Source: an optimization exercise on an open RTL-to-GDS flow (aim: small area and a short achievable clock period). Production flows keep margins and buffers that such runs may drop. The RTL was checked by simulation tests, not by an equivalence proof against the original design. The series may have gaps, and a smaller design here may also do less where the tests do not look. With no activity given, the tool overestimates toggling in this design, so its power and IR-drop figures are unreliable.

Run 1, floorplan with the power grid:
Bar = 100 microns. Pins as bars on the die edge. Tap cells in gray.
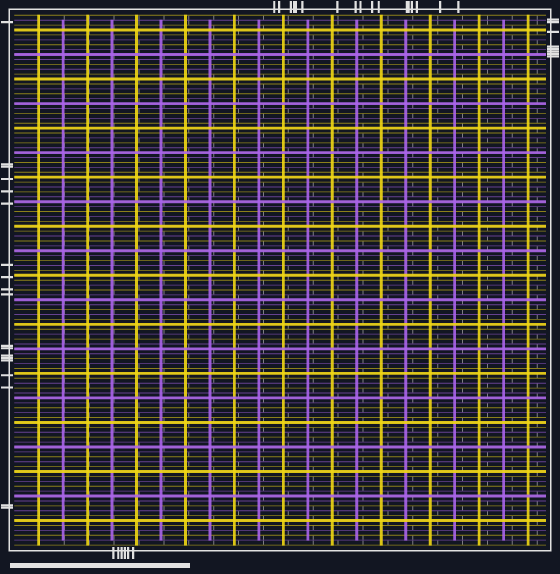
Run 1, clock distribution:
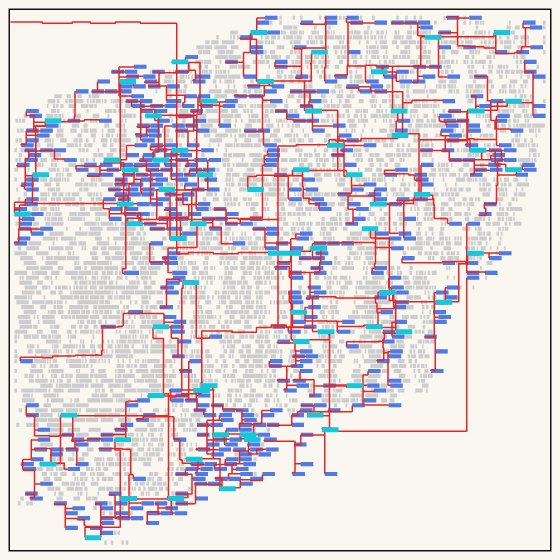
Run 1, signal wires by layer:
Two of the layers only.
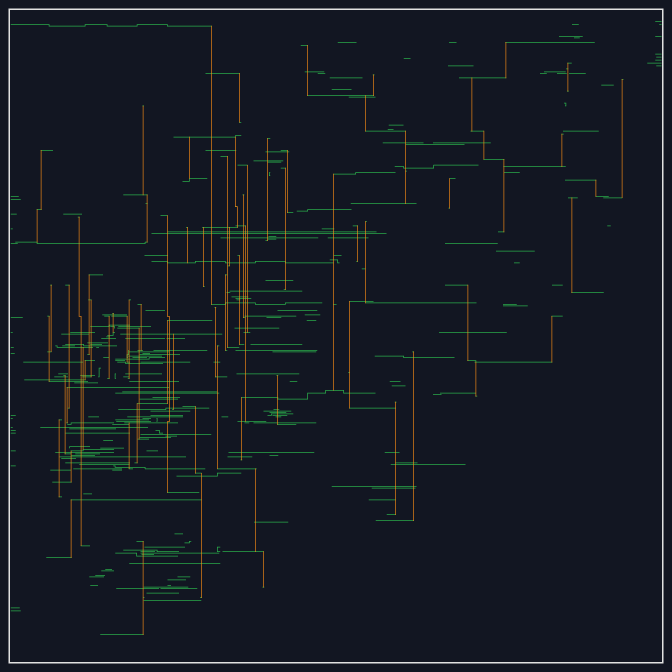
==> flow/design.v, too long to show whole: its modules and the start of the top module <==
// module fft_ctrl: 50 lines
// module Butterfly: 12 lines
// module Butterfly4: 11 lines
// module PrepAdd: 6 lines
// module TwPrep: 17 lines
// module TwTap3: 5 lines
// module FA: 4 lines
// module HA: 4 lines
// module tw1_tree: 597 lines
// module tw2_tree: 337 lines
// module top_FFT: 78 lines
module top_FFT(
    output [24-1:0] out,
    input  [24-1:0] in,
    input clk, reset
);
  // ...
==> flow/flow/run.sh <==
#!/bin/bash
# Layout flow: standard.sh (unchanged synthesis and ORFS steps) with
#  - port buffers of a plain buffer cell instead of the default delay cell,
#  - clock tree synthesis without dummy loads,
#  - the resizer's setup repair aiming at a larger slack margin,
#  - after synthesis, inverters pushed through full adders (flow/bubble.py;
#    registers and all other cells untouched).
# Each tool's output goes to a log file in this folder.
set -euo pipefail
export BUFFER_PORTS_ARGS="-buffer_cell sky130_fd_sc_hd__buf_2"
export CTS_ARGS="-sink_clustering_enable -repair_clock_nets -dont_use_dummy_load"
export SETUP_SLACK_MARGIN=6.5
R=orfs/results/sky130hd/top_FFT/base
bash standard.sh synth > synth.log 2>&1
python3 flow/bubble.py $R/1_2_yosys.v $R/1_2_yosys_bub.v > bubble.log 2>&1
cp $R/1_2_yosys.v $R/1_2_yosys_presub.v
mv $R/1_2_yosys_bub.v $R/1_2_yosys.v
rm -f $R/1_synth.odb
bash standard.sh > standard.log 2>&1
==> flow/flow/bubble.py <==
#!/usr/bin/env python3
"""Push inverters through full adders in a synthesized sky130 netlist.

A full adder is self-dual: FA(~a, ~b, ~c) = (~sum, ~cout).  Yosys's adder
extraction leaves many inverters between full adders.  This pass chooses,
for every full adder, whether to implement it on complemented signals, so as
to minimize the number of distinct inverted signals, then rebuilds the data
inverters (one per signal that is needed inverted).  Registers, ports and
all other cells are left as they are.

usage: bubble.py IN.v OUT.v
"""
import re, sys, collections

OUTPINS = {'X', 'Y', 'Q', 'Q_N', 'SUM', 'COUT', 'HI', 'LO'}
src = open(sys.argv[1]).read()

m = re.search(r'^module\s+(\S+)\s*\(', src, re.M)
start = m.start()
body_start = src.index(';', m.end()) + 1
end = src.index('endmodule', body_start)
header = src[:body_start]
body = src[body_start:end]
tail = src[end:]

# statements
stmts = [s.strip() for s in body.split(';')]
decls, cells, others = [], [], []
cell_re = re.compile(r'^(sky130_fd_sc_hd__\w+)\s+(\S+)\s*\((.*)\)$', re.S)
pin_re = re.compile(r'\.(\w+)\(\s*((?:\\\S+\s*)|[^()\s]*(?:\[\d+\])?)\s*\)')
ports_in, ports_out = set(), set()
for s in stmts:
    if not s:
        continue
    cm = cell_re.match(s)
    if cm:
        pins = {}
        for p, n in pin_re.findall(cm.group(3)):
            pins[p] = n.strip()
        cells.append([cm.group(1), cm.group(2), pins])
        continue
    w = s.split()[0]
    if w in ('wire', 'input', 'output', 'inout', 'reg'):
        decls.append(s)
        if w in ('input', 'output'):
            # input [23:0] in  /  input clk
            mm = re.match(r'(input|output)\s*(\[(\d+):(\d+)\])?\s*(\S+)', s)
            name = mm.group(5)
            if mm.group(2):
                hi, lo = int(mm.group(3)), int(mm.group(4))
                names = [f"{name}[{i}]" for i in range(min(hi, lo), max(hi, lo) + 1)]
            else:
                names = [name]
            (ports_in if w == 'input' else ports_out).update(names)
            if not mm.group(2):
                (ports_in if w == 'input' else ports_out).add(name)
    else:
        others.append(s)

def is_inv(t):
    return re.fullmatch(r'sky130_fd_sc_hd__inv_\d+', t) is not None
def is_fa(t):
    return re.fullmatch(r'sky130_fd_sc_hd__fa_\d+', t) is not None

# nets referenced in assigns count as (fixed) loads of their RHS
assign_re = re.compile(r'^assign\s+(.*?)\s*=\s*(.*)$', re.S)
assign_rhs = []
for s in others:
    am = assign_re.match(s)
    if am:
        assign_rhs.append(am.group(2).strip())

driver = {}
for c in cells:
    for p, n in c[2].items():
        if p in OUTPINS:
            driver[n] = c

# removable inverters: output drives an internal net, not a port, not in assigns
assign_nets = set()
for s in others:
    for tok in re.findall(r'\\\S+|[A-Za-z_][\w$]*(?:\[\d+\])?', s):
        assign_nets.add(tok)
removable = set()
for c in cells:
    if is_inv(c[0]):
        y = c[2].get('Y')
        a = c[2].get('A')
        if y is None or a is None:
            continue
        if y in ports_out or y in assign_nets or y in ports_in:
            continue
        removable.add(id(c))

def base(net):
    pol = 0
    seen = 0
    while True:
        d = driver.get(net)
        if d is not None and id(d) in removable:
            net = d[2]['A']
            pol ^= 1
            seen += 1
            if seen > 50:
                raise SystemExit("inverter loop")
        else:
            return net, pol

# loads: (cell, pin) of every input pin of kept cells
loads = []   # entries: [cell, pin, base, pol]
for c in cells:
    if id(c) in removable:
        continue
    for p, n in c[2].items():
        if p in OUTPINS or n == '' or n.startswith("1'b"):
            continue
        b, pol = base(n)
        loads.append([c, p, b, pol])

fas = [c for c in cells if is_fa(c[0])]
fa_idx = {id(c): i for i, c in enumerate(fas)}
flip = [0] * len(fas)
fa_out_bases = [[c[2][p] for p in ('SUM', 'COUT') if p in c[2]] for c in fas]
fa_in_loads = [[] for _ in fas]
cnt = collections.defaultdict(lambda: [0, 0])
for L in loads:
    c, p, b, pol = L
    cnt[b][pol] += 1
    if id(c) in fa_idx:
        fa_in_loads[fa_idx[id(c)]].append(L)
def drv_flip(b):
    d = driver.get(b)
    if d is not None and id(d) in fa_idx:
        return flip[fa_idx[id(d)]]
    return 0
# physical polarity wanted = logical pol ^ flip(driver of base) ^ flip(load fa)
# cnt holds physical polarities; initially no flips
def cost_of(b):
    return 1 if cnt[b][1] > 0 else 0
before = sum(cost_of(b) for b in cnt)

def flip_delta(i, apply=False):
    touched = set()
    changes = []
    for L in fa_in_loads[i]:
        b = L[2]
        touched.add(b)
    for b in fa_out_bases[i]:
        touched.add(b)
    old = sum(cost_of(b) for b in touched)
    saved = {b: list(cnt[b]) for b in touched}
    for L in fa_in_loads[i]:
        b = L[2]
        cur = L[3] ^ drv_flip(b) ^ flip[i]
        cnt[b][cur] -= 1
        cnt[b][cur ^ 1] += 1
    for b in fa_out_bases[i]:
        cnt[b][0], cnt[b][1] = cnt[b][1], cnt[b][0]
    new = sum(cost_of(b) for b in touched)
    if not apply:
        for b in touched:
            cnt[b] = saved[b]
    return new - old

changed = True
passes = 0
while changed and passes < 20:
    changed = False
    passes += 1
    for i in range(len(fas)):
        d = flip_delta(i)
        if d < 0:
            flip_delta(i, apply=True)
            flip[i] ^= 1
            changed = True
after = sum(cost_of(b) for b in cnt)

# rebuild
newcells = []
invs = {}
k = 0
def inv_of(b):
    global k
    if b not in invs:
        k += 1
        nn = f"bub_n{k}"
        invs[b] = nn
    return invs[b]
for L in loads:
    c, p, b, pol = L
    phys = pol ^ drv_flip(b) ^ (flip[fa_idx[id(c)]] if id(c) in fa_idx else 0)
    c[2][p] = inv_of(b) if phys else b
out = [header]
for d in decls:
    out.append("  " + d + " ;")
for b, nn in invs.items():
    out.append(f"  wire {nn};")
for c in cells:
    if id(c) in removable:
        continue
    pins = ", ".join(f".{p}({n}{' ' if n.startswith(chr(92)) else ''})" for p, n in c[2].items())
    out.append(f"  {c[0]} {c[1]} ({pins});")
for b, nn in invs.items():
    bb = b + (' ' if b.startswith('\\') else '')
    out.append(f"  sky130_fd_sc_hd__inv_1 {nn}_i (.A({bb}), .Y({nn}));")
for s in others:
    out.append("  " + s + " ;")
out.append(tail)
open(sys.argv[2], 'w').write("\n".join(out))
nrem = len(removable)
print(f"full adders {len(fas)}, flipped {sum(flip)}; inverters {nrem} -> {len(invs)} "
      f"(cost before {before}, after {after}), passes {passes}")
==> flow/standard.sh <==
#!/bin/bash
# synth_recipe.tcl (not shown) runs the flow's synth.tcl, then flattens the netlist and writes it again
# the make line also repeats each setting of config.mk as NAME=value (left out here)
make -C /OpenROAD-flow-scripts/flow DESIGN_CONFIG=/design/flow/config.mk WORK_HOME=/design/flow/orfs CLKGATE_MAP_FILE= SYNTH_SCRIPT=/design/flow/synth_recipe.tcl "${@:-finish}"
==> flow/config.mk <==
export PLATFORM = sky130hd
export DESIGN_NAME = top_FFT
export DESIGN_NICKNAME = top_FFT
export VERILOG_FILES = /design/flow/design.v
export SDC_FILE = /design/flow/constraint.sdc
export NUM_CORES = 4
export LEC_CHECK = 0
export CAP_MARGIN = 20
export CORE_MARGIN = 2
export CORE_UTILIZATION = 40
export SLEW_MARGIN = 20
==> flow/constraint.sdc <==
create_clock -name core_clock -period 10.0 [get_ports {clk}]
set_input_delay 2.0000 -clock core_clock [delete_from_list [all_inputs] [get_ports {clk}]]
set_output_delay 2.0000 -clock core_clock [all_outputs]
set_load 0.01 [all_outputs]
==> impl_metrics.ini, run 1 <==
[critical_path]
slowest_delay_ns = 0.60
critPathMostFrequentCell = fa_1
crit_fanout = 8
startpoint_type = register
worstRegToRegCells = 11
crit_chain = buf_12, a22o_1, a21oi_2, inv_1, fa_1, fa_1, fa_1, fa_1, ha_4, a21o_1, a31o_2
cp_slowest_cell = fa_1
worst-r2r-setup-slack_ns = 6.27
crit_type = reg2reg
cp-end-kind = register
critPathRequiredTime_ns = 10.46
worstPathArrival_ns = 4.19

[clock_network]
ctsLongestPathBuffers = 3
clk_pin_slew_worst_paths_ns = 0.06
cts_root_buffer = clkbuf_16
cts_max_level = 3
clk_latency_ns = 0.62
clock-sinks = 570
cts_tree = built
cts_buffers = 67
cts_hold_buffers = 0

[placement]
dp.cells = 4790
port_buffers = 49
globalplace.congestion = 0.873
pre_cts_slack_ns = 5.30
dp_hpwl_mm = 66.7

[global_route]
grt_pass1_wl_mm = 140
track_usage_pct = 19.8
grt_overflow = 0
met2_usage_pct = 33.7
grt_pass1_vias = 25600
grt_max_degree = 90
grtUsageMet1_pct = 26.1
met3_usage_pct = 2.85
antenna_found_initial = 1
busiest_layer = met2

[detailed_routing]
drt-initial-drc-count = 1749
first_pass_iters = 7
drc = 0
postRouteAntennaNets = 0
via_count = 25900
routed_wl_mm = 89.9
vias_per_cell = 5.25
wire_per_inst_microns = 18.2

[die]
ios = 50
fp.dieArea_sq_um = 89600
start_util_pct = 40.3
std_cell_rows = 108

[status]
status = no timing/DRC/antenna violations

[logic_synthesis]
synthesis.nets = 4260
ys_warn_count = 3
synthCells = 3727
syn_avg_cell_area_sq_um = 9.37
syn_area_sq_um = 34900

[timing]
finalCritPeriodShare_pct = 37.3
fin_ws_ns = 6.27
setup-violations-final = 0
clock_skew_ns = 0.0763
worstMarginPinSlew_ns = 0.953
fmax_mhz = 268
slew_viol_final = 0
tns_ns = 0
slew_headroom_pct = 36.2
min_period_ns = 3.73
grt_setup_unrepaired = yes
hold_viol = 0

[cells_and_area]
n_antenna_cell = 0
finalNetCount = 4310
area_growth_syn_to_layout_pct = 11.8
drive_gt1_share_pct = 11.1
fillCellCount = 8254
final_cells = 4930

[job]
drv_cap = 0

[worst_hold_path]
min_path_type = reg2reg
holdPathStages = 0
Back to the opening pictures, 'floorplan with the power grid':
legend:
  purple:
    net: VDD
  yellow:
    net: VSS
rows: 108
met5 straps: 21
tap cells: 1155
met1 rails: 109
core area: 86600 sq um
Die Span X: 299 microns
Die Ht: 299 microns

Back to the opening pictures, 'clock distribution':
legend:
  red:
    item: clock wires
    length: 7690 microns
  blue:
    item: flip-flops
    count: 570
  cyan:
    item: clock-net drivers
    count: 67
flops lie: spread over the die

Back to the opening pictures, 'signal wires by layer':
legend:
  green:
    layer: M3
    wire_length: 4310 microns
  orange:
    layer: M4
    wire_length: 2880 microns

-- run 1: critical path: cells and delay by family, from the launching register on --
| kind | cells | cell delay [ns] |
|---|---|---|
| AO/OA/AOI/OAI | 4 | 0.72 |
| adder cells (fa/ha/maj) | 5 | 2.29 |
| buffers and inverters | 2 | 0.22 |
| flip-flops | 1 | 0.35 |
-- run 1: repair_timing --
action,4_1_cts,5_1_grt
resized for setup,60,52
buffers inserted,26,33
pin swaps,4,22
endpoints found under the setup margin,86,33
hold endpoints to repair,0,0
cloned,8,6
-- run 1: layer usage --
layer	wire (microns)	up-vias
met3	4310	168
met4	2880	0
met5	0	-
met1	39900	12400
li1	-	12700
met2	42700	598
-- run 1: final cells by class --
cell class / count / area (sq um) / share of cell area (%)
clock buffer: 67 / 1680 / 4.30
inverter: 364 / 1400 / 3.58
multi-input combinational: 2631 / 21700 / 55.7
sequential: 570 / 11500 / 29.4
tap: 1155 / 1450 / 3.70
timing repair buffer: 138 / 1270 / 3.26
timing repair inverter: 5 / 37.5 / 0.0962
-- run 1: stage by stage --
step / util (%) / hold slack [ns] / area (sq um)
3_5_place_dp: 41.8 / 0.312 / 36200
4_1_cts: 44.4 / 0.303 / 38500
3_3_place_gp: 41.8 / 0.310 / 36200
6_report: 45.0 / 0.304 / 39000
5_1_grt: 45.0 / 0.304 / 39000
2_1_floorplan: - / 0.310 / 35100
-- run 1: cell usage in the layout (no fill, tap or decap), types with 65 or more instances in the layout --
master / count
dfxtp_1: 549
inv_1: 353
nor2_1: 289
ha_1: 273
nand2_1: 261
fa_1: 224
a21oi_1: 210
o21ai_0: 127
mux2i_1: 126
xnor2_1: 119
mux2_2: 106
and3_1: 78
clkbuf_16: 71
a21o_1: 65
Run 1, placed cells, one color a class:
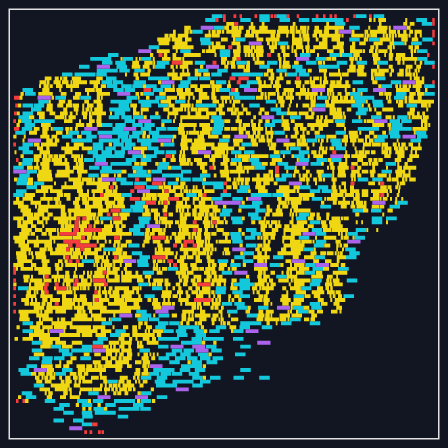

==> run 1 -> run 2 <==
--- a/flow/design.v
+++ b/flow/design.v
@@ -109,5 +109,5 @@
 endmodule
 module tw1_tree(input [12:0] A, B, input [2:0] k, input mI, m1p, m1n, m2, m1,
-    output [11:0] Sr, Cr, output cr, output [11:0] Si, Ci, output ci);
+    output [11:0] Sr, Cr, output [2:0] cr, output [11:0] Si, Ci, output [2:0] ci);
     wire [12:0] nA = ~A, nB = ~B;
     wire rp1 = A[0];
@@ -402,6 +402,8 @@
     wire rs290, rc291;
     FA urs290(.a(rc215), .b(rs252), .c(rc251), .s(rs290), .co(rc291));
-    wire [10:0] rlo = {1'b0, {rs266, rs264, rs262, rs260, rs258, rs256, rs216, rp44, rp43, 1'b0}} + {1'b0, {rc265, rc263, rc261, rc259, rc257, rc255, rs254, rp59, rk105, 1'b0}};
-    assign cr = rlo[10];
+    wire [5:0] rlb = {1'b0, {rs256, rs216, rp44, rp43, 1'b0}} + {1'b0, {rc255, rs254, rp59, rk105, 1'b0}};
+    wire [5:0] rlg = {1'b0, {rs266, rs264, rs262, rs260, rs258}} + {1'b0, {rc265, rc263, rc261, rc259, rc257}};
+    wire [4:0] rlp = {rs266, rs264, rs262, rs260, rs258} ^ {rc265, rc263, rc261, rc259, rc257};
+    assign cr = {rlg[5], &rlp, rlb[5]};
     assign Sr = {rs290, rs288, rs286, rs284, rs282, rs280, rs278, rs276, rs274, rs272, rs270, rs268};
     assign Cr = {rc289, rc287, rc285, rc283, rc281, rc279, rc277, rc275, rc273, rc271, rc269, rc267};
@@ -700,6 +702,8 @@
     wire is584, ic585;
     FA uis584(.a(ic507), .b(is544), .c(ic543), .s(is584), .co(ic585));
-    wire [10:0] ilo = {1'b0, {is560, is558, is556, is554, is552, is550, is548, ik397, ip334, 1'b0}} + {1'b0, {ic559, ic557, ic555, ic553, ic551, ic549, ic547, is546, ik396, 1'b0}};
-    assign ci = ilo[10];
+    wire [5:0] ilb = {1'b0, {is550, is548, ik397, ip334, 1'b0}} + {1'b0, {ic549, ic547, is546, ik396, 1'b0}};
+    wire [5:0] ilg = {1'b0, {is560, is558, is556, is554, is552}} + {1'b0, {ic559, ic557, ic555, ic553, ic551}};
+    wire [4:0] ilp = {is560, is558, is556, is554, is552} ^ {ic559, ic557, ic555, ic553, ic551};
+    assign ci = {ilg[5], &ilp, ilb[5]};
     assign Si = {is584, is582, is580, is578, is576, is574, is572, is570, is568, is566, is564, is562};
     assign Ci = {ic583, ic581, ic579, ic577, ic575, ic573, ic571, ic569, ic567, ic565, ic563, ic561};
@@ -1058,5 +1062,5 @@
     reg [23:0] a0, a1, a2, a3, a4, a5;
     reg [25:0] a6;
-    reg [49:0] a7;
+    reg [53:0] a7;
     reg [23:0] b0;
     reg [25:0] b1, b2;
@@ -1065,6 +1069,7 @@
     reg [25:0] c1;
     reg [23:0] d0;
-    wire [11:0] a7sr = a7[49:38], a7cr = a7[36:25], a7si = a7[24:13], a7ci = a7[11:0];
-    wire        a7nr = a7[37],    a7ni = a7[12];
+    wire [11:0] a7sr = a7[53:42], a7cr = a7[38:27], a7si = a7[26:15], a7ci = a7[11:0];
+    wire        a7nr = a7[41] | (a7[40] & a7[39]);
+    wire        a7ni = a7[14] | (a7[13] & a7[12]);
     wire [11:0] b3sr = b3[49:38], b3cr = b3[36:25], b3si = b3[24:13], b3ci = b3[11:0];
     wire        b3nr = b3[37],    b3ni = b3[12];
@@ -1087,5 +1092,6 @@
     wire [25:0] p1, p2, t3;
     wire [11:0] t1sr, t1cr, t1si, t1ci, t2sr, t2cr, t2si, t2ci;
-    wire t1nr, t1ni, t2nr, t2ni;
+    wire [2:0] t1nr, t1ni;
+    wire t2nr, t2ni;
     wire sel_a = (k1p[1:0] == 2'd2);
     wire [12:0] pS, pD;
--- a/flow/config.mk
+++ b/flow/config.mk
@@ -6,6 +6,7 @@
 export NUM_CORES = 4
 export LEC_CHECK = 0
-export CAP_MARGIN = 20
+export ABC_CLOCK_PERIOD_IN_PS = 3500
+export CAP_MARGIN = 40
 export CORE_MARGIN = 2
 export CORE_UTILIZATION = 40
-export SLEW_MARGIN = 20
+export SLEW_MARGIN = 60
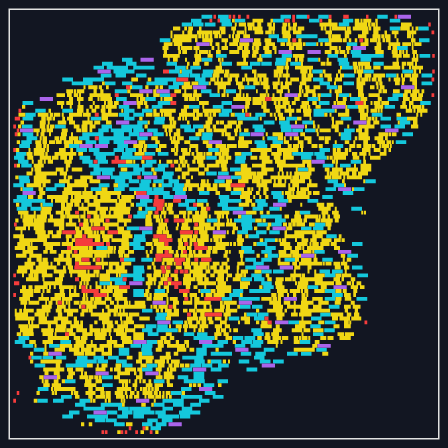
Run 2: placed cells, one color a class
legend:
  yellow:
    class: remaining logic cells
    cells: 2877
  cyan:
    class: sequential cells
    cells: 574
  red:
    class: remaining buffers and delay cells
    cells: 152
  purple:
    class: clock-net drivers
    cells: 67

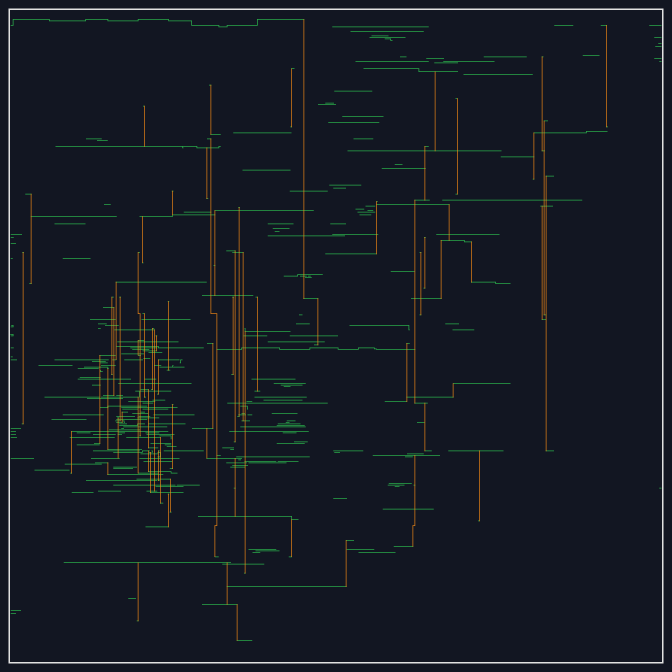
Run 2: signal wires by layer
Two of the layers only.
legend:
  orange:
    layer: M4
    wire_length: 2850 microns
  green:
    layer: M3
    wire_length: 3930 microns

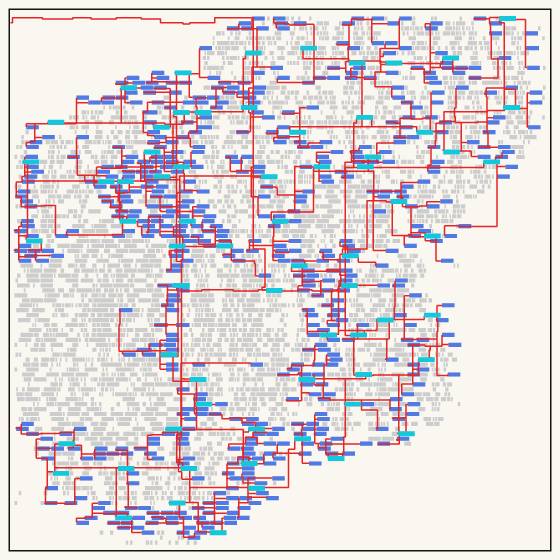
Run 2: clock distribution
legend:
  red:
    item: clock wires
    length: 7440 microns
  cyan:
    item: clock-net drivers
    count: 67
  blue:
    item: flip-flops
    count: 574
routed clock nets: 68
clock skew: 0.0834 ns

==> run 2 against run 1 <==
Global-route usage decreased by 0.56 points. Still clean on timing, DRC and antenna. Register-to-register slack improved by 0.15 ns. Flip-flop and latch count increased by 4. Setup slack improved by 0.15 ns. Largest cell class unchanged.
==> impl_metrics.ini, run 2 <==
[status]
status = no timing/DRC/antenna violations

[critical_path]
worst-r2r-setup-slack_ns = 6.42
worstRegToRegCells = 12
worstPathArrival_ns = 4.07
cp-end-kind = register
startpoint_type = register
crit_fanout = 10
critPathRequiredTime_ns = 10.49
crit_type = reg2reg

[die]
ios = 50
die_w_microns = 297
die_h_microns = 297
coreArea_sq_um = 85100
start_util_pct = 40.3
std_cell_rows = 107
fp.dieArea_sq_um = 88200

[detailed_routing]
wire_per_inst_microns = 17.9
via_count = 24700
drc = 0
vias_per_cell = 5.14
drt-initial-drc-count = 1589
postRouteAntennaNets = 0
first_pass_iters = 6
routed_wl_mm = 86.4

[global_route]
grt_overflow = 0
track_usage_pct = 19.2
grt_pass1_vias = 24500
antenna_found_initial = 3
grt_max_degree = 73
grt_pass1_wl_mm = 135

[timing]
slew_viol_final = 0
tns_ns = 0
setup-violations-final = 0
worstMarginPinSlew_ns = 0.594
grt_setup_unrepaired = yes
finalCritPeriodShare_pct = 35.8
slew_headroom_pct = 60.1
whs_ns = 0.291
min_period_ns = 3.58
hold_viol = 0
fmax_mhz = 279
fin_ws_ns = 6.42

[worst_hold_path]
holdPathStages = 0
min_path_type = reg2reg

[clock_network]
cts_buffers = 67
clk_latency_ns = 0.61
clk_pin_slew_worst_paths_ns = 0.06
cts_tree = built
ctsLongestPathBuffers = 3
cts_hold_buffers = 0
clock-sinks = 574
cts_root_buffer = clkbuf_16
cts_max_level = 3

[cells_and_area]
largest_reg_flops = 54
area_growth_syn_to_layout_pct = 13.1
design_area_sq_um = 38900
layout_common_cells = dfxtp_1, inv_1, nor2_1
fin_util_pct = 45.6
layout_commonest_cell = dfxtp_1
finalNetCount = 4205
drive_gt1_share_pct = 12.7
final_cells = 4815

[logic_synthesis]
synthesis.nets = 4135
ys_warn_count = 3
syn_avg_cell_area_sq_um = 9.54
syn_area_sq_um = 34400
synthCells = 3602

[placement]
pre_cts_slack_ns = 5.81
dp_hpwl_mm = 64.7
dp.cells = 4669
globalplace.congestion = 0.888
postPlaceCellArea_sq_um = 35700
port_buffers = 49

[job]
drv_cap = 0
run 2: cell type report:
class                      instances  area (sq um)
antenna                            1          2.50
clock buffer                      67          1680
fill                            8164         46300
inverter                         347          1340
multi-input combinational       2530         21300
sequential                       574         11500
tap                             1144          1430
timing repair buffer             152          1530
run 2: per-layer routing:
| metal | global-route usage [%] | wire length (microns) | up-vias |
|---|---|---|---|
| met1 | 26.3 | 39800 | 11700 |
| met4 | 6.81 | 2850 | 0 |
| met2 | 31.4 | 39800 | 598 |
| met3 | 2.28 | 3930 | 164 |
| li1 | - | - | 12300 |
| met5 | 0 | 0 | - |
run 2: timing repair:
| item | 4_1_cts | 5_1_grt |
|---|---|---|
| gates resized for setup | 84 | 62 |
| setup buffers | 27 | 36 |
| setup endpoints to repair | 75 | 50 |
| pin swaps | 20 | 38 |
| cloned | 7 | 8 |
run 2: critical path: stages, from the launching register on:
cell and delay [ns]:
dfxtp_4 0.35, buf_12 0.13, nor2b_4 0.13, a211oi_2 0.19, inv_1 0.08, fa_1 0.55, fa_1 0.44, fa_1 0.47
fa_1 0.54, ha_4 0.21, a21o_1 0.17, a21oi_2 0.12, o21ai_1 0.07
==> run 2 -> run 3 <==
--- a/flow/config.mk
+++ b/flow/config.mk
@@ -6,5 +6,4 @@
 export NUM_CORES = 4
 export LEC_CHECK = 0
-export ABC_CLOCK_PERIOD_IN_PS = 3500
 export CAP_MARGIN = 40
 export CORE_MARGIN = 2
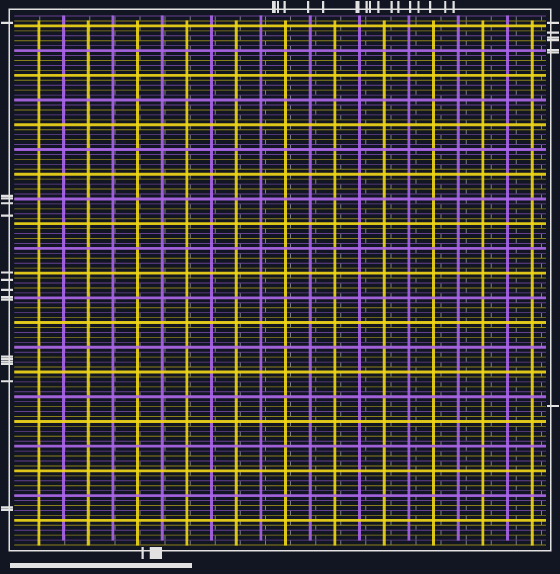
Run 3: floorplan with the power grid
Bar = 100 microns. Pins as bars on the die edge. Tap cells in gray.
legend:
  yellow:
    net: VSS
  purple:
    net: VDD
met1 rails: 108
tap cells: 1144
met5 straps: 21
met4 straps: 21
rows: 107
core area: 85100 sq um
Die Ht: 297 microns
Die Span X: 297 microns

==> run 3 against run 2 <==
Critical path depth unchanged. Synthesized cell count unchanged. Flip-flop and latch count unchanged. Register-to-register slack about the same. Routed wire length unchanged. Cell count unchanged. Global-route usage unchanged.
==> impl_metrics.ini, run 3 <==
[status]
status = no timing/DRC/antenna violations

[clock_network]
cts_tree = built
clk_pin_slew_worst_paths_ns = 0.06
cts_buffers = 67
cts_hold_buffers = 0
clock-sinks = 574
ctsLongestPathBuffers = 3
cts_root_buffer = clkbuf_16
cts_max_level = 3
clk_latency_ns = 0.61

[global_route]
grt_pass1_wl_mm = 135
antenna_found_initial = 3
grt_overflow = 0
track_usage_pct = 19.2
grt_max_degree = 73
grt_pass1_vias = 24500

[detailed_routing]
wire_per_inst_microns = 17.9
postRouteAntennaNets = 0
wl_met2_mm = 39.8
wl_met1_mm = 39.8
first_pass_iters = 6
drc = 0
top_layer_used = met4
vias_per_cell = 5.14
routed_wl_mm = 86.4
via_count = 24700
drt-initial-drc-count = 1589
met3_length_mm = 3.93

[logic_synthesis]
ys_warn_count = 3
synthesis.nets = 4135
syn_avg_cell_area_sq_um = 9.54
synthCells = 3602
syn_area_sq_um = 34400

[cells_and_area]
fillCellCount = 8164
layout_common_cells = dfxtp_1, inv_1, nor2_1
largest_reg_flops = 54
final_cells = 4815
layout_commonest_cell = dfxtp_1
drive_gt1_share_pct = 12.7
area_growth_syn_to_layout_pct = 13.1
finalNetCount = 4205

[timing]
setup-violations-final = 0
slew_headroom_pct = 60.1
worstMarginPinSlew_ns = 0.594
grt_setup_unrepaired = yes
min_period_ns = 3.58
clock_skew_ns = 0.0834
slew_viol_final = 0
tns_ns = 0
fmax_mhz = 279
finalCritPeriodShare_pct = 35.8
hold_viol = 0

[die]
start_util_pct = 40.3
std_cell_rows = 107
fp.dieArea_sq_um = 88200
ios = 50

[critical_path]
cp_slowest_cell = fa_1
slowest_delay_ns = 0.55
crit_chain = buf_12, nor2b_4, a211oi_2, inv_1, fa_1, fa_1, fa_1, fa_1, ha_4, a21o_1, a21oi_2, o21ai_1
critPathRequiredTime_ns = 10.49
crit_type = reg2reg
worstRegToRegCells = 12
startpoint_type = register
worstPathArrival_ns = 4.07
critPathMostFrequentCell = fa_1
cp-end-kind = register
worst-r2r-setup-slack_ns = 6.42
crit_fanout = 10

[placement]
globalplace.congestion = 0.888
dp_hpwl_mm = 64.7
dp.cells = 4669
port_buffers = 49

[job]
drv_cap = 0

[worst_hold_path]
min_path_type = reg2reg
holdPathStages = 0
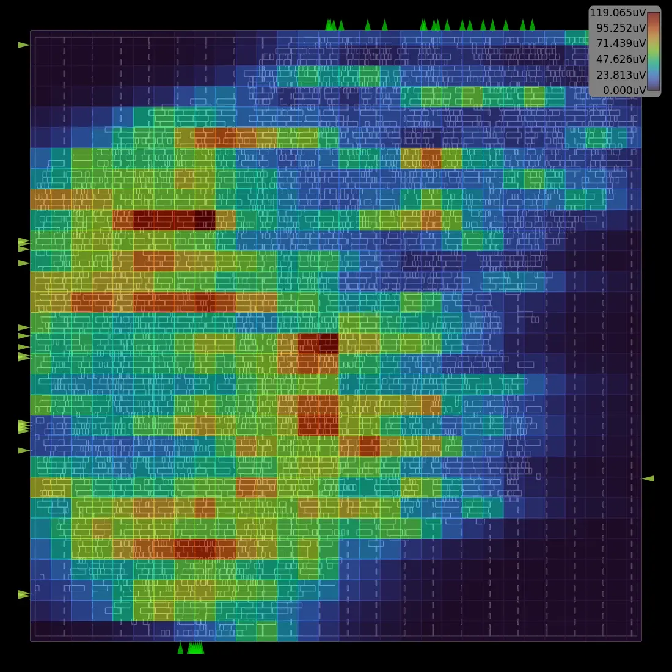
Run 3: IR drop map

[run 3: final cells by class]
cell class,instances,area (sq um),area share [%]
sequential,574,11500,29.7
timing repair buffer,152,1530,3.94
tap,1144,1430,3.68
antenna,1,2.50,0.00644
inverter,347,1340,3.46
clock buffer,67,1680,4.31
multi-input combinational,2530,21300,54.9
[run 3: what timing repair did]
item,4_1_cts,5_1_grt
gates resized for setup,84,62
buffers inserted,27,36
gates cloned,7,8
setup endpoints to repair,75,50
pin swaps,20,38
[run 3: per-layer routing]
| layer | global-route usage (%) | vias up |
|---|---|---|
| met4 | 6.81 | 0 |
| met5 | 0 | - |
| li1 | - | 12300 |
| met1 | 26.3 | 11700 |
| met2 | 31.4 | 598 |
| met3 | 2.28 | 164 |
[run 3: metrics by stage]
step | util (%) | hold WS, ns | cell area [sq um] | worst slack (ns)
after detailed placement | 41.9 | 0.312 | 35700 | 5.81
final | 45.6 | 0.291 | 38900 | 6.42
after global placement | 41.9 | 0.310 | 35700 | 5.65
after floorplan | - | 0.310 | 34500 | 6.34
after global routing | 45.6 | 0.308 | 38900 | 6.31
after CTS | 44.8 | 0.292 | 38100 | 6.32
[run 3: critical path, delay by kind of cell, from the launching register on]
kind                     cells  cell delay (ns)
AO/OA/AOI/OAI                4             0.55
adder cells (fa/ha/maj)      5             2.21
buffers and inverters        2             0.21
flip-flops                   1             0.35
AND/OR/NAND/NOR              1             0.13
==> run 3 -> run 4 <==
--- a/flow/flow/run.sh
+++ b/flow/flow/run.sh
@@ -9,5 +9,5 @@
 set -euo pipefail
 export BUFFER_PORTS_ARGS="-buffer_cell sky130_fd_sc_hd__buf_2"
-export CTS_ARGS="-sink_clustering_enable -repair_clock_nets -dont_use_dummy_load"
+export CTS_ARGS="-sink_clustering_enable -repair_clock_nets -dont_use_dummy_load -sink_clustering_size 24 -sink_clustering_max_diameter 100"
 export SETUP_SLACK_MARGIN=6.5
 R=orfs/results/sky130hd/top_FFT/base
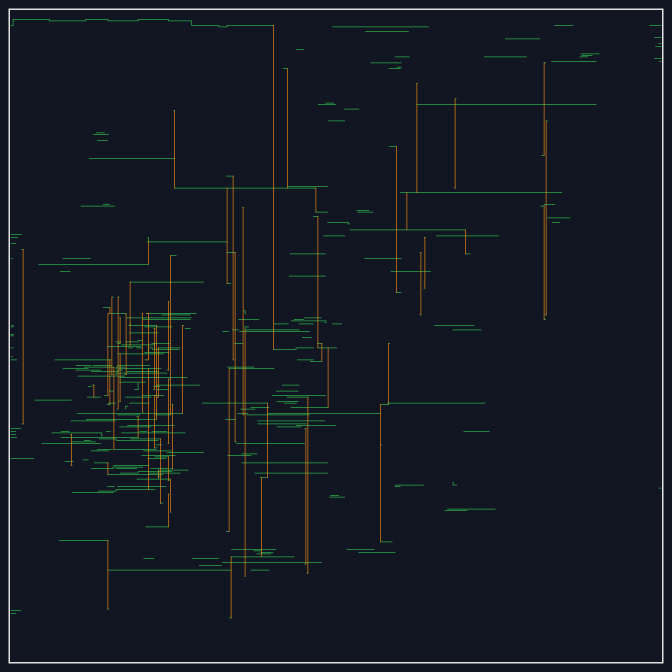
Run 4: signal wires by layer
Two of the layers only.
legend:
  green:
    layer: M3
    wire_length: 3390 microns
  orange:
    layer: M4
    wire_length: 2530 microns
wire length per cell: 17.9 microns
Post-Route WL: 85.5 mm
via count: 24400
total track usage: 18.8%

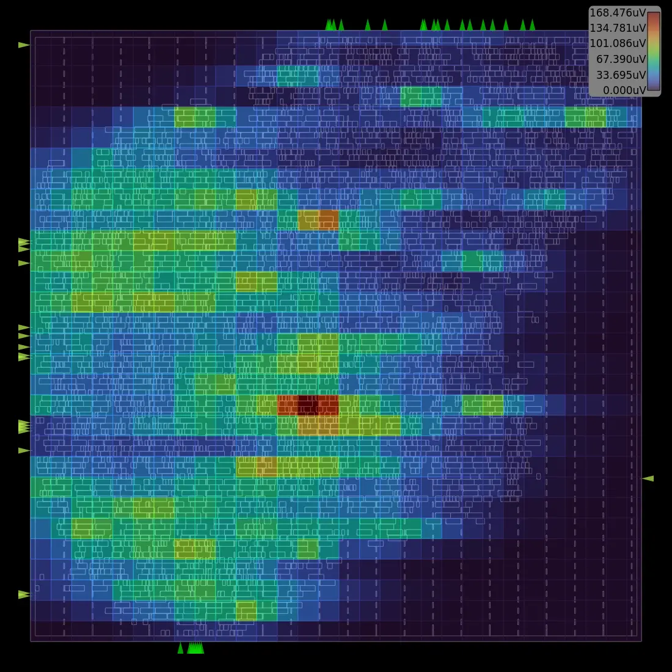
Run 4: IR drop map

==> run 4 against run 3 <==
Still clean on timing, DRC and antenna. Synthesized area stayed put. Flip-flop and latch count stayed put. Global-route usage is 0.40 points lower. Die area stayed put. Clock skew is 0.0024 ns higher. Cell count is 1.0% lower. Critical path depth stayed put. Via count is 1.3% lower. Largest cell class unchanged.
==> impl_metrics.ini, run 4 <==
[critical_path]
startpoint_type = register
worstRegToRegCells = 12
crit_chain = buf_12, nor2b_4, a211oi_2, inv_1, fa_1, fa_1, fa_1, fa_1, ha_4, a21o_1, a21oi_2, o21ai_1
worst-r2r-setup-slack_ns = 6.41
slowest_delay_ns = 0.55
critPathMostFrequentCell = fa_1
cp-end-kind = register
crit_type = reg2reg
worstPathArrival_ns = 4.12
critPathRequiredTime_ns = 10.53
cp_slowest_cell = fa_1
crit_fanout = 10

[die]
coreArea_sq_um = 85100
std_cell_rows = 107
ios = 50
start_util_pct = 40.3
die_h_microns = 297
fp.dieArea_sq_um = 88200
die_w_microns = 297

[cells_and_area]
area_growth_syn_to_layout_pct = 10.2
largest_reg_flops = 54
fin_util_pct = 44.5
layout_commonest_cell = dfxtp_1
layout_common_cells = dfxtp_1, inv_1, nor2_1
fillCellCount = 8266
n_antenna_cell = 0
drive_gt1_share_pct = 11.8
finalNetCount = 4158

[detailed_routing]
drc = 0
drt-initial-drc-count = 1541
first_pass_iters = 5
vias_per_cell = 5.12
postRouteAntennaNets = 0

[placement]
pre_cts_slack_ns = 5.81
port_buffers = 49
dp_hpwl_mm = 64.7
globalplace.congestion = 0.888

[logic_synthesis]
ys_warn_count = 3
synthesis.nets = 4135
syn_avg_cell_area_sq_um = 9.54
syn_area_sq_um = 34400
synthCells = 3602

[clock_network]
ctsLongestPathBuffers = 3
clock-sinks = 574
clk_latency_ns = 0.64
cts_max_level = 1
cts_tree = built
clk_pin_slew_worst_paths_ns = 0.10
cts_root_buffer = clkbuf_16
cts_buffers = 29
cts_hold_buffers = 0

[timing]
slew_viol_final = 0
tns_ns = 0
slew_headroom_pct = 57.6
setup-violations-final = 0
worstMarginPinSlew_ns = 0.631
fmax_mhz = 279
min_period_ns = 3.59
fin_ws_ns = 6.41
finalCritPeriodShare_pct = 35.9
hold_viol = 0
clock_skew_ns = 0.0859
grt_setup_unrepaired = yes

[status]
status = no timing/DRC/antenna violations

[global_route]
grt_overflow = 0
grt_pass1_vias = 24100
grt_pass1_wl_mm = 134
antenna_found_initial = 3
grt_max_degree = 73

[job]
drv_cap = 0

[worst_hold_path]
holdPathStages = 0
min_path_type = reg2reg
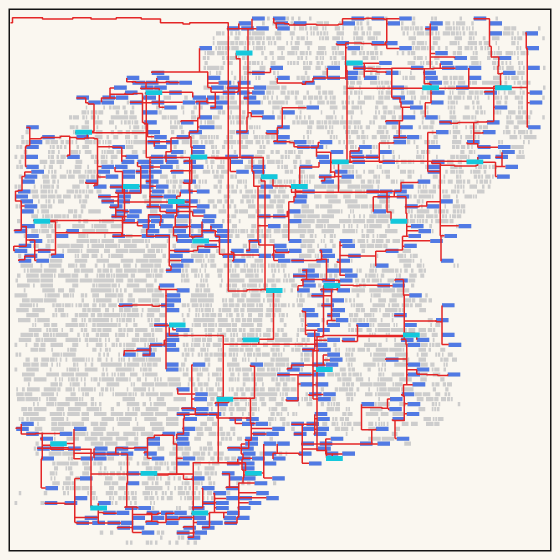
Run 4: clock distribution
legend:
  red:
    item: clock wires
    length: 6420 microns
  blue:
    item: flip-flops
    count: 574
  cyan:
    item: clock-net drivers
    count: 29
routed clock nets: 30

## run 4: cell count changes in the layout (fill, tap and decap cells not counted), moves of 2 or more
cell / before / now
a221oi_4: 4 / 2
buf_4: 67 / 59
inv_1: 332 / 336
a221oi_2: 2 / 5
clkinvlp_4: 4 / 1
nor2b_4: 2 / 4
o21ai_0: 140 / 136
clkbuf_16: 74 / 35
nor2b_1: 47 / 45
mux2i_2: 1 / 3
o21ai_1: 43 / 47
## run 4: through the flow
step	cell area, sq um	hold WS (ns)	instances
3_5_place_dp	35700	0.312	4669
5_1_grt	37900	0.288	4767
3_3_place_gp	35700	0.310	4669
2_1_floorplan	34500	0.310	3602
6_report	37900	0.285	4767
4_1_cts	37100	0.294	4730
## run 4: timing repair
item / 4_1_cts / 5_1_grt
buffers inserted: 25 / 29
pin swaps: 20 / 43
resized for setup: 82 / 73
gates cloned: 7 / 7
setup endpoints to repair: 76 / 51
## run 4: routing by layer
metal / share of wire, % / vias up / track usage, %
met4: 3.0 / 0 / 5.41
met5: 0 / - / 0
met2: 46 / 513 / 31.1
li1: - / 12200 / -
met3: 4.0 / 136 / 1.79
met1: 47 / 11600 / 26.3
## run 4: layout make-up
cell class                 count  area, sq um  share of cell area [%]
timing repair buffer         143         1450                    3.82
clock buffer                  29          726                    1.92
multi-input combinational   2530        21400                    56.5
sequential                   574        11500                    30.5
inverter                     347         1320                    3.49
tap                         1144         1430                    3.78
## run 4: worst max-delay path, delay by kind of cell (launching register included)
family                     cells  cell delay (ns)
and+or+nand+nor                1             0.13
AOI/OAI and AO/OA              4             0.56
adders and majority gates      5             2.21
buffers and inverters          2             0.21
DFF                            1             0.36
Run 4, placed cells, one color a class:
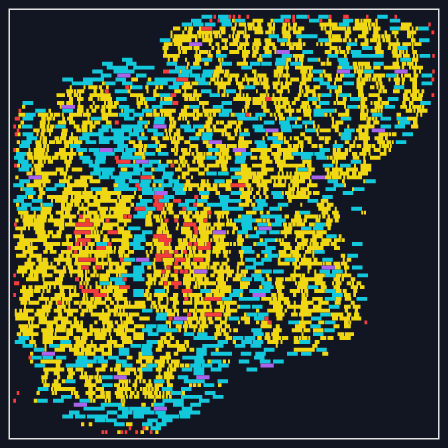

==> run 4 -> run 5 <==
--- a/flow/flow/run.sh
+++ b/flow/flow/run.sh
@@ -9,5 +9,5 @@
 set -euo pipefail
 export BUFFER_PORTS_ARGS="-buffer_cell sky130_fd_sc_hd__buf_2"
-export CTS_ARGS="-sink_clustering_enable -repair_clock_nets -dont_use_dummy_load -sink_clustering_size 24 -sink_clustering_max_diameter 100"
+export CTS_ARGS="-sink_clustering_enable -repair_clock_nets -dont_use_dummy_load -sink_clustering_size 32 -sink_clustering_max_diameter 120"
 export SETUP_SLACK_MARGIN=6.5
 R=orfs/results/sky130hd/top_FFT/base
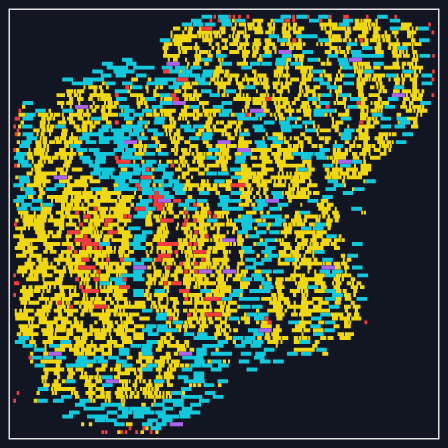
Run 5: placed cells, one color a class
legend:
  red:
    class: remaining buffers and delay cells
    cells: 151
  cyan:
    class: sequential cells
    cells: 574
  yellow:
    class: remaining logic cells
    cells: 2877
  purple:
    class: clock-net drivers
    cells: 24
Final Util: 44.3%
Seq/total area: 30.6%
cell area after layout: 37700 sq um

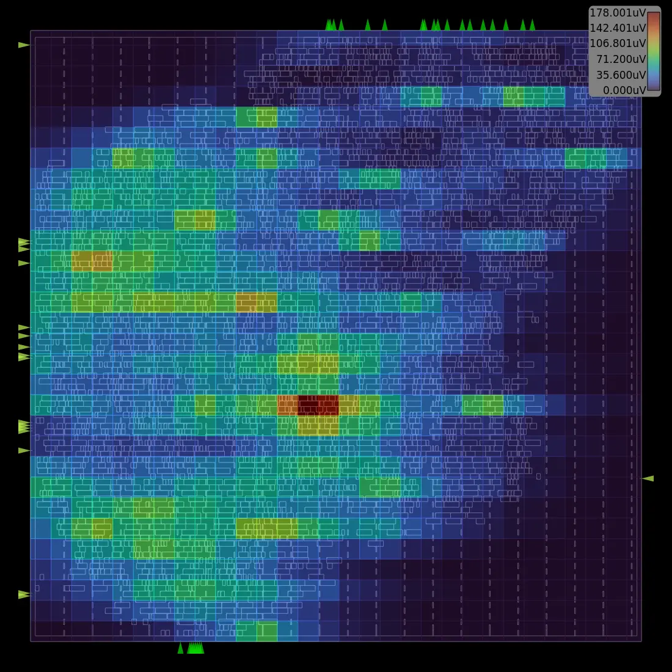
Run 5: IR drop map

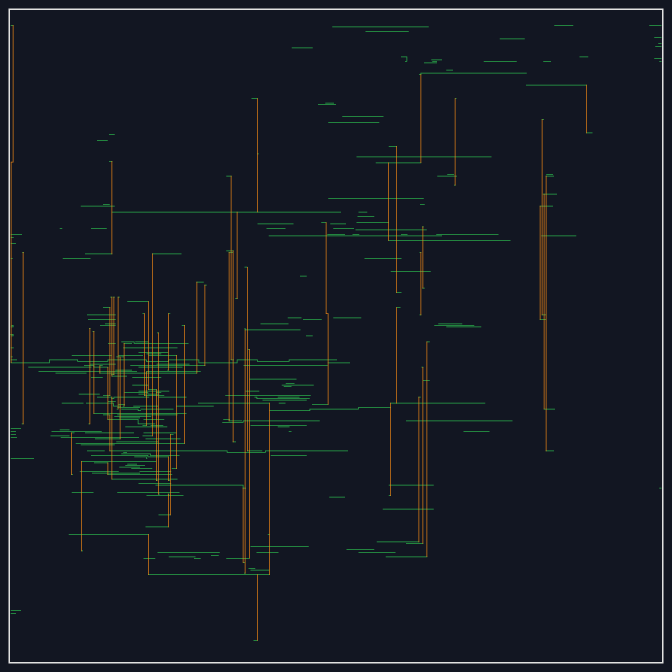
Run 5: signal wires by layer
Two of the layers only.
legend:
  green:
    layer: M3
    wire_length: 3680 microns
  orange:
    layer: M4
    wire_length: 3130 microns

==> run 5 against run 4 <==
Synthesized cell count unchanged. Register-to-register slack got worse by 0.02 ns. Global-route usage increased by 0.074 points. Utilization decreased by 0.16 points. Sequential share of layout area increased by 0.14 points. Maximum frequency decreased by 0.51%. Die area unchanged. Hold slack improved by 0.013 ns. Setup slack got worse by 0.019 ns. Critical path depth decreased by 1.
==> impl_metrics.ini, run 5 <==
[status]
status = no timing/DRC/antenna violations

[clock_network]
cts_max_level = 1
clk_latency_ns = 0.61
ctsLongestPathBuffers = 3
cts_root_buffer = clkbuf_16
cts_hold_buffers = 0
clk_pin_slew_worst_paths_ns = 0.11
cts_tree = built

[logic_synthesis]
syn_area_sq_um = 34400
ys_warn_count = 3
synthCells = 3602

[placement]
port_buffers = 49
dp_hpwl_mm = 64.7
globalplace.congestion = 0.888

[detailed_routing]
drc = 0
via_count = 24300
wire_per_inst_microns = 17.9
drt-initial-drc-count = 1491
routed_wl_mm = 85.4
vias_per_cell = 5.10

[critical_path]
critPathMostFrequentCell = fa_1
cp.buffers_inverters = 2
slowest_delay_ns = 0.54
cp_top_family = adder cells
crit_fanout = 5
critPathRequiredTime_ns = 10.51
crit_chain = clkinvlp_4, a221oi_4, inv_2, fa_1, fa_1, fa_1, fa_1, ha_4, a21o_1, a21oi_2, o21ai_1
cp_slowest_cell = fa_1
startpoint_type = register
worstPathArrival_ns = 4.12
cp-end-kind = register

[cells_and_area]
layout_common_cells = dfxtp_1, inv_1, nor2_1
area_growth_syn_to_layout_pct = 9.84
n_antenna_cell = 0
largest_reg_flops = 54
finalNetCount = 4161
drive_gt1_share_pct = 11.7

[timing]
tns_ns = 0
setup-violations-final = 0
whs_ns = 0.298
min_period_ns = 3.61
worstMarginPinSlew_ns = 0.580
grt_setup_unrepaired = yes
clock_skew_ns = 0.0819
slew_viol_final = 0

[worst_hold_path]
min_path_type = reg2reg
holdPathStages = 0

[die]
die_w_microns = 297
ios = 50
fp.dieArea_sq_um = 88200
start_util_pct = 40.3
die_h_microns = 297

[global_route]
grt_overflow = 0
track_usage_pct = 18.9
grt_pass1_vias = 24200
grt_max_degree = 73
antenna_found_initial = 2

[job]
drv_cap = 0
## run 5: repair_timing
item	CTS	global route
cloned	7	6
pin swaps	21	32
setup endpoints to repair	75	51
gates resized for setup	86	62
buffers inserted	35	28
## run 5: routing by layer
metal / track usage (%) / vias to the layer above / share of wire [%]
met4: 6.37 / 0 / 3.7
met5: 0 / - / 0
li1: - / 12200 / -
met1: 26.2 / 11500 / 47
met2: 30.8 / 495 / 45
met3: 2.07 / 131 / 4.3
## run 5: final cells by class
cell class / instances / area [sq um]
repair buffers: 151 / 1460
fillers: 8259 / 47400
clock buffers: 24 / 601
inverters: 347 / 1330
well taps: 1144 / 1430
flip-flops and latches: 574 / 11500
multi-input cells: 2530 / 21400
## run 5: stage by stage
step,worst slack [ns],cell area (sq um),utilization [%],instances
final,6.39,37700,44.3,4770
after global routing,6.28,37700,44.3,4770
after CTS,6.33,37100,43.6,4735
after detailed placement,5.81,35700,41.9,4669
after global placement,5.65,35700,41.9,4669
after floorplan,6.34,34500,-,3602
Run 5, clock distribution:
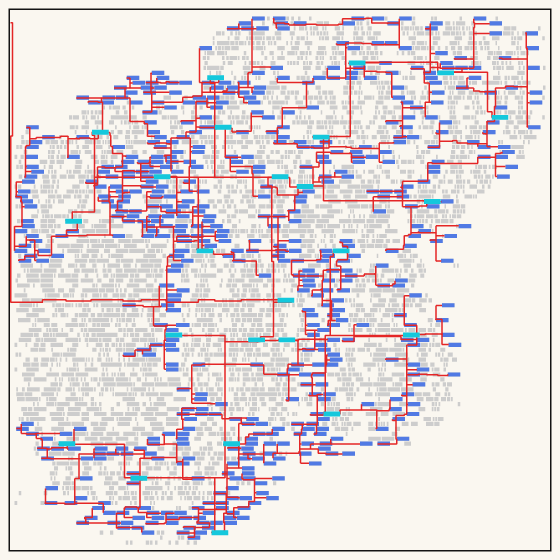

==> run 5 -> run 6 <==
--- a/flow/design.v
+++ b/flow/design.v
@@ -109,5 +109,5 @@
 endmodule
 module tw1_tree(input [12:0] A, B, input [2:0] k, input mI, m1p, m1n, m2, m1,
-    output [11:0] Sr, Cr, output [2:0] cr, output [11:0] Si, Ci, output [2:0] ci);
+    output [11:0] Sr, Cr, output [4:0] cr, output [11:0] Si, Ci, output [4:0] ci);
     wire [12:0] nA = ~A, nB = ~B;
     wire rp1 = A[0];
@@ -402,8 +402,10 @@
     wire rs290, rc291;
     FA urs290(.a(rc215), .b(rs252), .c(rc251), .s(rs290), .co(rc291));
-    wire [5:0] rlb = {1'b0, {rs256, rs216, rp44, rp43, 1'b0}} + {1'b0, {rc255, rs254, rp59, rk105, 1'b0}};
-    wire [5:0] rlg = {1'b0, {rs266, rs264, rs262, rs260, rs258}} + {1'b0, {rc265, rc263, rc261, rc259, rc257}};
-    wire [4:0] rlp = {rs266, rs264, rs262, rs260, rs258} ^ {rc265, rc263, rc261, rc259, rc257};
-    assign cr = {rlg[5], &rlp, rlb[5]};
+    wire [3:0] rg0 = {1'b0, {rp44, rp43, 1'b0}} + {1'b0, {rp59, rk105, 1'b0}};
+    wire [3:0] rg1 = {1'b0, {rs258, rs256, rs216}} + {1'b0, {rc257, rc255, rs254}};
+    wire [2:0] rq1 = {rs258, rs256, rs216} ^ {rc257, rc255, rs254};
+    wire [4:0] rg2 = {1'b0, {rs266, rs264, rs262, rs260}} + {1'b0, {rc265, rc263, rc261, rc259}};
+    wire [3:0] rq2 = {rs266, rs264, rs262, rs260} ^ {rc265, rc263, rc261, rc259};
+    assign cr = {rg2[4], &rq2, rg1[3], &rq1, rg0[3]};
     assign Sr = {rs290, rs288, rs286, rs284, rs282, rs280, rs278, rs276, rs274, rs272, rs270, rs268};
     assign Cr = {rc289, rc287, rc285, rc283, rc281, rc279, rc277, rc275, rc273, rc271, rc269, rc267};
@@ -702,8 +704,10 @@
     wire is584, ic585;
     FA uis584(.a(ic507), .b(is544), .c(ic543), .s(is584), .co(ic585));
-    wire [5:0] ilb = {1'b0, {is550, is548, ik397, ip334, 1'b0}} + {1'b0, {ic549, ic547, is546, ik396, 1'b0}};
-    wire [5:0] ilg = {1'b0, {is560, is558, is556, is554, is552}} + {1'b0, {ic559, ic557, ic555, ic553, ic551}};
-    wire [4:0] ilp = {is560, is558, is556, is554, is552} ^ {ic559, ic557, ic555, ic553, ic551};
-    assign ci = {ilg[5], &ilp, ilb[5]};
+    wire [3:0] ig0 = {1'b0, {ik397, ip334, 1'b0}} + {1'b0, {is546, ik396, 1'b0}};
+    wire [3:0] ig1 = {1'b0, {is552, is550, is548}} + {1'b0, {ic551, ic549, ic547}};
+    wire [2:0] iq1 = {is552, is550, is548} ^ {ic551, ic549, ic547};
+    wire [4:0] ig2 = {1'b0, {is560, is558, is556, is554}} + {1'b0, {ic559, ic557, ic555, ic553}};
+    wire [3:0] iq2 = {is560, is558, is556, is554} ^ {ic559, ic557, ic555, ic553};
+    assign ci = {ig2[4], &iq2, ig1[3], &iq1, ig0[3]};
     assign Si = {is584, is582, is580, is578, is576, is574, is572, is570, is568, is566, is564, is562};
     assign Ci = {ic583, ic581, ic579, ic577, ic575, ic573, ic571, ic569, ic567, ic565, ic563, ic561};
@@ -1062,5 +1066,5 @@
     reg [23:0] a0, a1, a2, a3, a4, a5;
     reg [25:0] a6;
-    reg [53:0] a7;
+    reg [57:0] a7;
     reg [23:0] b0;
     reg [25:0] b1, b2;
@@ -1069,7 +1073,7 @@
     reg [25:0] c1;
     reg [23:0] d0;
-    wire [11:0] a7sr = a7[53:42], a7cr = a7[38:27], a7si = a7[26:15], a7ci = a7[11:0];
-    wire        a7nr = a7[41] | (a7[40] & a7[39]);
-    wire        a7ni = a7[14] | (a7[13] & a7[12]);
+    wire [11:0] a7sr = a7[57:46], a7cr = a7[40:29], a7si = a7[28:17], a7ci = a7[11:0];
+    wire        a7nr = a7[45] | (a7[44] & (a7[43] | (a7[42] & a7[41])));
+    wire        a7ni = a7[16] | (a7[15] & (a7[14] | (a7[13] & a7[12])));
     wire [11:0] b3sr = b3[49:38], b3cr = b3[36:25], b3si = b3[24:13], b3ci = b3[11:0];
     wire        b3nr = b3[37],    b3ni = b3[12];
@@ -1092,5 +1096,5 @@
     wire [25:0] p1, p2, t3;
     wire [11:0] t1sr, t1cr, t1si, t1ci, t2sr, t2cr, t2si, t2ci;
-    wire [2:0] t1nr, t1ni;
+    wire [4:0] t1nr, t1ni;
     wire t2nr, t2ni;
     wire sel_a = (k1p[1:0] == 2'd2);
--- a/flow/flow/run.sh
+++ b/flow/flow/run.sh
@@ -9,5 +9,5 @@
 set -euo pipefail
 export BUFFER_PORTS_ARGS="-buffer_cell sky130_fd_sc_hd__buf_2"
-export CTS_ARGS="-sink_clustering_enable -repair_clock_nets -dont_use_dummy_load -sink_clustering_size 32 -sink_clustering_max_diameter 120"
+export CTS_ARGS="-sink_clustering_enable -repair_clock_nets -dont_use_dummy_load"
 export SETUP_SLACK_MARGIN=6.5
 R=orfs/results/sky130hd/top_FFT/base
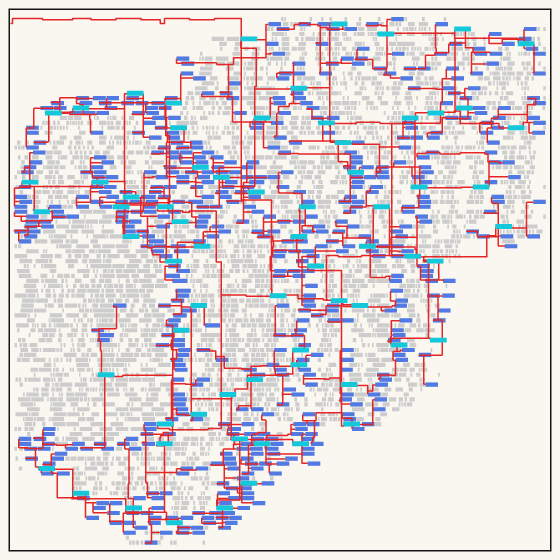
Run 6: clock distribution
legend:
  blue:
    item: flip-flops
    count: 578
  cyan:
    item: clock-net drivers
    count: 68
  red:
    item: clock wires
    length: 7420 microns
flops lie: spread over the die

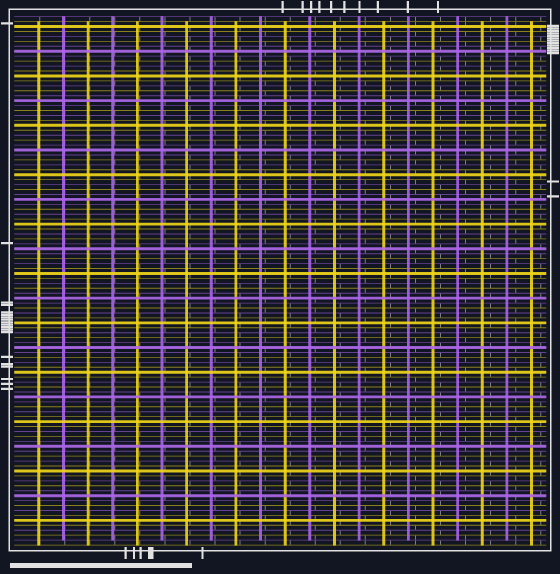
Run 6: floorplan with the power grid
Bar = 100 microns. Pins as bars on the die edge. Tap cells in gray.
legend:
  purple:
    net: VDD
  yellow:
    net: VSS
met4 straps: 21
rows: 107
met5 straps: 21
signal pins: 50
met1 rails: 108

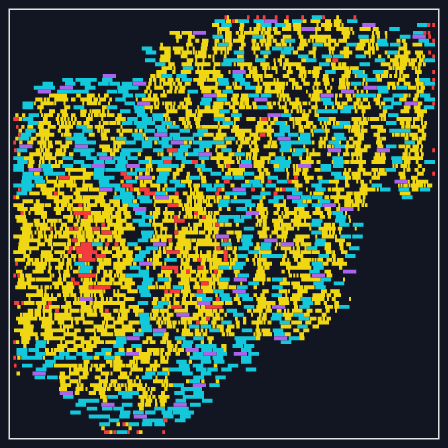
Run 6: placed cells, one color a class
legend:
  cyan:
    class: sequential cells
    cells: 578
  purple:
    class: clock-net drivers
    cells: 68
  yellow:
    class: remaining logic cells
    cells: 2868
  red:
    class: remaining buffers and delay cells
    cells: 138

==> run 6 against run 5 <==
Count of clock-buffer cells in the layout grew 44. Maximum frequency down 0.33%. Hold slack got worse by 0.00075 ns. Synthesized cell count fell by 0.11%. Flip-flop and latch count grew 4. Non-clock buffer count shrank 13.
==> impl_metrics.ini, run 6 <==
[status]
status = no timing/DRC/antenna violations

[global_route]
grt_pass1_vias = 24600
grt_pass1_wl_mm = 135
track_usage_pct = 19.2
antenna_found_initial = 5
grt_max_degree = 65

[die]
coreArea_sq_um = 85300
die_w_microns = 297
start_util_pct = 40.4
ios = 50
std_cell_rows = 107
die_h_microns = 297
fp.dieArea_sq_um = 88500

[clock_network]
ctsLongestPathBuffers = 3
clk_latency_ns = 0.62
clk_pin_slew_worst_paths_ns = 0.05
cts_max_level = 3
cts_tree = built
cts_root_buffer = clkbuf_16
cts_buffers = 68
clock-sinks = 578

[critical_path]
crit_type = reg2reg
cp-end-kind = register
worstRegToRegCells = 13
crit_fanout = 5
worstPathArrival_ns = 4.11

[detailed_routing]
via_count = 24700
drt-initial-drc-count = 1594
vias_per_cell = 5.15
postRouteAntennaNets = 0
routed_wl_mm = 85.7
wire_per_inst_microns = 17.9
drc = 0

[timing]
fmax_mhz = 276
tns_ns = 0
grt_setup_unrepaired = yes
slew_headroom_pct = 63.9
setup-violations-final = 0
clock_skew_ns = 0.0685
finalCritPeriodShare_pct = 36.2
hold_viol = 0
min_period_ns = 3.62
worstMarginPinSlew_ns = 0.541
slew_viol_final = 0

[cells_and_area]
fillCellCount = 8191
finalNetCount = 4187
drive_gt1_share_pct = 11.8
area_growth_syn_to_layout_pct = 12.3
layout_commonest_cell = dfxtp_1
layout_common_cells = dfxtp_1, inv_1, nor2_1
largest_reg_flops = 58
design_area_sq_um = 38700

[placement]
globalplace.congestion = 0.881
dp_hpwl_mm = 64.3
postPlaceCellArea_sq_um = 35800
port_buffers = 49

[job]
drv_cap = 0

[logic_synthesis]
syn_area_sq_um = 34400
synthCells = 3598
syn_avg_cell_area_sq_um = 9.57
synthesis.nets = 4131
ys_warn_count = 3

[worst_hold_path]
min_path_type = reg2reg
holdPathStages = 0
==> run 6: final cells by class <==
type	instances	area (sq um)	area share, %
Antenna cell	3	7.51	0.0194
Clock buffer	68	1700	4.40
Inverter	340	1310	3.37
Multi-Input combinational cell	2526	21300	55.0
Sequential cell	578	11600	30.1
Tap cell	1144	1430	3.70
Timing Repair Buffer	138	1330	3.43
Timing Repair inverter	2	17.5	0.0453
==> run 6: repair_timing <==
action,4_1_cts,5_1_grt
hold buffers,0,0
resized for setup,74,50
endpoints found under the setup margin,75,52
gates cloned,10,2
pin swaps,21,20
buffers inserted,25,24
==> run 6: metrics by stage <==
| step | instances | worst slack [ns] | utilization (%) | hold WS [ns] |
|---|---|---|---|---|
| after floorplan | 3598 | 6.50 | - | 0.310 |
| after global placement | 4662 | 5.56 | 41.9 | 0.310 |
| after detailed placement | 4667 | 5.58 | 42.0 | 0.312 |
| after CTS | 4770 | 6.37 | 44.8 | 0.299 |
| after global routing | 4799 | 6.29 | 45.4 | 0.302 |
| final | 4799 | 6.38 | 45.4 | 0.297 |
==> run 6: layer usage <==
layer  track usage (%)  vias to the layer above  share of wire, %
met4              6.60                        0               3.3
met2              32.7                      576                48
met5                 0                        -                 0
li1                  -                    12200                 -
met3              2.75                      168               4.7
met1              24.9                    11700                45
==> run 6: worst max-delay path: stages (launching register included) <==
cell and delay [ns]:
dfxtp_2 0.34, buf_12 0.14, buf_4 0.14, buf_12 0.13, a22oi_2 0.17, fa_1 0.47, fa_1 0.56, fa_1 0.44
fa_1 0.49, inv_1 0.04, ha_1 0.27, nor2b_1 0.13, o21ai_1 0.12, nand2b_1 0.06
Run 6, IR drop map:
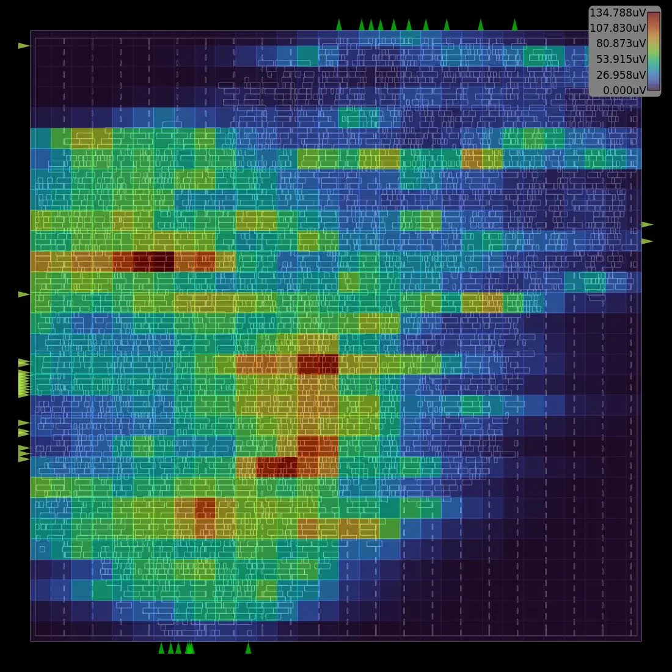

==> run 6 -> run 7 <==
--- a/flow/flow/run.sh
+++ b/flow/flow/run.sh
@@ -2,5 +2,5 @@
 # Layout flow: standard.sh (unchanged synthesis and ORFS steps) with
 #  - port buffers of a plain buffer cell instead of the default delay cell,
-#  - clock tree synthesis without dummy loads,
+#  - clock tree synthesis without dummy loads and with larger sink clusters,
 #  - the resizer's setup repair aiming at a larger slack margin,
 #  - after synthesis, inverters pushed through full adders (flow/bubble.py;
@@ -9,6 +9,6 @@
 set -euo pipefail
 export BUFFER_PORTS_ARGS="-buffer_cell sky130_fd_sc_hd__buf_2"
-export CTS_ARGS="-sink_clustering_enable -repair_clock_nets -dont_use_dummy_load"
-export SETUP_SLACK_MARGIN=6.5
+export CTS_ARGS="-sink_clustering_enable -repair_clock_nets -dont_use_dummy_load -sink_clustering_size 24 -sink_clustering_max_diameter 100"
+export SETUP_SLACK_MARGIN=6.8
 R=orfs/results/sky130hd/top_FFT/base
 bash standard.sh synth > synth.log 2>&1
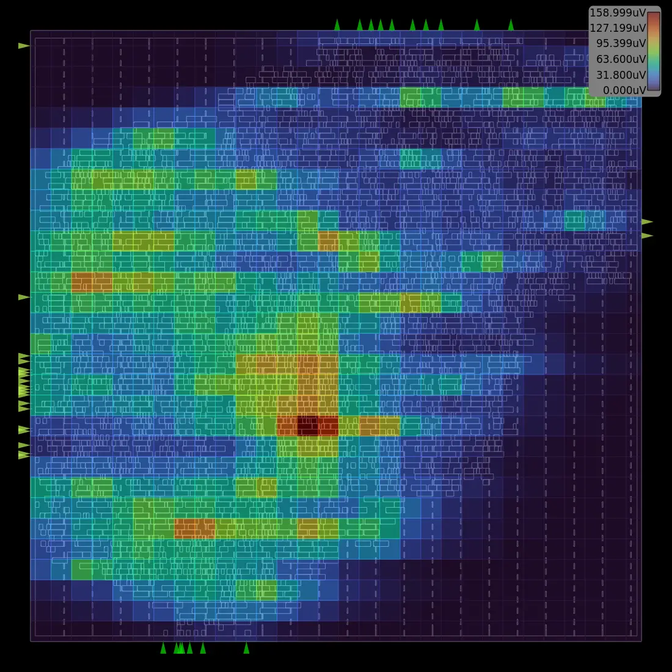
Run 7: IR drop map

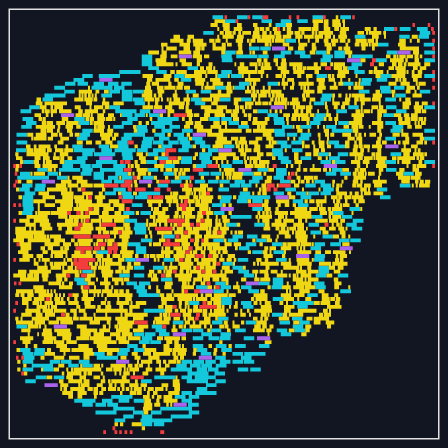
Run 7: placed cells, one color a class
legend:
  cyan:
    class: sequential cells
    cells: 578
  purple:
    class: clock-net drivers
    cells: 30
  red:
    class: remaining buffers and delay cells
    cells: 168
  yellow:
    class: remaining logic cells
    cells: 2868

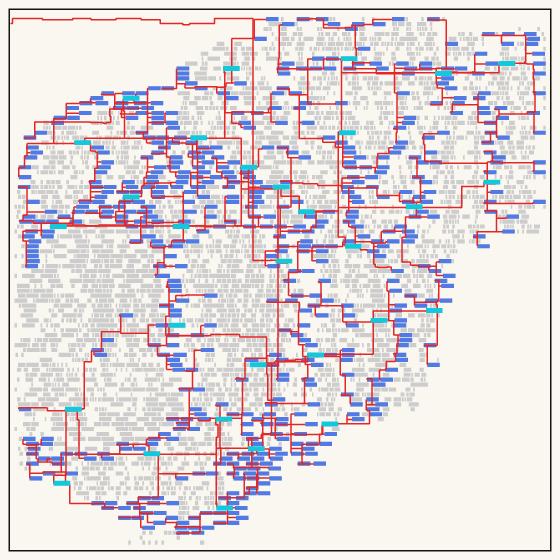
Run 7: clock distribution
legend:
  red:
    item: clock wires
    length: 6580 microns
  cyan:
    item: clock-net drivers
    count: 30
  blue:
    item: flip-flops
    count: 578
flops lie: spread over the die

==> run 7 against run 6 <==
Maximum frequency grew 1.8%. Utilization is 0.34 points lower. Setup slack better by 0.063 ns. Critical endpoint unchanged. Largest cell class unchanged.
==> impl_metrics.ini, run 7 <==
[critical_path]
cp_top_family = adder cells
startpoint_type = register
worstPathArrival_ns = 4.03
worst-path-stages = 13
critPathMostFrequentCell = fa_1
crit_fanout = 20
cp.buffers_inverters = 4
crit_type = reg2reg
worstRegToRegCells = 13
worst-r2r-setup-slack_ns = 6.44
cp_slowest_cell = fa_1
cp-end-kind = register
critPathRequiredTime_ns = 10.47
slowest_delay_ns = 0.55
crit_chain = buf_12, inv_16, o22ai_4, inv_2, fa_1, fa_1, fa_1, fa_1, inv_1, ha_1, nor2b_1, o21ai_1, nand2b_1

[die]
die_h_microns = 297
ios = 50
std_cell_rows = 107
fp.dieArea_sq_um = 88500
start_util_pct = 40.4
die_w_microns = 297
coreArea_sq_um = 85300

[timing]
slew_viol_final = 0
clock_skew_ns = 0.103
whs_ns = 0.311
hold_viol = 0
grt_setup_unrepaired = yes
finalCritPeriodShare_pct = 35.6
setup-violations-final = 0
tns_ns = 0
slew_headroom_pct = 62.4
fmax_mhz = 281
fin_ws_ns = 6.44
worstMarginPinSlew_ns = 0.563
min_period_ns = 3.56

[placement]
port_buffers = 49
globalplace.congestion = 0.868
pre_cts_slack_ns = 5.62
dp_hpwl_mm = 63.9
dp.cells = 4664

[cells_and_area]
multi_input_area_sq_um = 21600
fillCellCount = 8148
drive_gt1_share_pct = 13.1
layout_commonest_cell = dfxtp_1
register_area_sq_um = 11600
final_cells = 4789
finalNetCount = 4179
largest_reg_flops = 58
layout_common_cells = dfxtp_1, inv_1, nor2_1
area_growth_syn_to_layout_pct = 11.5

[detailed_routing]
vias_per_cell = 5.13
drt-initial-drc-count = 1655
drc = 0
routed_wl_mm = 86.3
first_pass_iters = 7
wire_per_inst_microns = 18.0
via_count = 24600
postRouteAntennaNets = 0

[clock_network]
cts_buffers = 30
clock-sinks = 578
cts_tree = built
clk_latency_ns = 0.65
cts_root_buffer = clkbuf_16
clk_pin_slew_worst_paths_ns = 0.09
ctsLongestPathBuffers = 3
cts_hold_buffers = 0
cts_max_level = 1

[job]
drv_cap = 0

[global_route]
track_usage_pct = 19.2
grt_pass1_vias = 24400
grt_overflow = 0
grt_pass1_wl_mm = 136
antenna_found_initial = 1
grt_max_degree = 64

[status]
status = no timing/DRC/antenna violations

[worst_hold_path]
min_path_type = reg2reg
holdPathStages = 0

[logic_synthesis]
synthesis.nets = 4131
syn_area_sq_um = 34400
synthCells = 3598
ys_warn_count = 3
syn_avg_cell_area_sq_um = 9.57
run 7: area by class of cell:
cell class / instances / share of cell area, %
Multi-Input combinational cell: 2527 / 56.3
Timing Repair inverter: 1 / 0.0228
Tap cell: 1144 / 3.73
Inverter: 340 / 3.40
Timing Repair Buffer: 168 / 4.35
Antenna cell: 1 / 0.00652
Clock buffer: 30 / 1.96
Sequential cell: 578 / 30.3
run 7: worst register-to-register path: cells and delay by family (launching register included):
family / cells / cell delay (ns)
AO/OA/AOI/OAI: 2 / 0.29
adder cells (fa/ha/maj): 5 / 2.29
flip-flops: 1 / 0.36
AND/OR/NAND/NOR: 2 / 0.19
buffers and inverters: 4 / 0.31
run 7: layer usage:
metal | global-route usage [%] | vias up | share of wire (%)
li1 | - | 12200 | -
met2 | 32.5 | 549 | 47
met1 | 25.8 | 11700 | 45
met4 | 5.99 | 0 | 3.7
met3 | 1.88 | 160 | 3.9
met5 | 0 | - | 0
run 7: what timing repair did:
| item | 4_1_cts | 5_1_grt |
|---|---|---|
| cloned | 13 | 4 |
| buffers inserted | 67 | 10 |
| endpoints found under the setup margin | 126 | 87 |
| gates resized for setup | 146 | 61 |
| pin swaps | 59 | 24 |
run 7: metrics by stage:
step	cell area (sq um)	util, %
floorplan	34600	-
global placement	35800	41.9
detailed placement	35800	42.0
CTS	38000	44.5
global route	38400	45.0
finish	38400	45.0
Run 7, signal wires by layer:
Two of the layers only.
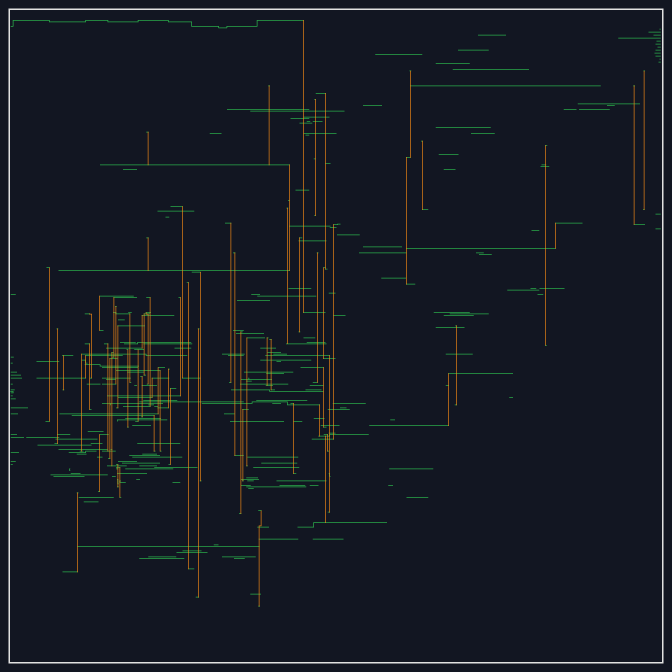

==> run 7 -> run 8 <==
--- a/flow/flow/run.sh
+++ b/flow/flow/run.sh
@@ -10,5 +10,5 @@
 export BUFFER_PORTS_ARGS="-buffer_cell sky130_fd_sc_hd__buf_2"
 export CTS_ARGS="-sink_clustering_enable -repair_clock_nets -dont_use_dummy_load -sink_clustering_size 24 -sink_clustering_max_diameter 100"
-export SETUP_SLACK_MARGIN=6.8
+export SETUP_SLACK_MARGIN=6.2
 R=orfs/results/sky130hd/top_FFT/base
 bash standard.sh synth > synth.log 2>&1
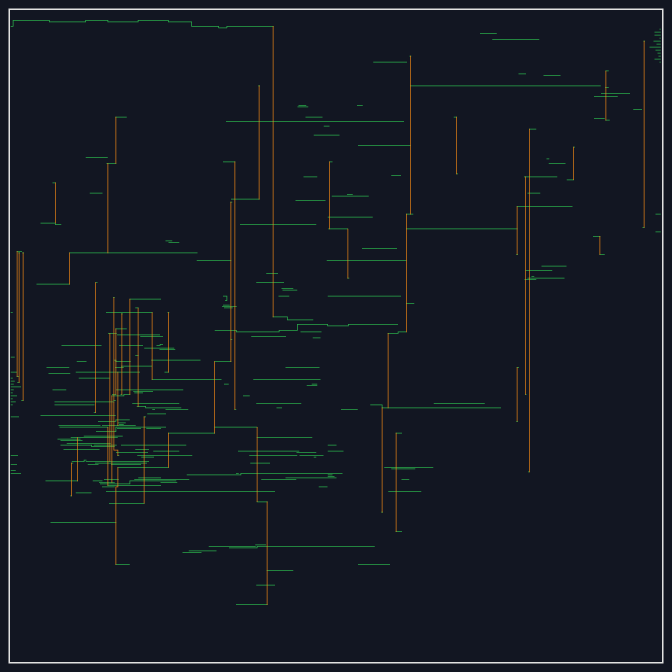
Run 8: signal wires by layer
Two of the layers only.
legend:
  orange:
    layer: M4
    wire_length: 2150 microns
  green:
    layer: M3
    wire_length: 3090 microns
total track usage: 18.3%
Post-Route WL: 82.2 mm
wire length per cell: 17.4 microns
via count: 24000

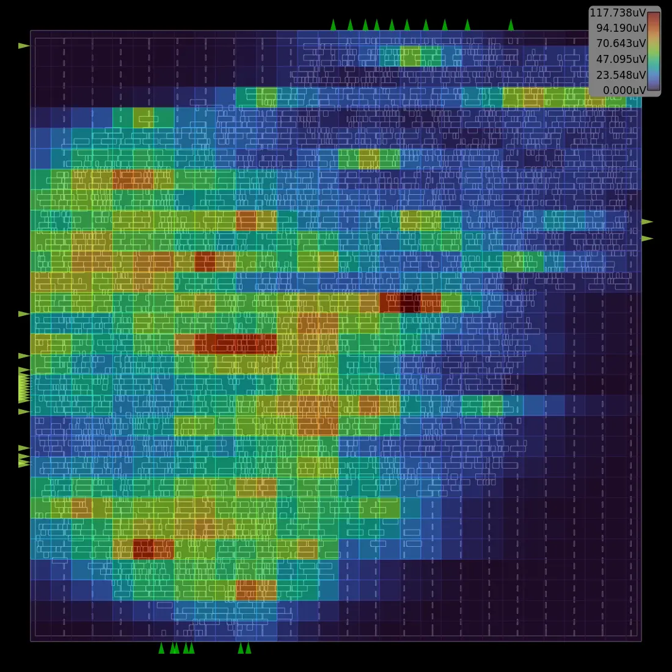
Run 8: IR drop map

==> run 8 against run 7 <==
Critical path type unchanged. Highest routed layer unchanged. Maximum frequency decreased by 2.4%. Hold slack improved by 0.010 ns. Register-to-register slack got worse by 0.09 ns. Global-route usage is 0.85 points lower. Via count fell by 2.4%.
==> impl_metrics.ini, run 8 <==
[status]
status = no timing/DRC/antenna violations

[timing]
grt_setup_unrepaired = yes
whs_ns = 0.322
min_period_ns = 3.65
fmax_mhz = 274
clock_skew_ns = 0.0555
slew_viol_final = 0
finalCritPeriodShare_pct = 36.5
hold_viol = 0
slew_headroom_pct = 61.3
worstMarginPinSlew_ns = 0.578
tns_ns = 0
setup-violations-final = 0

[clock_network]
cts_hold_buffers = 0
clk_pin_slew_worst_paths_ns = 0.09
ctsLongestPathBuffers = 3
cts_tree = built
cts_buffers = 31
clk_latency_ns = 0.63
cts_root_buffer = clkbuf_16
clock-sinks = 578
cts_max_level = 1

[die]
ios = 50
die_h_microns = 297
coreArea_sq_um = 85300
start_util_pct = 40.4
std_cell_rows = 107
die_w_microns = 297
fp.dieArea_sq_um = 88500

[cells_and_area]
area_growth_syn_to_layout_pct = 7.42
drive_gt1_share_pct = 8.69
fillCellCount = 8276
largest_reg_flops = 58
layout_commonest_cell = dfxtp_1
finalNetCount = 4102
layout_common_cells = dfxtp_1, inv_1, nor2_1

[detailed_routing]
drt-initial-drc-count = 1577
drc = 0
postRouteAntennaNets = 0
vias_per_cell = 5.09
first_pass_iters = 6

[logic_synthesis]
syn_area_sq_um = 34400
syn_avg_cell_area_sq_um = 9.57
synthesis.nets = 4131
synthCells = 3598
ys_warn_count = 3

[placement]
dp_hpwl_mm = 63.9
port_buffers = 49
globalplace.congestion = 0.864

[worst_hold_path]
min_path_type = reg2reg
holdPathStages = 0

[critical_path]
worstRegToRegCells = 12
crit_fanout = 12
worstPathArrival_ns = 4.18
worst-r2r-setup-slack_ns = 6.35
crit_type = reg2reg
worst-path-stages = 12
cp.buffers_inverters = 3
critPathRequiredTime_ns = 10.54
crit_chain = buf_12, clkinv_8, buf_12, o21ai_1, fa_1, fa_1, fa_1, fa_1, ha_1, nor2b_1, o21ai_1, nand2b_1
cp-end-kind = register
critPathMostFrequentCell = fa_1
startpoint_type = register
cp_slowest_cell = fa_1
cp_top_family = adder cells
slowest_delay_ns = 0.51

[job]
drv_cap = 0

[global_route]
grt_pass1_wl_mm = 131
grt_max_degree = 76
antenna_found_initial = 2
grt_overflow = 0
grt_pass1_vias = 24000
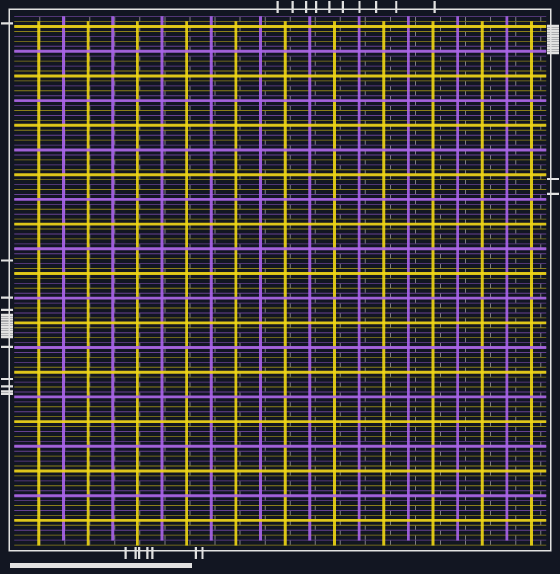
Run 8: floorplan with the power grid
Bar = 100 microns. Pins as bars on the die edge. Tap cells in gray.
legend:
  yellow:
    net: VSS
  purple:
    net: VDD
signal pins: 50
met5 straps: 21
met4 straps: 21
met1 rails: 108

## run 8: cell types whose count changed in the layout (fill, tap and decap cells not counted), moves of 9 or more
cell     delta
o21ai_2    -10
o21ai_0    +15
a21oi_2    -13
buf_6       -9
dfxtp_1    +10
a21oi_1    +14
buf_4      -54
## run 8: final cells by class
| type | count | area [sq um] | share of cell area (%) |
|---|---|---|---|
| clock buffer | 31 | 776 | 2.10 |
| multi-input combinational | 2526 | 21100 | 57.0 |
| timing repair inverter | 1 | 6.26 | 0.0169 |
| antenna | 2 | 5.00 | 0.0135 |
| inverter | 340 | 1320 | 3.56 |
| tap | 1144 | 1430 | 3.87 |
| sequential | 578 | 11600 | 31.3 |
| timing repair buffer | 91 | 786 | 2.12 |
## run 8: metal layers
metal  vias up  track usage, %  part of all wire (%)
met3       109            1.85                   3.8
met1     11400            24.9                    46
met4         0            4.51                   2.6
met5         -               0                     0
li1      12000               -                     -
met2       450            31.3                    47
## run 8: metrics by stage
| step | instances | utilization [%] | setup WS, ns | instance area, sq um |
|---|---|---|---|---|
| after floorplan | 3598 | - | 6.22 | 34400 |
| after global placement | 4663 | 41.9 | 5.59 | 35700 |
| after detailed placement | 4664 | 41.9 | 5.73 | 35800 |
| after CTS | 4696 | 43.0 | 6.20 | 36600 |
| after global routing | 4711 | 43.4 | 6.16 | 37000 |
| final | 4713 | 43.4 | 6.35 | 37000 |
## run 8: what timing repair did
action,in CTS,in global routing
gates cloned,1,5
resized for setup,26,39
buffers inserted,0,10
endpoints found under the setup margin,30,30
pin swaps,0,6
Run 8, placed cells, one color a class:
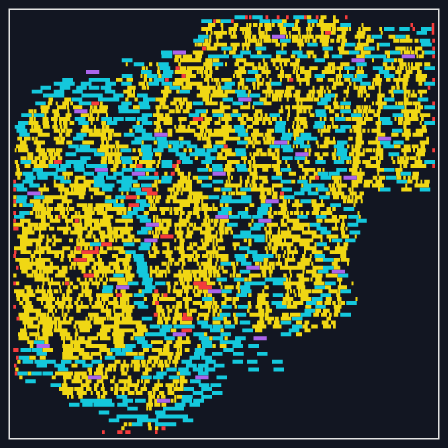

==> run 8 -> run 9 <==
--- a/flow/flow/run.sh
+++ b/flow/flow/run.sh
@@ -10,5 +10,5 @@
 export BUFFER_PORTS_ARGS="-buffer_cell sky130_fd_sc_hd__buf_2"
 export CTS_ARGS="-sink_clustering_enable -repair_clock_nets -dont_use_dummy_load -sink_clustering_size 24 -sink_clustering_max_diameter 100"
-export SETUP_SLACK_MARGIN=6.2
+export SETUP_SLACK_MARGIN=6.5
 R=orfs/results/sky130hd/top_FFT/base
 bash standard.sh synth > synth.log 2>&1
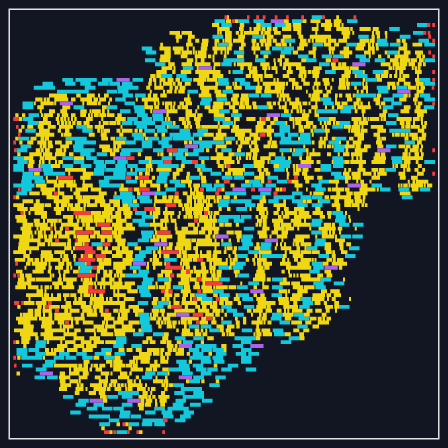
Run 9: placed cells, one color a class
legend:
  cyan:
    class: sequential cells
    cells: 578
  yellow:
    class: remaining logic cells
    cells: 2869
  red:
    class: remaining buffers and delay cells
    cells: 124
  purple:
    class: clock-net drivers
    cells: 30

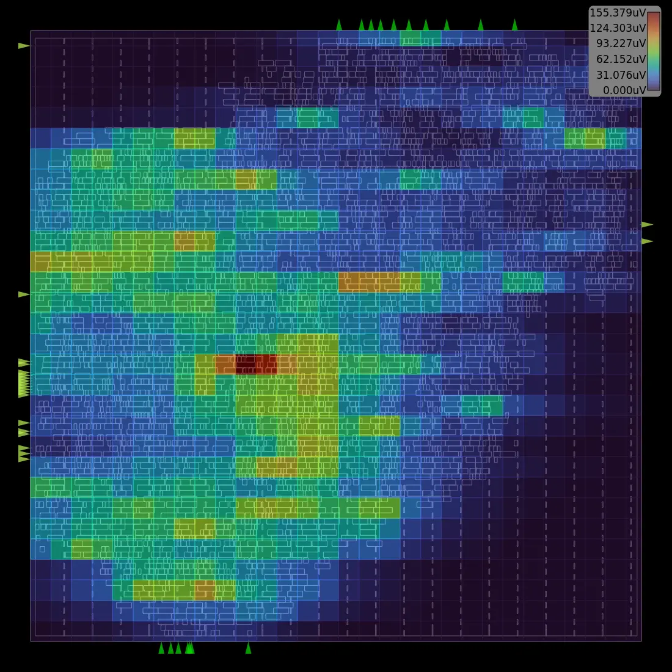
Run 9: IR drop map

==> run 9 against run 8 <==
Still clean. Non-clock buffer count rose by 33. Synthesized cell count did not move. Register-to-register slack improved by 0.14 ns. Synthesized area did not move. Final area rose by 1.8%. Clock skew fell by 0.0097 ns.
==> impl_metrics.ini, run 9 <==
[global_route]
grt_overflow = 0
grt_pass1_wl_mm = 134
antenna_found_initial = 4
grt_max_degree = 65
track_usage_pct = 18.8
grt_pass1_vias = 24100

[timing]
setup-violations-final = 0
worstMarginPinSlew_ns = 0.532
finalCritPeriodShare_pct = 35.0
fmax_mhz = 285
min_period_ns = 3.50
slew_viol_final = 0
slew_headroom_pct = 63.5
clock_skew_ns = 0.0458
hold_viol = 0
grt_setup_unrepaired = yes
tns_ns = 0

[logic_synthesis]
syn_avg_cell_area_sq_um = 9.57
synthesis.nets = 4131
syn_area_sq_um = 34400
ys_warn_count = 3
synthCells = 3598

[detailed_routing]
first_pass_iters = 5
vias_per_cell = 5.12
drt-initial-drc-count = 1688
via_count = 24300
postRouteAntennaNets = 0
wire_per_inst_microns = 17.8
routed_wl_mm = 84.4
drc = 0

[die]
fp.dieArea_sq_um = 88500
die_h_microns = 297
ios = 50
die_w_microns = 297
std_cell_rows = 107
start_util_pct = 40.4
coreArea_sq_um = 85300

[cells_and_area]
drive_gt1_share_pct = 10.6
multi_input_area_sq_um = 21300
layout_commonest_cell = dfxtp_1
area_growth_syn_to_layout_pct = 9.40
largest_reg_flops = 58
final_cells = 4748
layout_common_cells = dfxtp_1, inv_1, nor2_1
register_area_sq_um = 11600
fillCellCount = 8275
fin_util_pct = 44.2
finalNetCount = 4136

[critical_path]
cp_slowest_cell = fa_1
critPathMostFrequentCell = fa_1
cp-end-kind = register
worstRegToRegCells = 12
crit_chain = buf_12, nor2b_4, a211oi_2, inv_1, fa_1, fa_1, fa_1, fa_1, ha_4, nor2b_4, o21ai_1, nand2b_1
crit_fanout = 7
startpoint_type = register
critPathRequiredTime_ns = 10.50
worstPathArrival_ns = 4.00
worst-r2r-setup-slack_ns = 6.50
slowest_delay_ns = 0.54
crit_type = reg2reg

[clock_network]
cts_buffers = 30
cts_max_level = 1
cts_hold_buffers = 0
cts_tree = built
clock-sinks = 578
cts_root_buffer = clkbuf_16
ctsLongestPathBuffers = 3
clk_latency_ns = 0.63
clk_pin_slew_worst_paths_ns = 0.09

[placement]
dp_hpwl_mm = 64.3
port_buffers = 49
globalplace.congestion = 0.881
dp.cells = 4667

[worst_hold_path]
holdPathStages = 0
min_path_type = reg2reg

[job]
drv_cap = 0

[status]
status = no timing/DRC/antenna violations

[pwr]
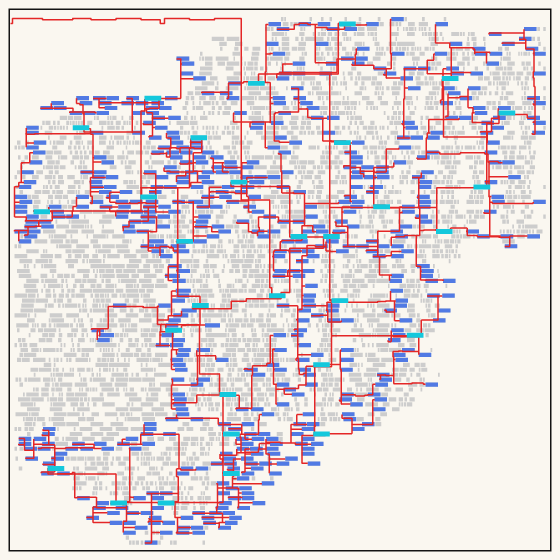
Run 9: clock distribution
legend:
  cyan:
    item: clock-net drivers
    count: 30
  blue:
    item: flip-flops
    count: 578
  red:
    item: clock wires
    length: 6540 microns
routed clock nets: 31
flops lie: spread over the die

run 9: critical path, delay by kind of cell (launching register included):
| kind | cells | cell delay [ns] |
|---|---|---|
| adders and majority gates | 5 | 2.18 |
| AOI/OAI and AO/OA | 2 | 0.31 |
| buffers and inverters | 2 | 0.22 |
| DFF | 1 | 0.38 |
| and+or+nand+nor | 3 | 0.31 |
run 9: metrics by stage:
stage | setup WS [ns] | hold slack, ns | instance area, sq um
finish | 6.50 | 0.307 | 37700
global route | 6.39 | 0.321 | 37700
CTS | 6.49 | 0.310 | 37300
detailed placement | 5.58 | 0.312 | 35800
global placement | 5.56 | 0.310 | 35800
floorplan | 6.50 | 0.310 | 34500
run 9: cell type report:
cell class,instances,share of cell area [%]
Tap cell,1144,3.80
Clock buffer,30,1.99
Antenna cell,3,0.0199
Timing Repair Buffer,124,3.31
Inverter,340,3.48
Sequential cell,578,30.9
Timing Repair inverter,2,0.0465
Multi-Input combinational cell,2527,56.5
run 9: repair_timing:
| item | CTS | global route |
|---|---|---|
| setup endpoints to repair | 79 | 43 |
| pin swaps | 17 | 11 |
| cloned | 12 | 2 |
| resized for setup | 78 | 42 |
| setup buffers | 20 | 14 |
run 9: routing by layer:
| metal | GRT usage [%] | wire length (microns) |
|---|---|---|
| met2 | 32.5 | 40300 |
| met1 | 25.0 | 38500 |
| met5 | 0 | 0 |
| met4 | 4.99 | 2360 |
| met3 | 1.91 | 3270 |
Run 9, signal wires by layer:
Two of the layers only.
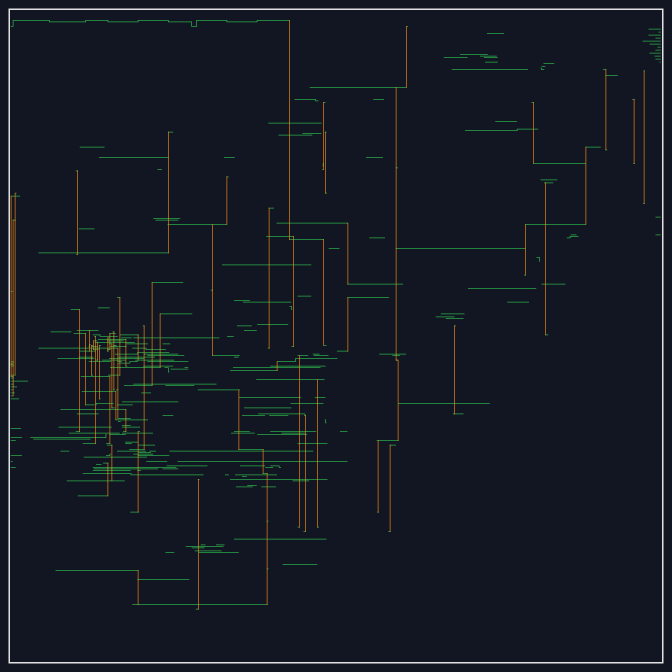

==> run 9 -> run 10 <==
--- a/flow/config.mk
+++ b/flow/config.mk
@@ -8,4 +8,4 @@
 export CAP_MARGIN = 40
 export CORE_MARGIN = 2
-export CORE_UTILIZATION = 40
+export CORE_UTILIZATION = 60
 export SLEW_MARGIN = 60
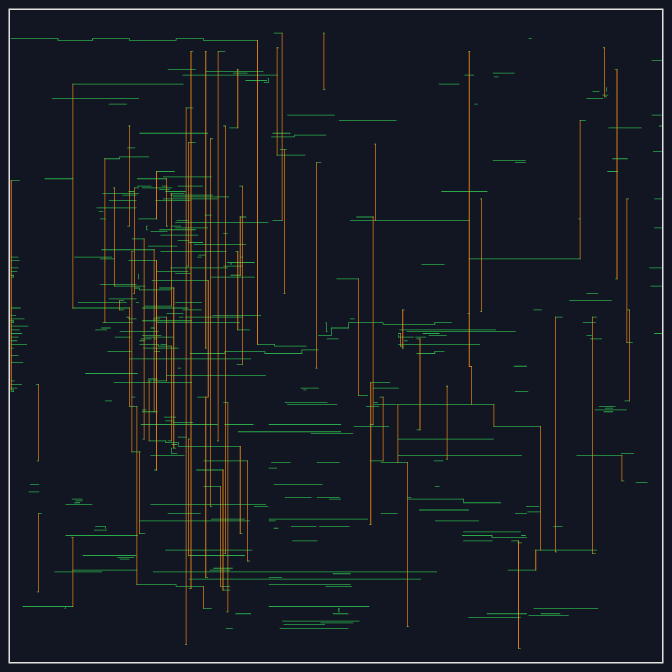
Run 10: signal wires by layer
Two of the layers only.
legend:
  orange:
    layer: M4
    wire_length: 4060 microns
  green:
    layer: M3
    wire_length: 3750 microns
Post-Route WL: 89.9 mm
via count: 25300
wire length per cell: 20.6 microns

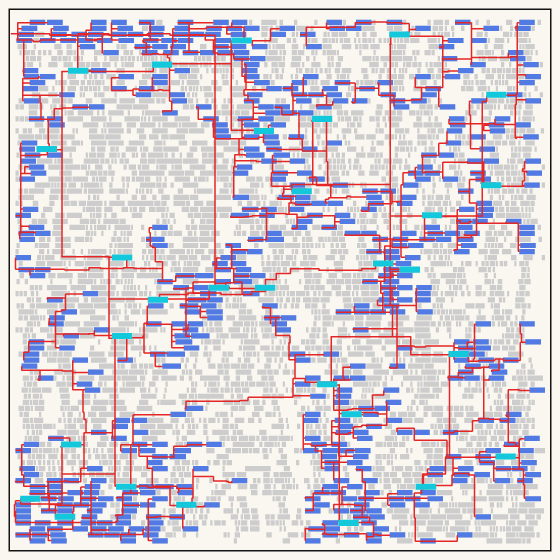
Run 10: clock distribution
legend:
  cyan:
    item: clock-net drivers
    count: 29
  blue:
    item: flip-flops
    count: 578
  red:
    item: clock wires
    length: 6140 microns
routed clock nets: 30
clock skew: 0.0609 ns
worst-skew pair later-pin latency: 0.61 ns

==> run 10 against run 9 <==
Highest routed layer unchanged. Register-to-register slack got worse by 0.02 ns. Synthesized area unchanged. Setup slack got worse by 0.022 ns. Critical path type unchanged. Hold slack worse by 0.038 ns. Flip-flop and latch count is the same. Sequential share of layout area is 0.32 points higher. Still clean. Via count up 3.9%. First-iteration DRC count is 10% higher.
==> impl_metrics.ini, run 10 <==
[critical_path]
crit_fanout = 26
critPathRequiredTime_ns = 10.50
cp-end-kind = register
worst-r2r-setup-slack_ns = 6.48
startpoint_type = register
crit_type = reg2reg
worstRegToRegCells = 11
worstPathArrival_ns = 4.03

[timing]
fmax_mhz = 284
min_period_ns = 3.52
hold_viol = 0
tns_ns = 0
slew_headroom_pct = 54.5
finalCritPeriodShare_pct = 35.2
worstMarginPinSlew_ns = 0.680
setup-violations-final = 0
grt_setup_unrepaired = yes
slew_viol_final = 0

[detailed_routing]
drc = 0
vias_per_cell = 5.79
drt-initial-drc-count = 1861
first_pass_iters = 5
postRouteAntennaNets = 0

[global_route]
antenna_found_initial = 4
grt_pass1_vias = 25800
track_usage_pct = 30.2
grt_overflow = 0
grt_pass1_wl_mm = 141
grt_max_degree = 92

[logic_synthesis]
syn_avg_cell_area_sq_um = 9.57
ys_warn_count = 3
synthesis.nets = 4131
syn_area_sq_um = 34400
synthCells = 3598

[cells_and_area]
layout_commonest_cell = dfxtp_1
finalNetCount = 4139
largest_reg_flops = 58
area_growth_syn_to_layout_pct = 8.32
layout_common_cells = dfxtp_1, inv_1, nor2_1
drive_gt1_share_pct = 11.0

[die]
start_util_pct = 60.8
die_h_microns = 244
die_w_microns = 244
std_cell_rows = 87
ios = 50
fp.dieArea_sq_um = 59300

[clock_network]
cts_hold_buffers = 0
clk_pin_slew_worst_paths_ns = 0.10
ctsLongestPathBuffers = 3
cts_max_level = 1
cts_buffers = 29
cts_root_buffer = clkbuf_16
cts_tree = built
clock-sinks = 578

[placement]
dp_hpwl_mm = 69.0
port_buffers = 49
globalplace.congestion = 0.943

[job]
drv_cap = 0

[status]
status = no timing/DRC/antenna violations

[worst_hold_path]
holdPathStages = 0
min_path_type = reg2reg
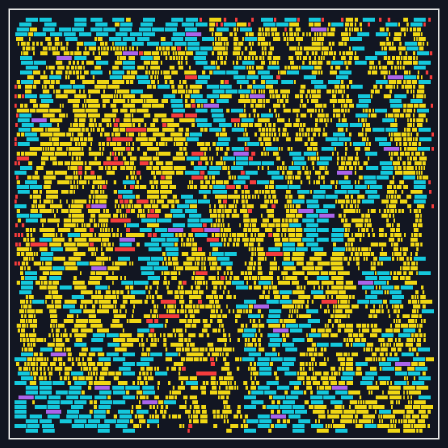
Run 10: placed cells, one color a class
legend:
  purple:
    class: clock-net drivers
    cells: 29
  yellow:
    class: remaining logic cells
    cells: 2869
  red:
    class: remaining buffers and delay cells
    cells: 128
  cyan:
    class: sequential cells
    cells: 578
Seq/total area: 31.2%
core area: 56600 sq um
Final Util: 65.9%

run 10: area by class of cell:
class                           instances  area, sq um
Multi-Input combinational cell       2526        21400
Fill cell                            4640        19300
Sequential cell                       578        11600
Inverter                              340         1330
Timing Repair Buffer                  128         1250
Tap cell                              756          946
Clock buffer                           29          726
Timing Repair inverter                  3         33.8
Antenna cell                            3         7.51
run 10: metrics by stage:
step                worst slack, ns  hold WS [ns]  util, %  instances  cell area [sq um]
global placement               5.18         0.310     62.3       4271              35200
floorplan                      6.50         0.310        -       3598              34500
detailed placement             5.70         0.312     62.5       4276              35400
finish                         6.48         0.270     65.9       4363              37300
CTS                            6.41         0.266     64.9       4329              36700
global route                   6.38         0.267     65.9       4361              37300
run 10: layer usage:
layer | vias to the layer above | GRT usage (%) | wire length [microns]
met1 | 12300 | 39.6 | 38900
met3 | 165 | 2.45 | 3750
met5 | - | 0 | 0
met4 | 0 | 12.1 | 4060
met2 | 684 | 51.7 | 43200
li1 | 12100 | - | -
run 10: critical path: stages, from the launching register on:
cell and delay (ns):
dfxtp_4 0.40, buf_12 0.18, a22oi_2 0.20, fa_1 0.48, fa_1 0.58, fa_1 0.46, fa_1 0.55, inv_2 0.05
ha_4 0.21, nor2b_4 0.12, o21ai_1 0.14, nand2b_1 0.07
run 10: timing repair:
action	4_1_cts	5_1_grt
resized for setup	70	68
gates cloned	9	4
buffers inserted	15	25
pin swaps	15	23
setup endpoints to repair	60	44
Run 10, floorplan with the power grid:
Bar = 50 microns. Pins as bars on the die edge. Tap cells in gray.
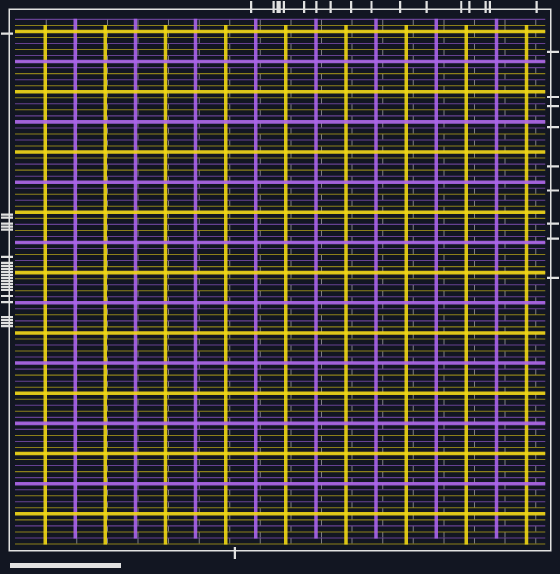

## Run 11: large edit since run 10, in outline
flow/design.v: 1131 -> 1141 lines; modules unchanged: 8
  fft_ctrl: edited, 50 -> 57 lines
  tw1_tree: edited, 605 -> 605 lines
  top_FFT: edited, 80 -> 83 lines
==> module fft_ctrl as of run 11 <==
module fft_ctrl(
    input clk, reset,
    output m,
    output reg s1, s2, s3, s4,
    output reg [2:0] k1t, k1p,
    output reg mI1, m1p1, m1n1, m11, m21,
    output reg nmI1, nm1p1, nm1n1, nm11, nm21,    
    output reg [1:0] k2t, k2p,
    output reg s3n, k3t
);
    reg [3:0] q;
    reg g5;
    reg g6, g7, g8, g12, g13;
    assign m = reset & g5;            
    wire [3:0] qm1 = q - 4'd1;
    wire [3:0] qp1 = q + 4'd1;
    wire [2:0] qm2 = q[2:0] - 3'd2;
    wire [2:0] n1t = q[3] ? 3'd0 : q[2:0];
    always @(posedge clk) begin
        if (!reset) begin
            q <= 4'd1;
            g5 <= 1'b0;
            g12 <= 1'b0;
            g6 <= 1'b0; g7 <= 1'b0; g8 <= 1'b0; g13 <= 1'b0;
            s1 <= 1'b0; s2 <= 1'b0; s3 <= 1'b0; s4 <= 1'b0;
            k1t <= 3'd0; k1p <= 3'd0; k2t <= 2'd0; k2p <= 2'd0;
            mI1 <= 1'b1; m1p1 <= 1'b0; m1n1 <= 1'b0; m11 <= 1'b0; m21 <= 1'b0;
            nmI1 <= 1'b0; nm1p1 <= 1'b1; nm1n1 <= 1'b1; nm11 <= 1'b1; nm21 <= 1'b1;
            s3n <= 1'b0; k3t <= 1'b0;
        end else begin
            q <= q + 4'd1;
            if (q == 4'd6) g5 <= 1'b1;
            if (q == 4'd13) g12 <= 1'b1;
            g6 <= g5; g7 <= g6; g8 <= g7; g13 <= g12;
            s1 <= qm1[3];
            k1t <= n1t;
            mI1 <= (n1t[1:0] == 2'd0);
            m1p1 <= (n1t[1:0] == 2'd1);
            m1n1 <= (n1t[1:0] == 2'd3);
            m11 <= n1t[0];
            m21 <= (n1t[1:0] == 2'd2);
            nmI1 <= ~(n1t[1:0] == 2'd0);
            nm1p1 <= ~(n1t[1:0] == 2'd1);
            nm1n1 <= ~(n1t[1:0] == 2'd3);
            nm11 <= ~n1t[0];
            nm21 <= ~(n1t[1:0] == 2'd2);
            k1p <= qp1[3] ? 3'd0 : qp1[2:0];
            s2 <= g8 & qm2[2];
            k2t <= (g7 & ~qm1[2]) ? qm1[1:0] : 2'd0;
            k2p <= (g5 & ~qp1[2]) ? qp1[1:0] : 2'd0;
            s3 <= g13 & qp1[1];
            s4 <= g13 & qp1[0];
            s3n <= g12 & ~q[1];
            k3t <= g12 & q[0];
        end
    end
endmodule
--- a/flow/config.mk
+++ b/flow/config.mk
@@ -8,4 +8,4 @@
 export CAP_MARGIN = 40
 export CORE_MARGIN = 2
-export CORE_UTILIZATION = 60
+export CORE_UTILIZATION = 40
 export SLEW_MARGIN = 60
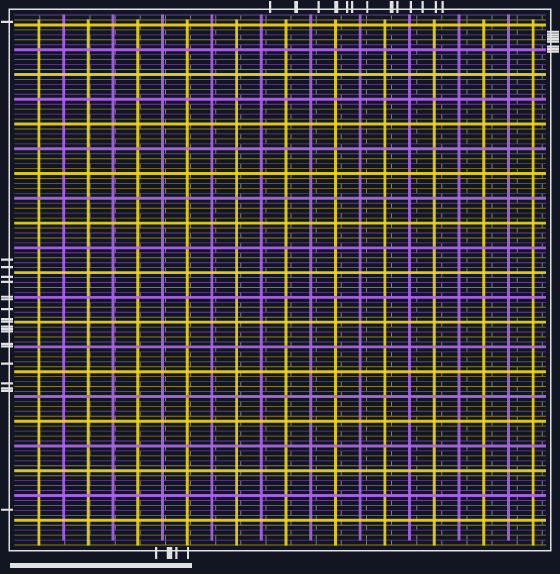
Run 11: floorplan with the power grid
Bar = 100 microns. Pins as bars on the die edge. Tap cells in gray.
legend:
  purple:
    net: VDD
  yellow:
    net: VSS
rows: 107
met4 straps: 21
tap cells: 1144
Die Ht: 297 microns
core area: 85000 sq um
Die Span X: 297 microns

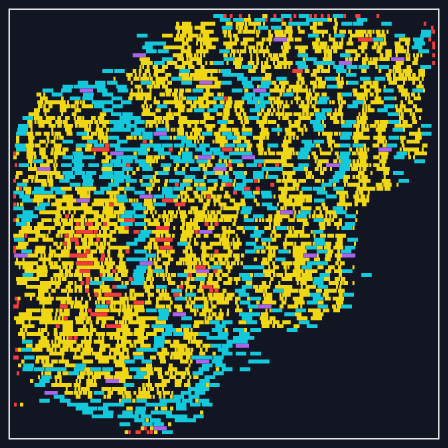
Run 11: placed cells, one color a class
legend:
  purple:
    class: clock-net drivers
    cells: 31
  yellow:
    class: remaining logic cells
    cells: 2843
  cyan:
    class: sequential cells
    cells: 579
  red:
    class: remaining buffers and delay cells
    cells: 132

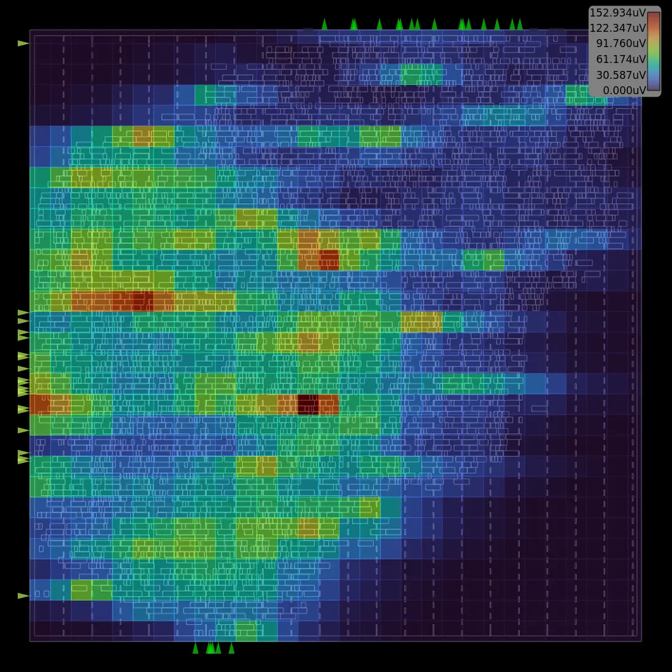
Run 11: IR drop map

==> run 11 against run 10 <==
First-iteration DRC count decreased by 14%. Still clean on timing, DRC and antenna. Critical path type unchanged. Setup slack got worse by 0.0054 ns.
==> impl_metrics.ini, run 11 <==
[status]
status = no timing/DRC/antenna violations

[clock_network]
cts_buffers = 31
clock-sinks = 579
cts_tree = built
clk_latency_ns = 0.64
cts_max_level = 1
clk_pin_slew_worst_paths_ns = 0.09
cts_hold_buffers = 0
ctsLongestPathBuffers = 3
cts_root_buffer = clkbuf_16

[logic_synthesis]
syn_avg_cell_area_sq_um = 9.56
synthCells = 3580
ys_warn_count = 3
synthesis.nets = 4113
syn_area_sq_um = 34200

[placement]
dp_hpwl_mm = 64.6
port_buffers = 49
globalplace.congestion = 0.891

[detailed_routing]
first_pass_iters = 5
routed_wl_mm = 83.4
drt-initial-drc-count = 1598
postRouteAntennaNets = 0
wire_per_inst_microns = 17.6
vias_per_cell = 5.07
via_count = 24000
drc = 0

[timing]
slew_headroom_pct = 63.2
slew_viol_final = 0
fmax_mhz = 283
clock_skew_ns = 0.101
worstMarginPinSlew_ns = 0.551
hold_viol = 0
grt_setup_unrepaired = yes
tns_ns = 0
min_period_ns = 3.53
finalCritPeriodShare_pct = 35.3
setup-violations-final = 0

[global_route]
busiest_layer = met2
grt_overflow = 0
met3_usage_pct = 2.24
grt_pass1_wl_mm = 131
antenna_found_initial = 0
grt_pass1_vias = 23800
grtUsageMet1_pct = 25.3
track_usage_pct = 19.0
grt_max_degree = 52
met2_usage_pct = 32.7

[critical_path]
worstRegToRegCells = 16
crit_fanout = 6
crit_type = reg2reg
worst-r2r-setup-slack_ns = 6.47
cp-end-kind = register
startpoint_type = register
critPathRequiredTime_ns = 10.53
worstPathArrival_ns = 4.06

[cells_and_area]
layout_commonest_cell = dfxtp_1
largest_reg_flops = 58
fillCellCount = 8190
layout_common_cells = dfxtp_1, inv_1, ha_1
drive_gt1_share_pct = 11.0
area_growth_syn_to_layout_pct = 9.27
n_antenna_cell = 0
finalNetCount = 4120
fin_util_pct = 44.0

[job]
drv_cap = 0

[die]
std_cell_rows = 107
ios = 50
fp.dieArea_sq_um = 87900
start_util_pct = 40.3

[worst_hold_path]
holdPathStages = 0
min_path_type = reg2reg
==> run 11: critical path: stages, from the launching register on <==
cell      delay [ns]
dfxtp_4         0.38
inv_4           0.04
buf_12          0.12
nor2_4          0.11
a21oi_2         0.04
nor2_1          0.09
inv_1           0.06
fa_1            0.53
inv_1           0.05
fa_1            0.52
fa_1            0.44
fa_1            0.53
inv_2           0.05
ha_4            0.20
nor2b_1         0.12
o21ai_1         0.11
nand2b_1        0.07
==> run 11: cell type report <==
cell class / instances / area [sq um] / share of cell area [%]
Multi-Input combinational cell: 2499 / 20900 / 56.0
Sequential cell: 579 / 11700 / 31.2
Tap cell: 1144 / 1430 / 3.83
Inverter: 343 / 1330 / 3.56
Timing Repair Buffer: 132 / 1240 / 3.31
Clock buffer: 31 / 776 / 2.07
Timing Repair inverter: 1 / 16.3 / 0.0435
==> run 11: through the flow <==
step / setup slack, ns / instances / cell area, sq um / hold slack (ns)
floorplan: 6.48 / 3580 / 34400 / 0.310
global placement: 5.70 / 4635 / 35500 / 0.310
detailed placement: 5.65 / 4638 / 35600 / 0.312
CTS: 6.46 / 4711 / 37100 / 0.312
global route: 6.37 / 4729 / 37400 / 0.327
finish: 6.47 / 4729 / 37400 / 0.304
==> run 11: repair_timing <==
action,in CTS,in global routing
buffers inserted,34,16
setup endpoints to repair,75,30
pin swaps,21,28
gates resized for setup,77,45
cloned,8,2
==> run 11: layer usage <==
layer,vias up,part of all wire [%]
met4,0,2.6
met2,522,48
met5,-,0
li1,12000,-
met3,125,4.4
met1,11400,45

port drivers added, routing unchanged:
The results above use ideal ports. As a check the final layouts listed here were re-extracted and re-timed, cells and wires unchanged.
Step 1 assumes that a clkbuf_16 drives the clock port and a buf_2 every other input.
Step 2 adds t to the input delays and takes it off the output delays; t is the mean of the earliest and latest rising clock arrival at the registers after step 1. Input paths then give back, and output paths get back, about the clock's delay inside the block.
Three values: ideal, step 1, step 2; two values: the first two.
| run | t (ns) | setup slack, ns | hold WS [ns] | worst register clock-pin slew, ns | worst slew at a driven data input, ns |
|---|---|---|---|---|---|
| run 1 | 0.649 | 6.270 / 6.270 / 6.086 | 0.304 / 0.304 / 0.304 | 0.07 / 0.07 | 0.07 |
| run 2 | 0.640 | 6.421 / 6.421 / 6.026 | 0.291 / 0.291 / 0.291 | 0.07 / 0.07 | 0.07 |
| run 3 | 0.640 | 6.421 / 6.421 / 6.026 | 0.291 / 0.291 / 0.291 | 0.07 / 0.07 | 0.07 |
| run 4 | 0.667 | 6.410 / 6.410 / 6.067 | 0.285 / 0.285 / 0.285 | 0.10 / 0.10 | 0.07 |
| run 5 | 0.647 | 6.392 / 6.392 / 5.999 | 0.298 / 0.298 / 0.298 | 0.12 / 0.12 | 0.08 |
| run 6 | 0.655 | 6.380 / 6.380 / 6.290 | 0.297 / 0.297 / 0.297 | 0.06 / 0.06 | 0.10 |
| run 7 | 0.666 | 6.443 / 6.443 / 6.316 | 0.311 / 0.311 / 0.311 | 0.10 / 0.10 | 0.06 |
| run 8 | 0.671 | 6.354 / 6.354 / 6.097 | 0.322 / 0.322 / 0.322 | 0.10 / 0.10 | 0.08 |
| run 9 | 0.673 | 6.497 / 6.497 / 6.324 | 0.307 / 0.307 / 0.307 | 0.10 / 0.10 | 0.10 |
| run 10 | 0.637 | 6.476 / 6.476 / 6.037 | 0.270 / 0.270 / 0.270 | 0.10 / 0.10 | 0.09 |
| run 11 | 0.660 | 6.470 / 6.470 / 6.464 | 0.304 / 0.304 / 0.304 | 0.10 / 0.10 | 0.07 |
After both steps every run listed still meets setup and hold. The setup slack of run 10, which loses most, moves by 0.000 ns with the drivers and by -0.439 ns with both steps.
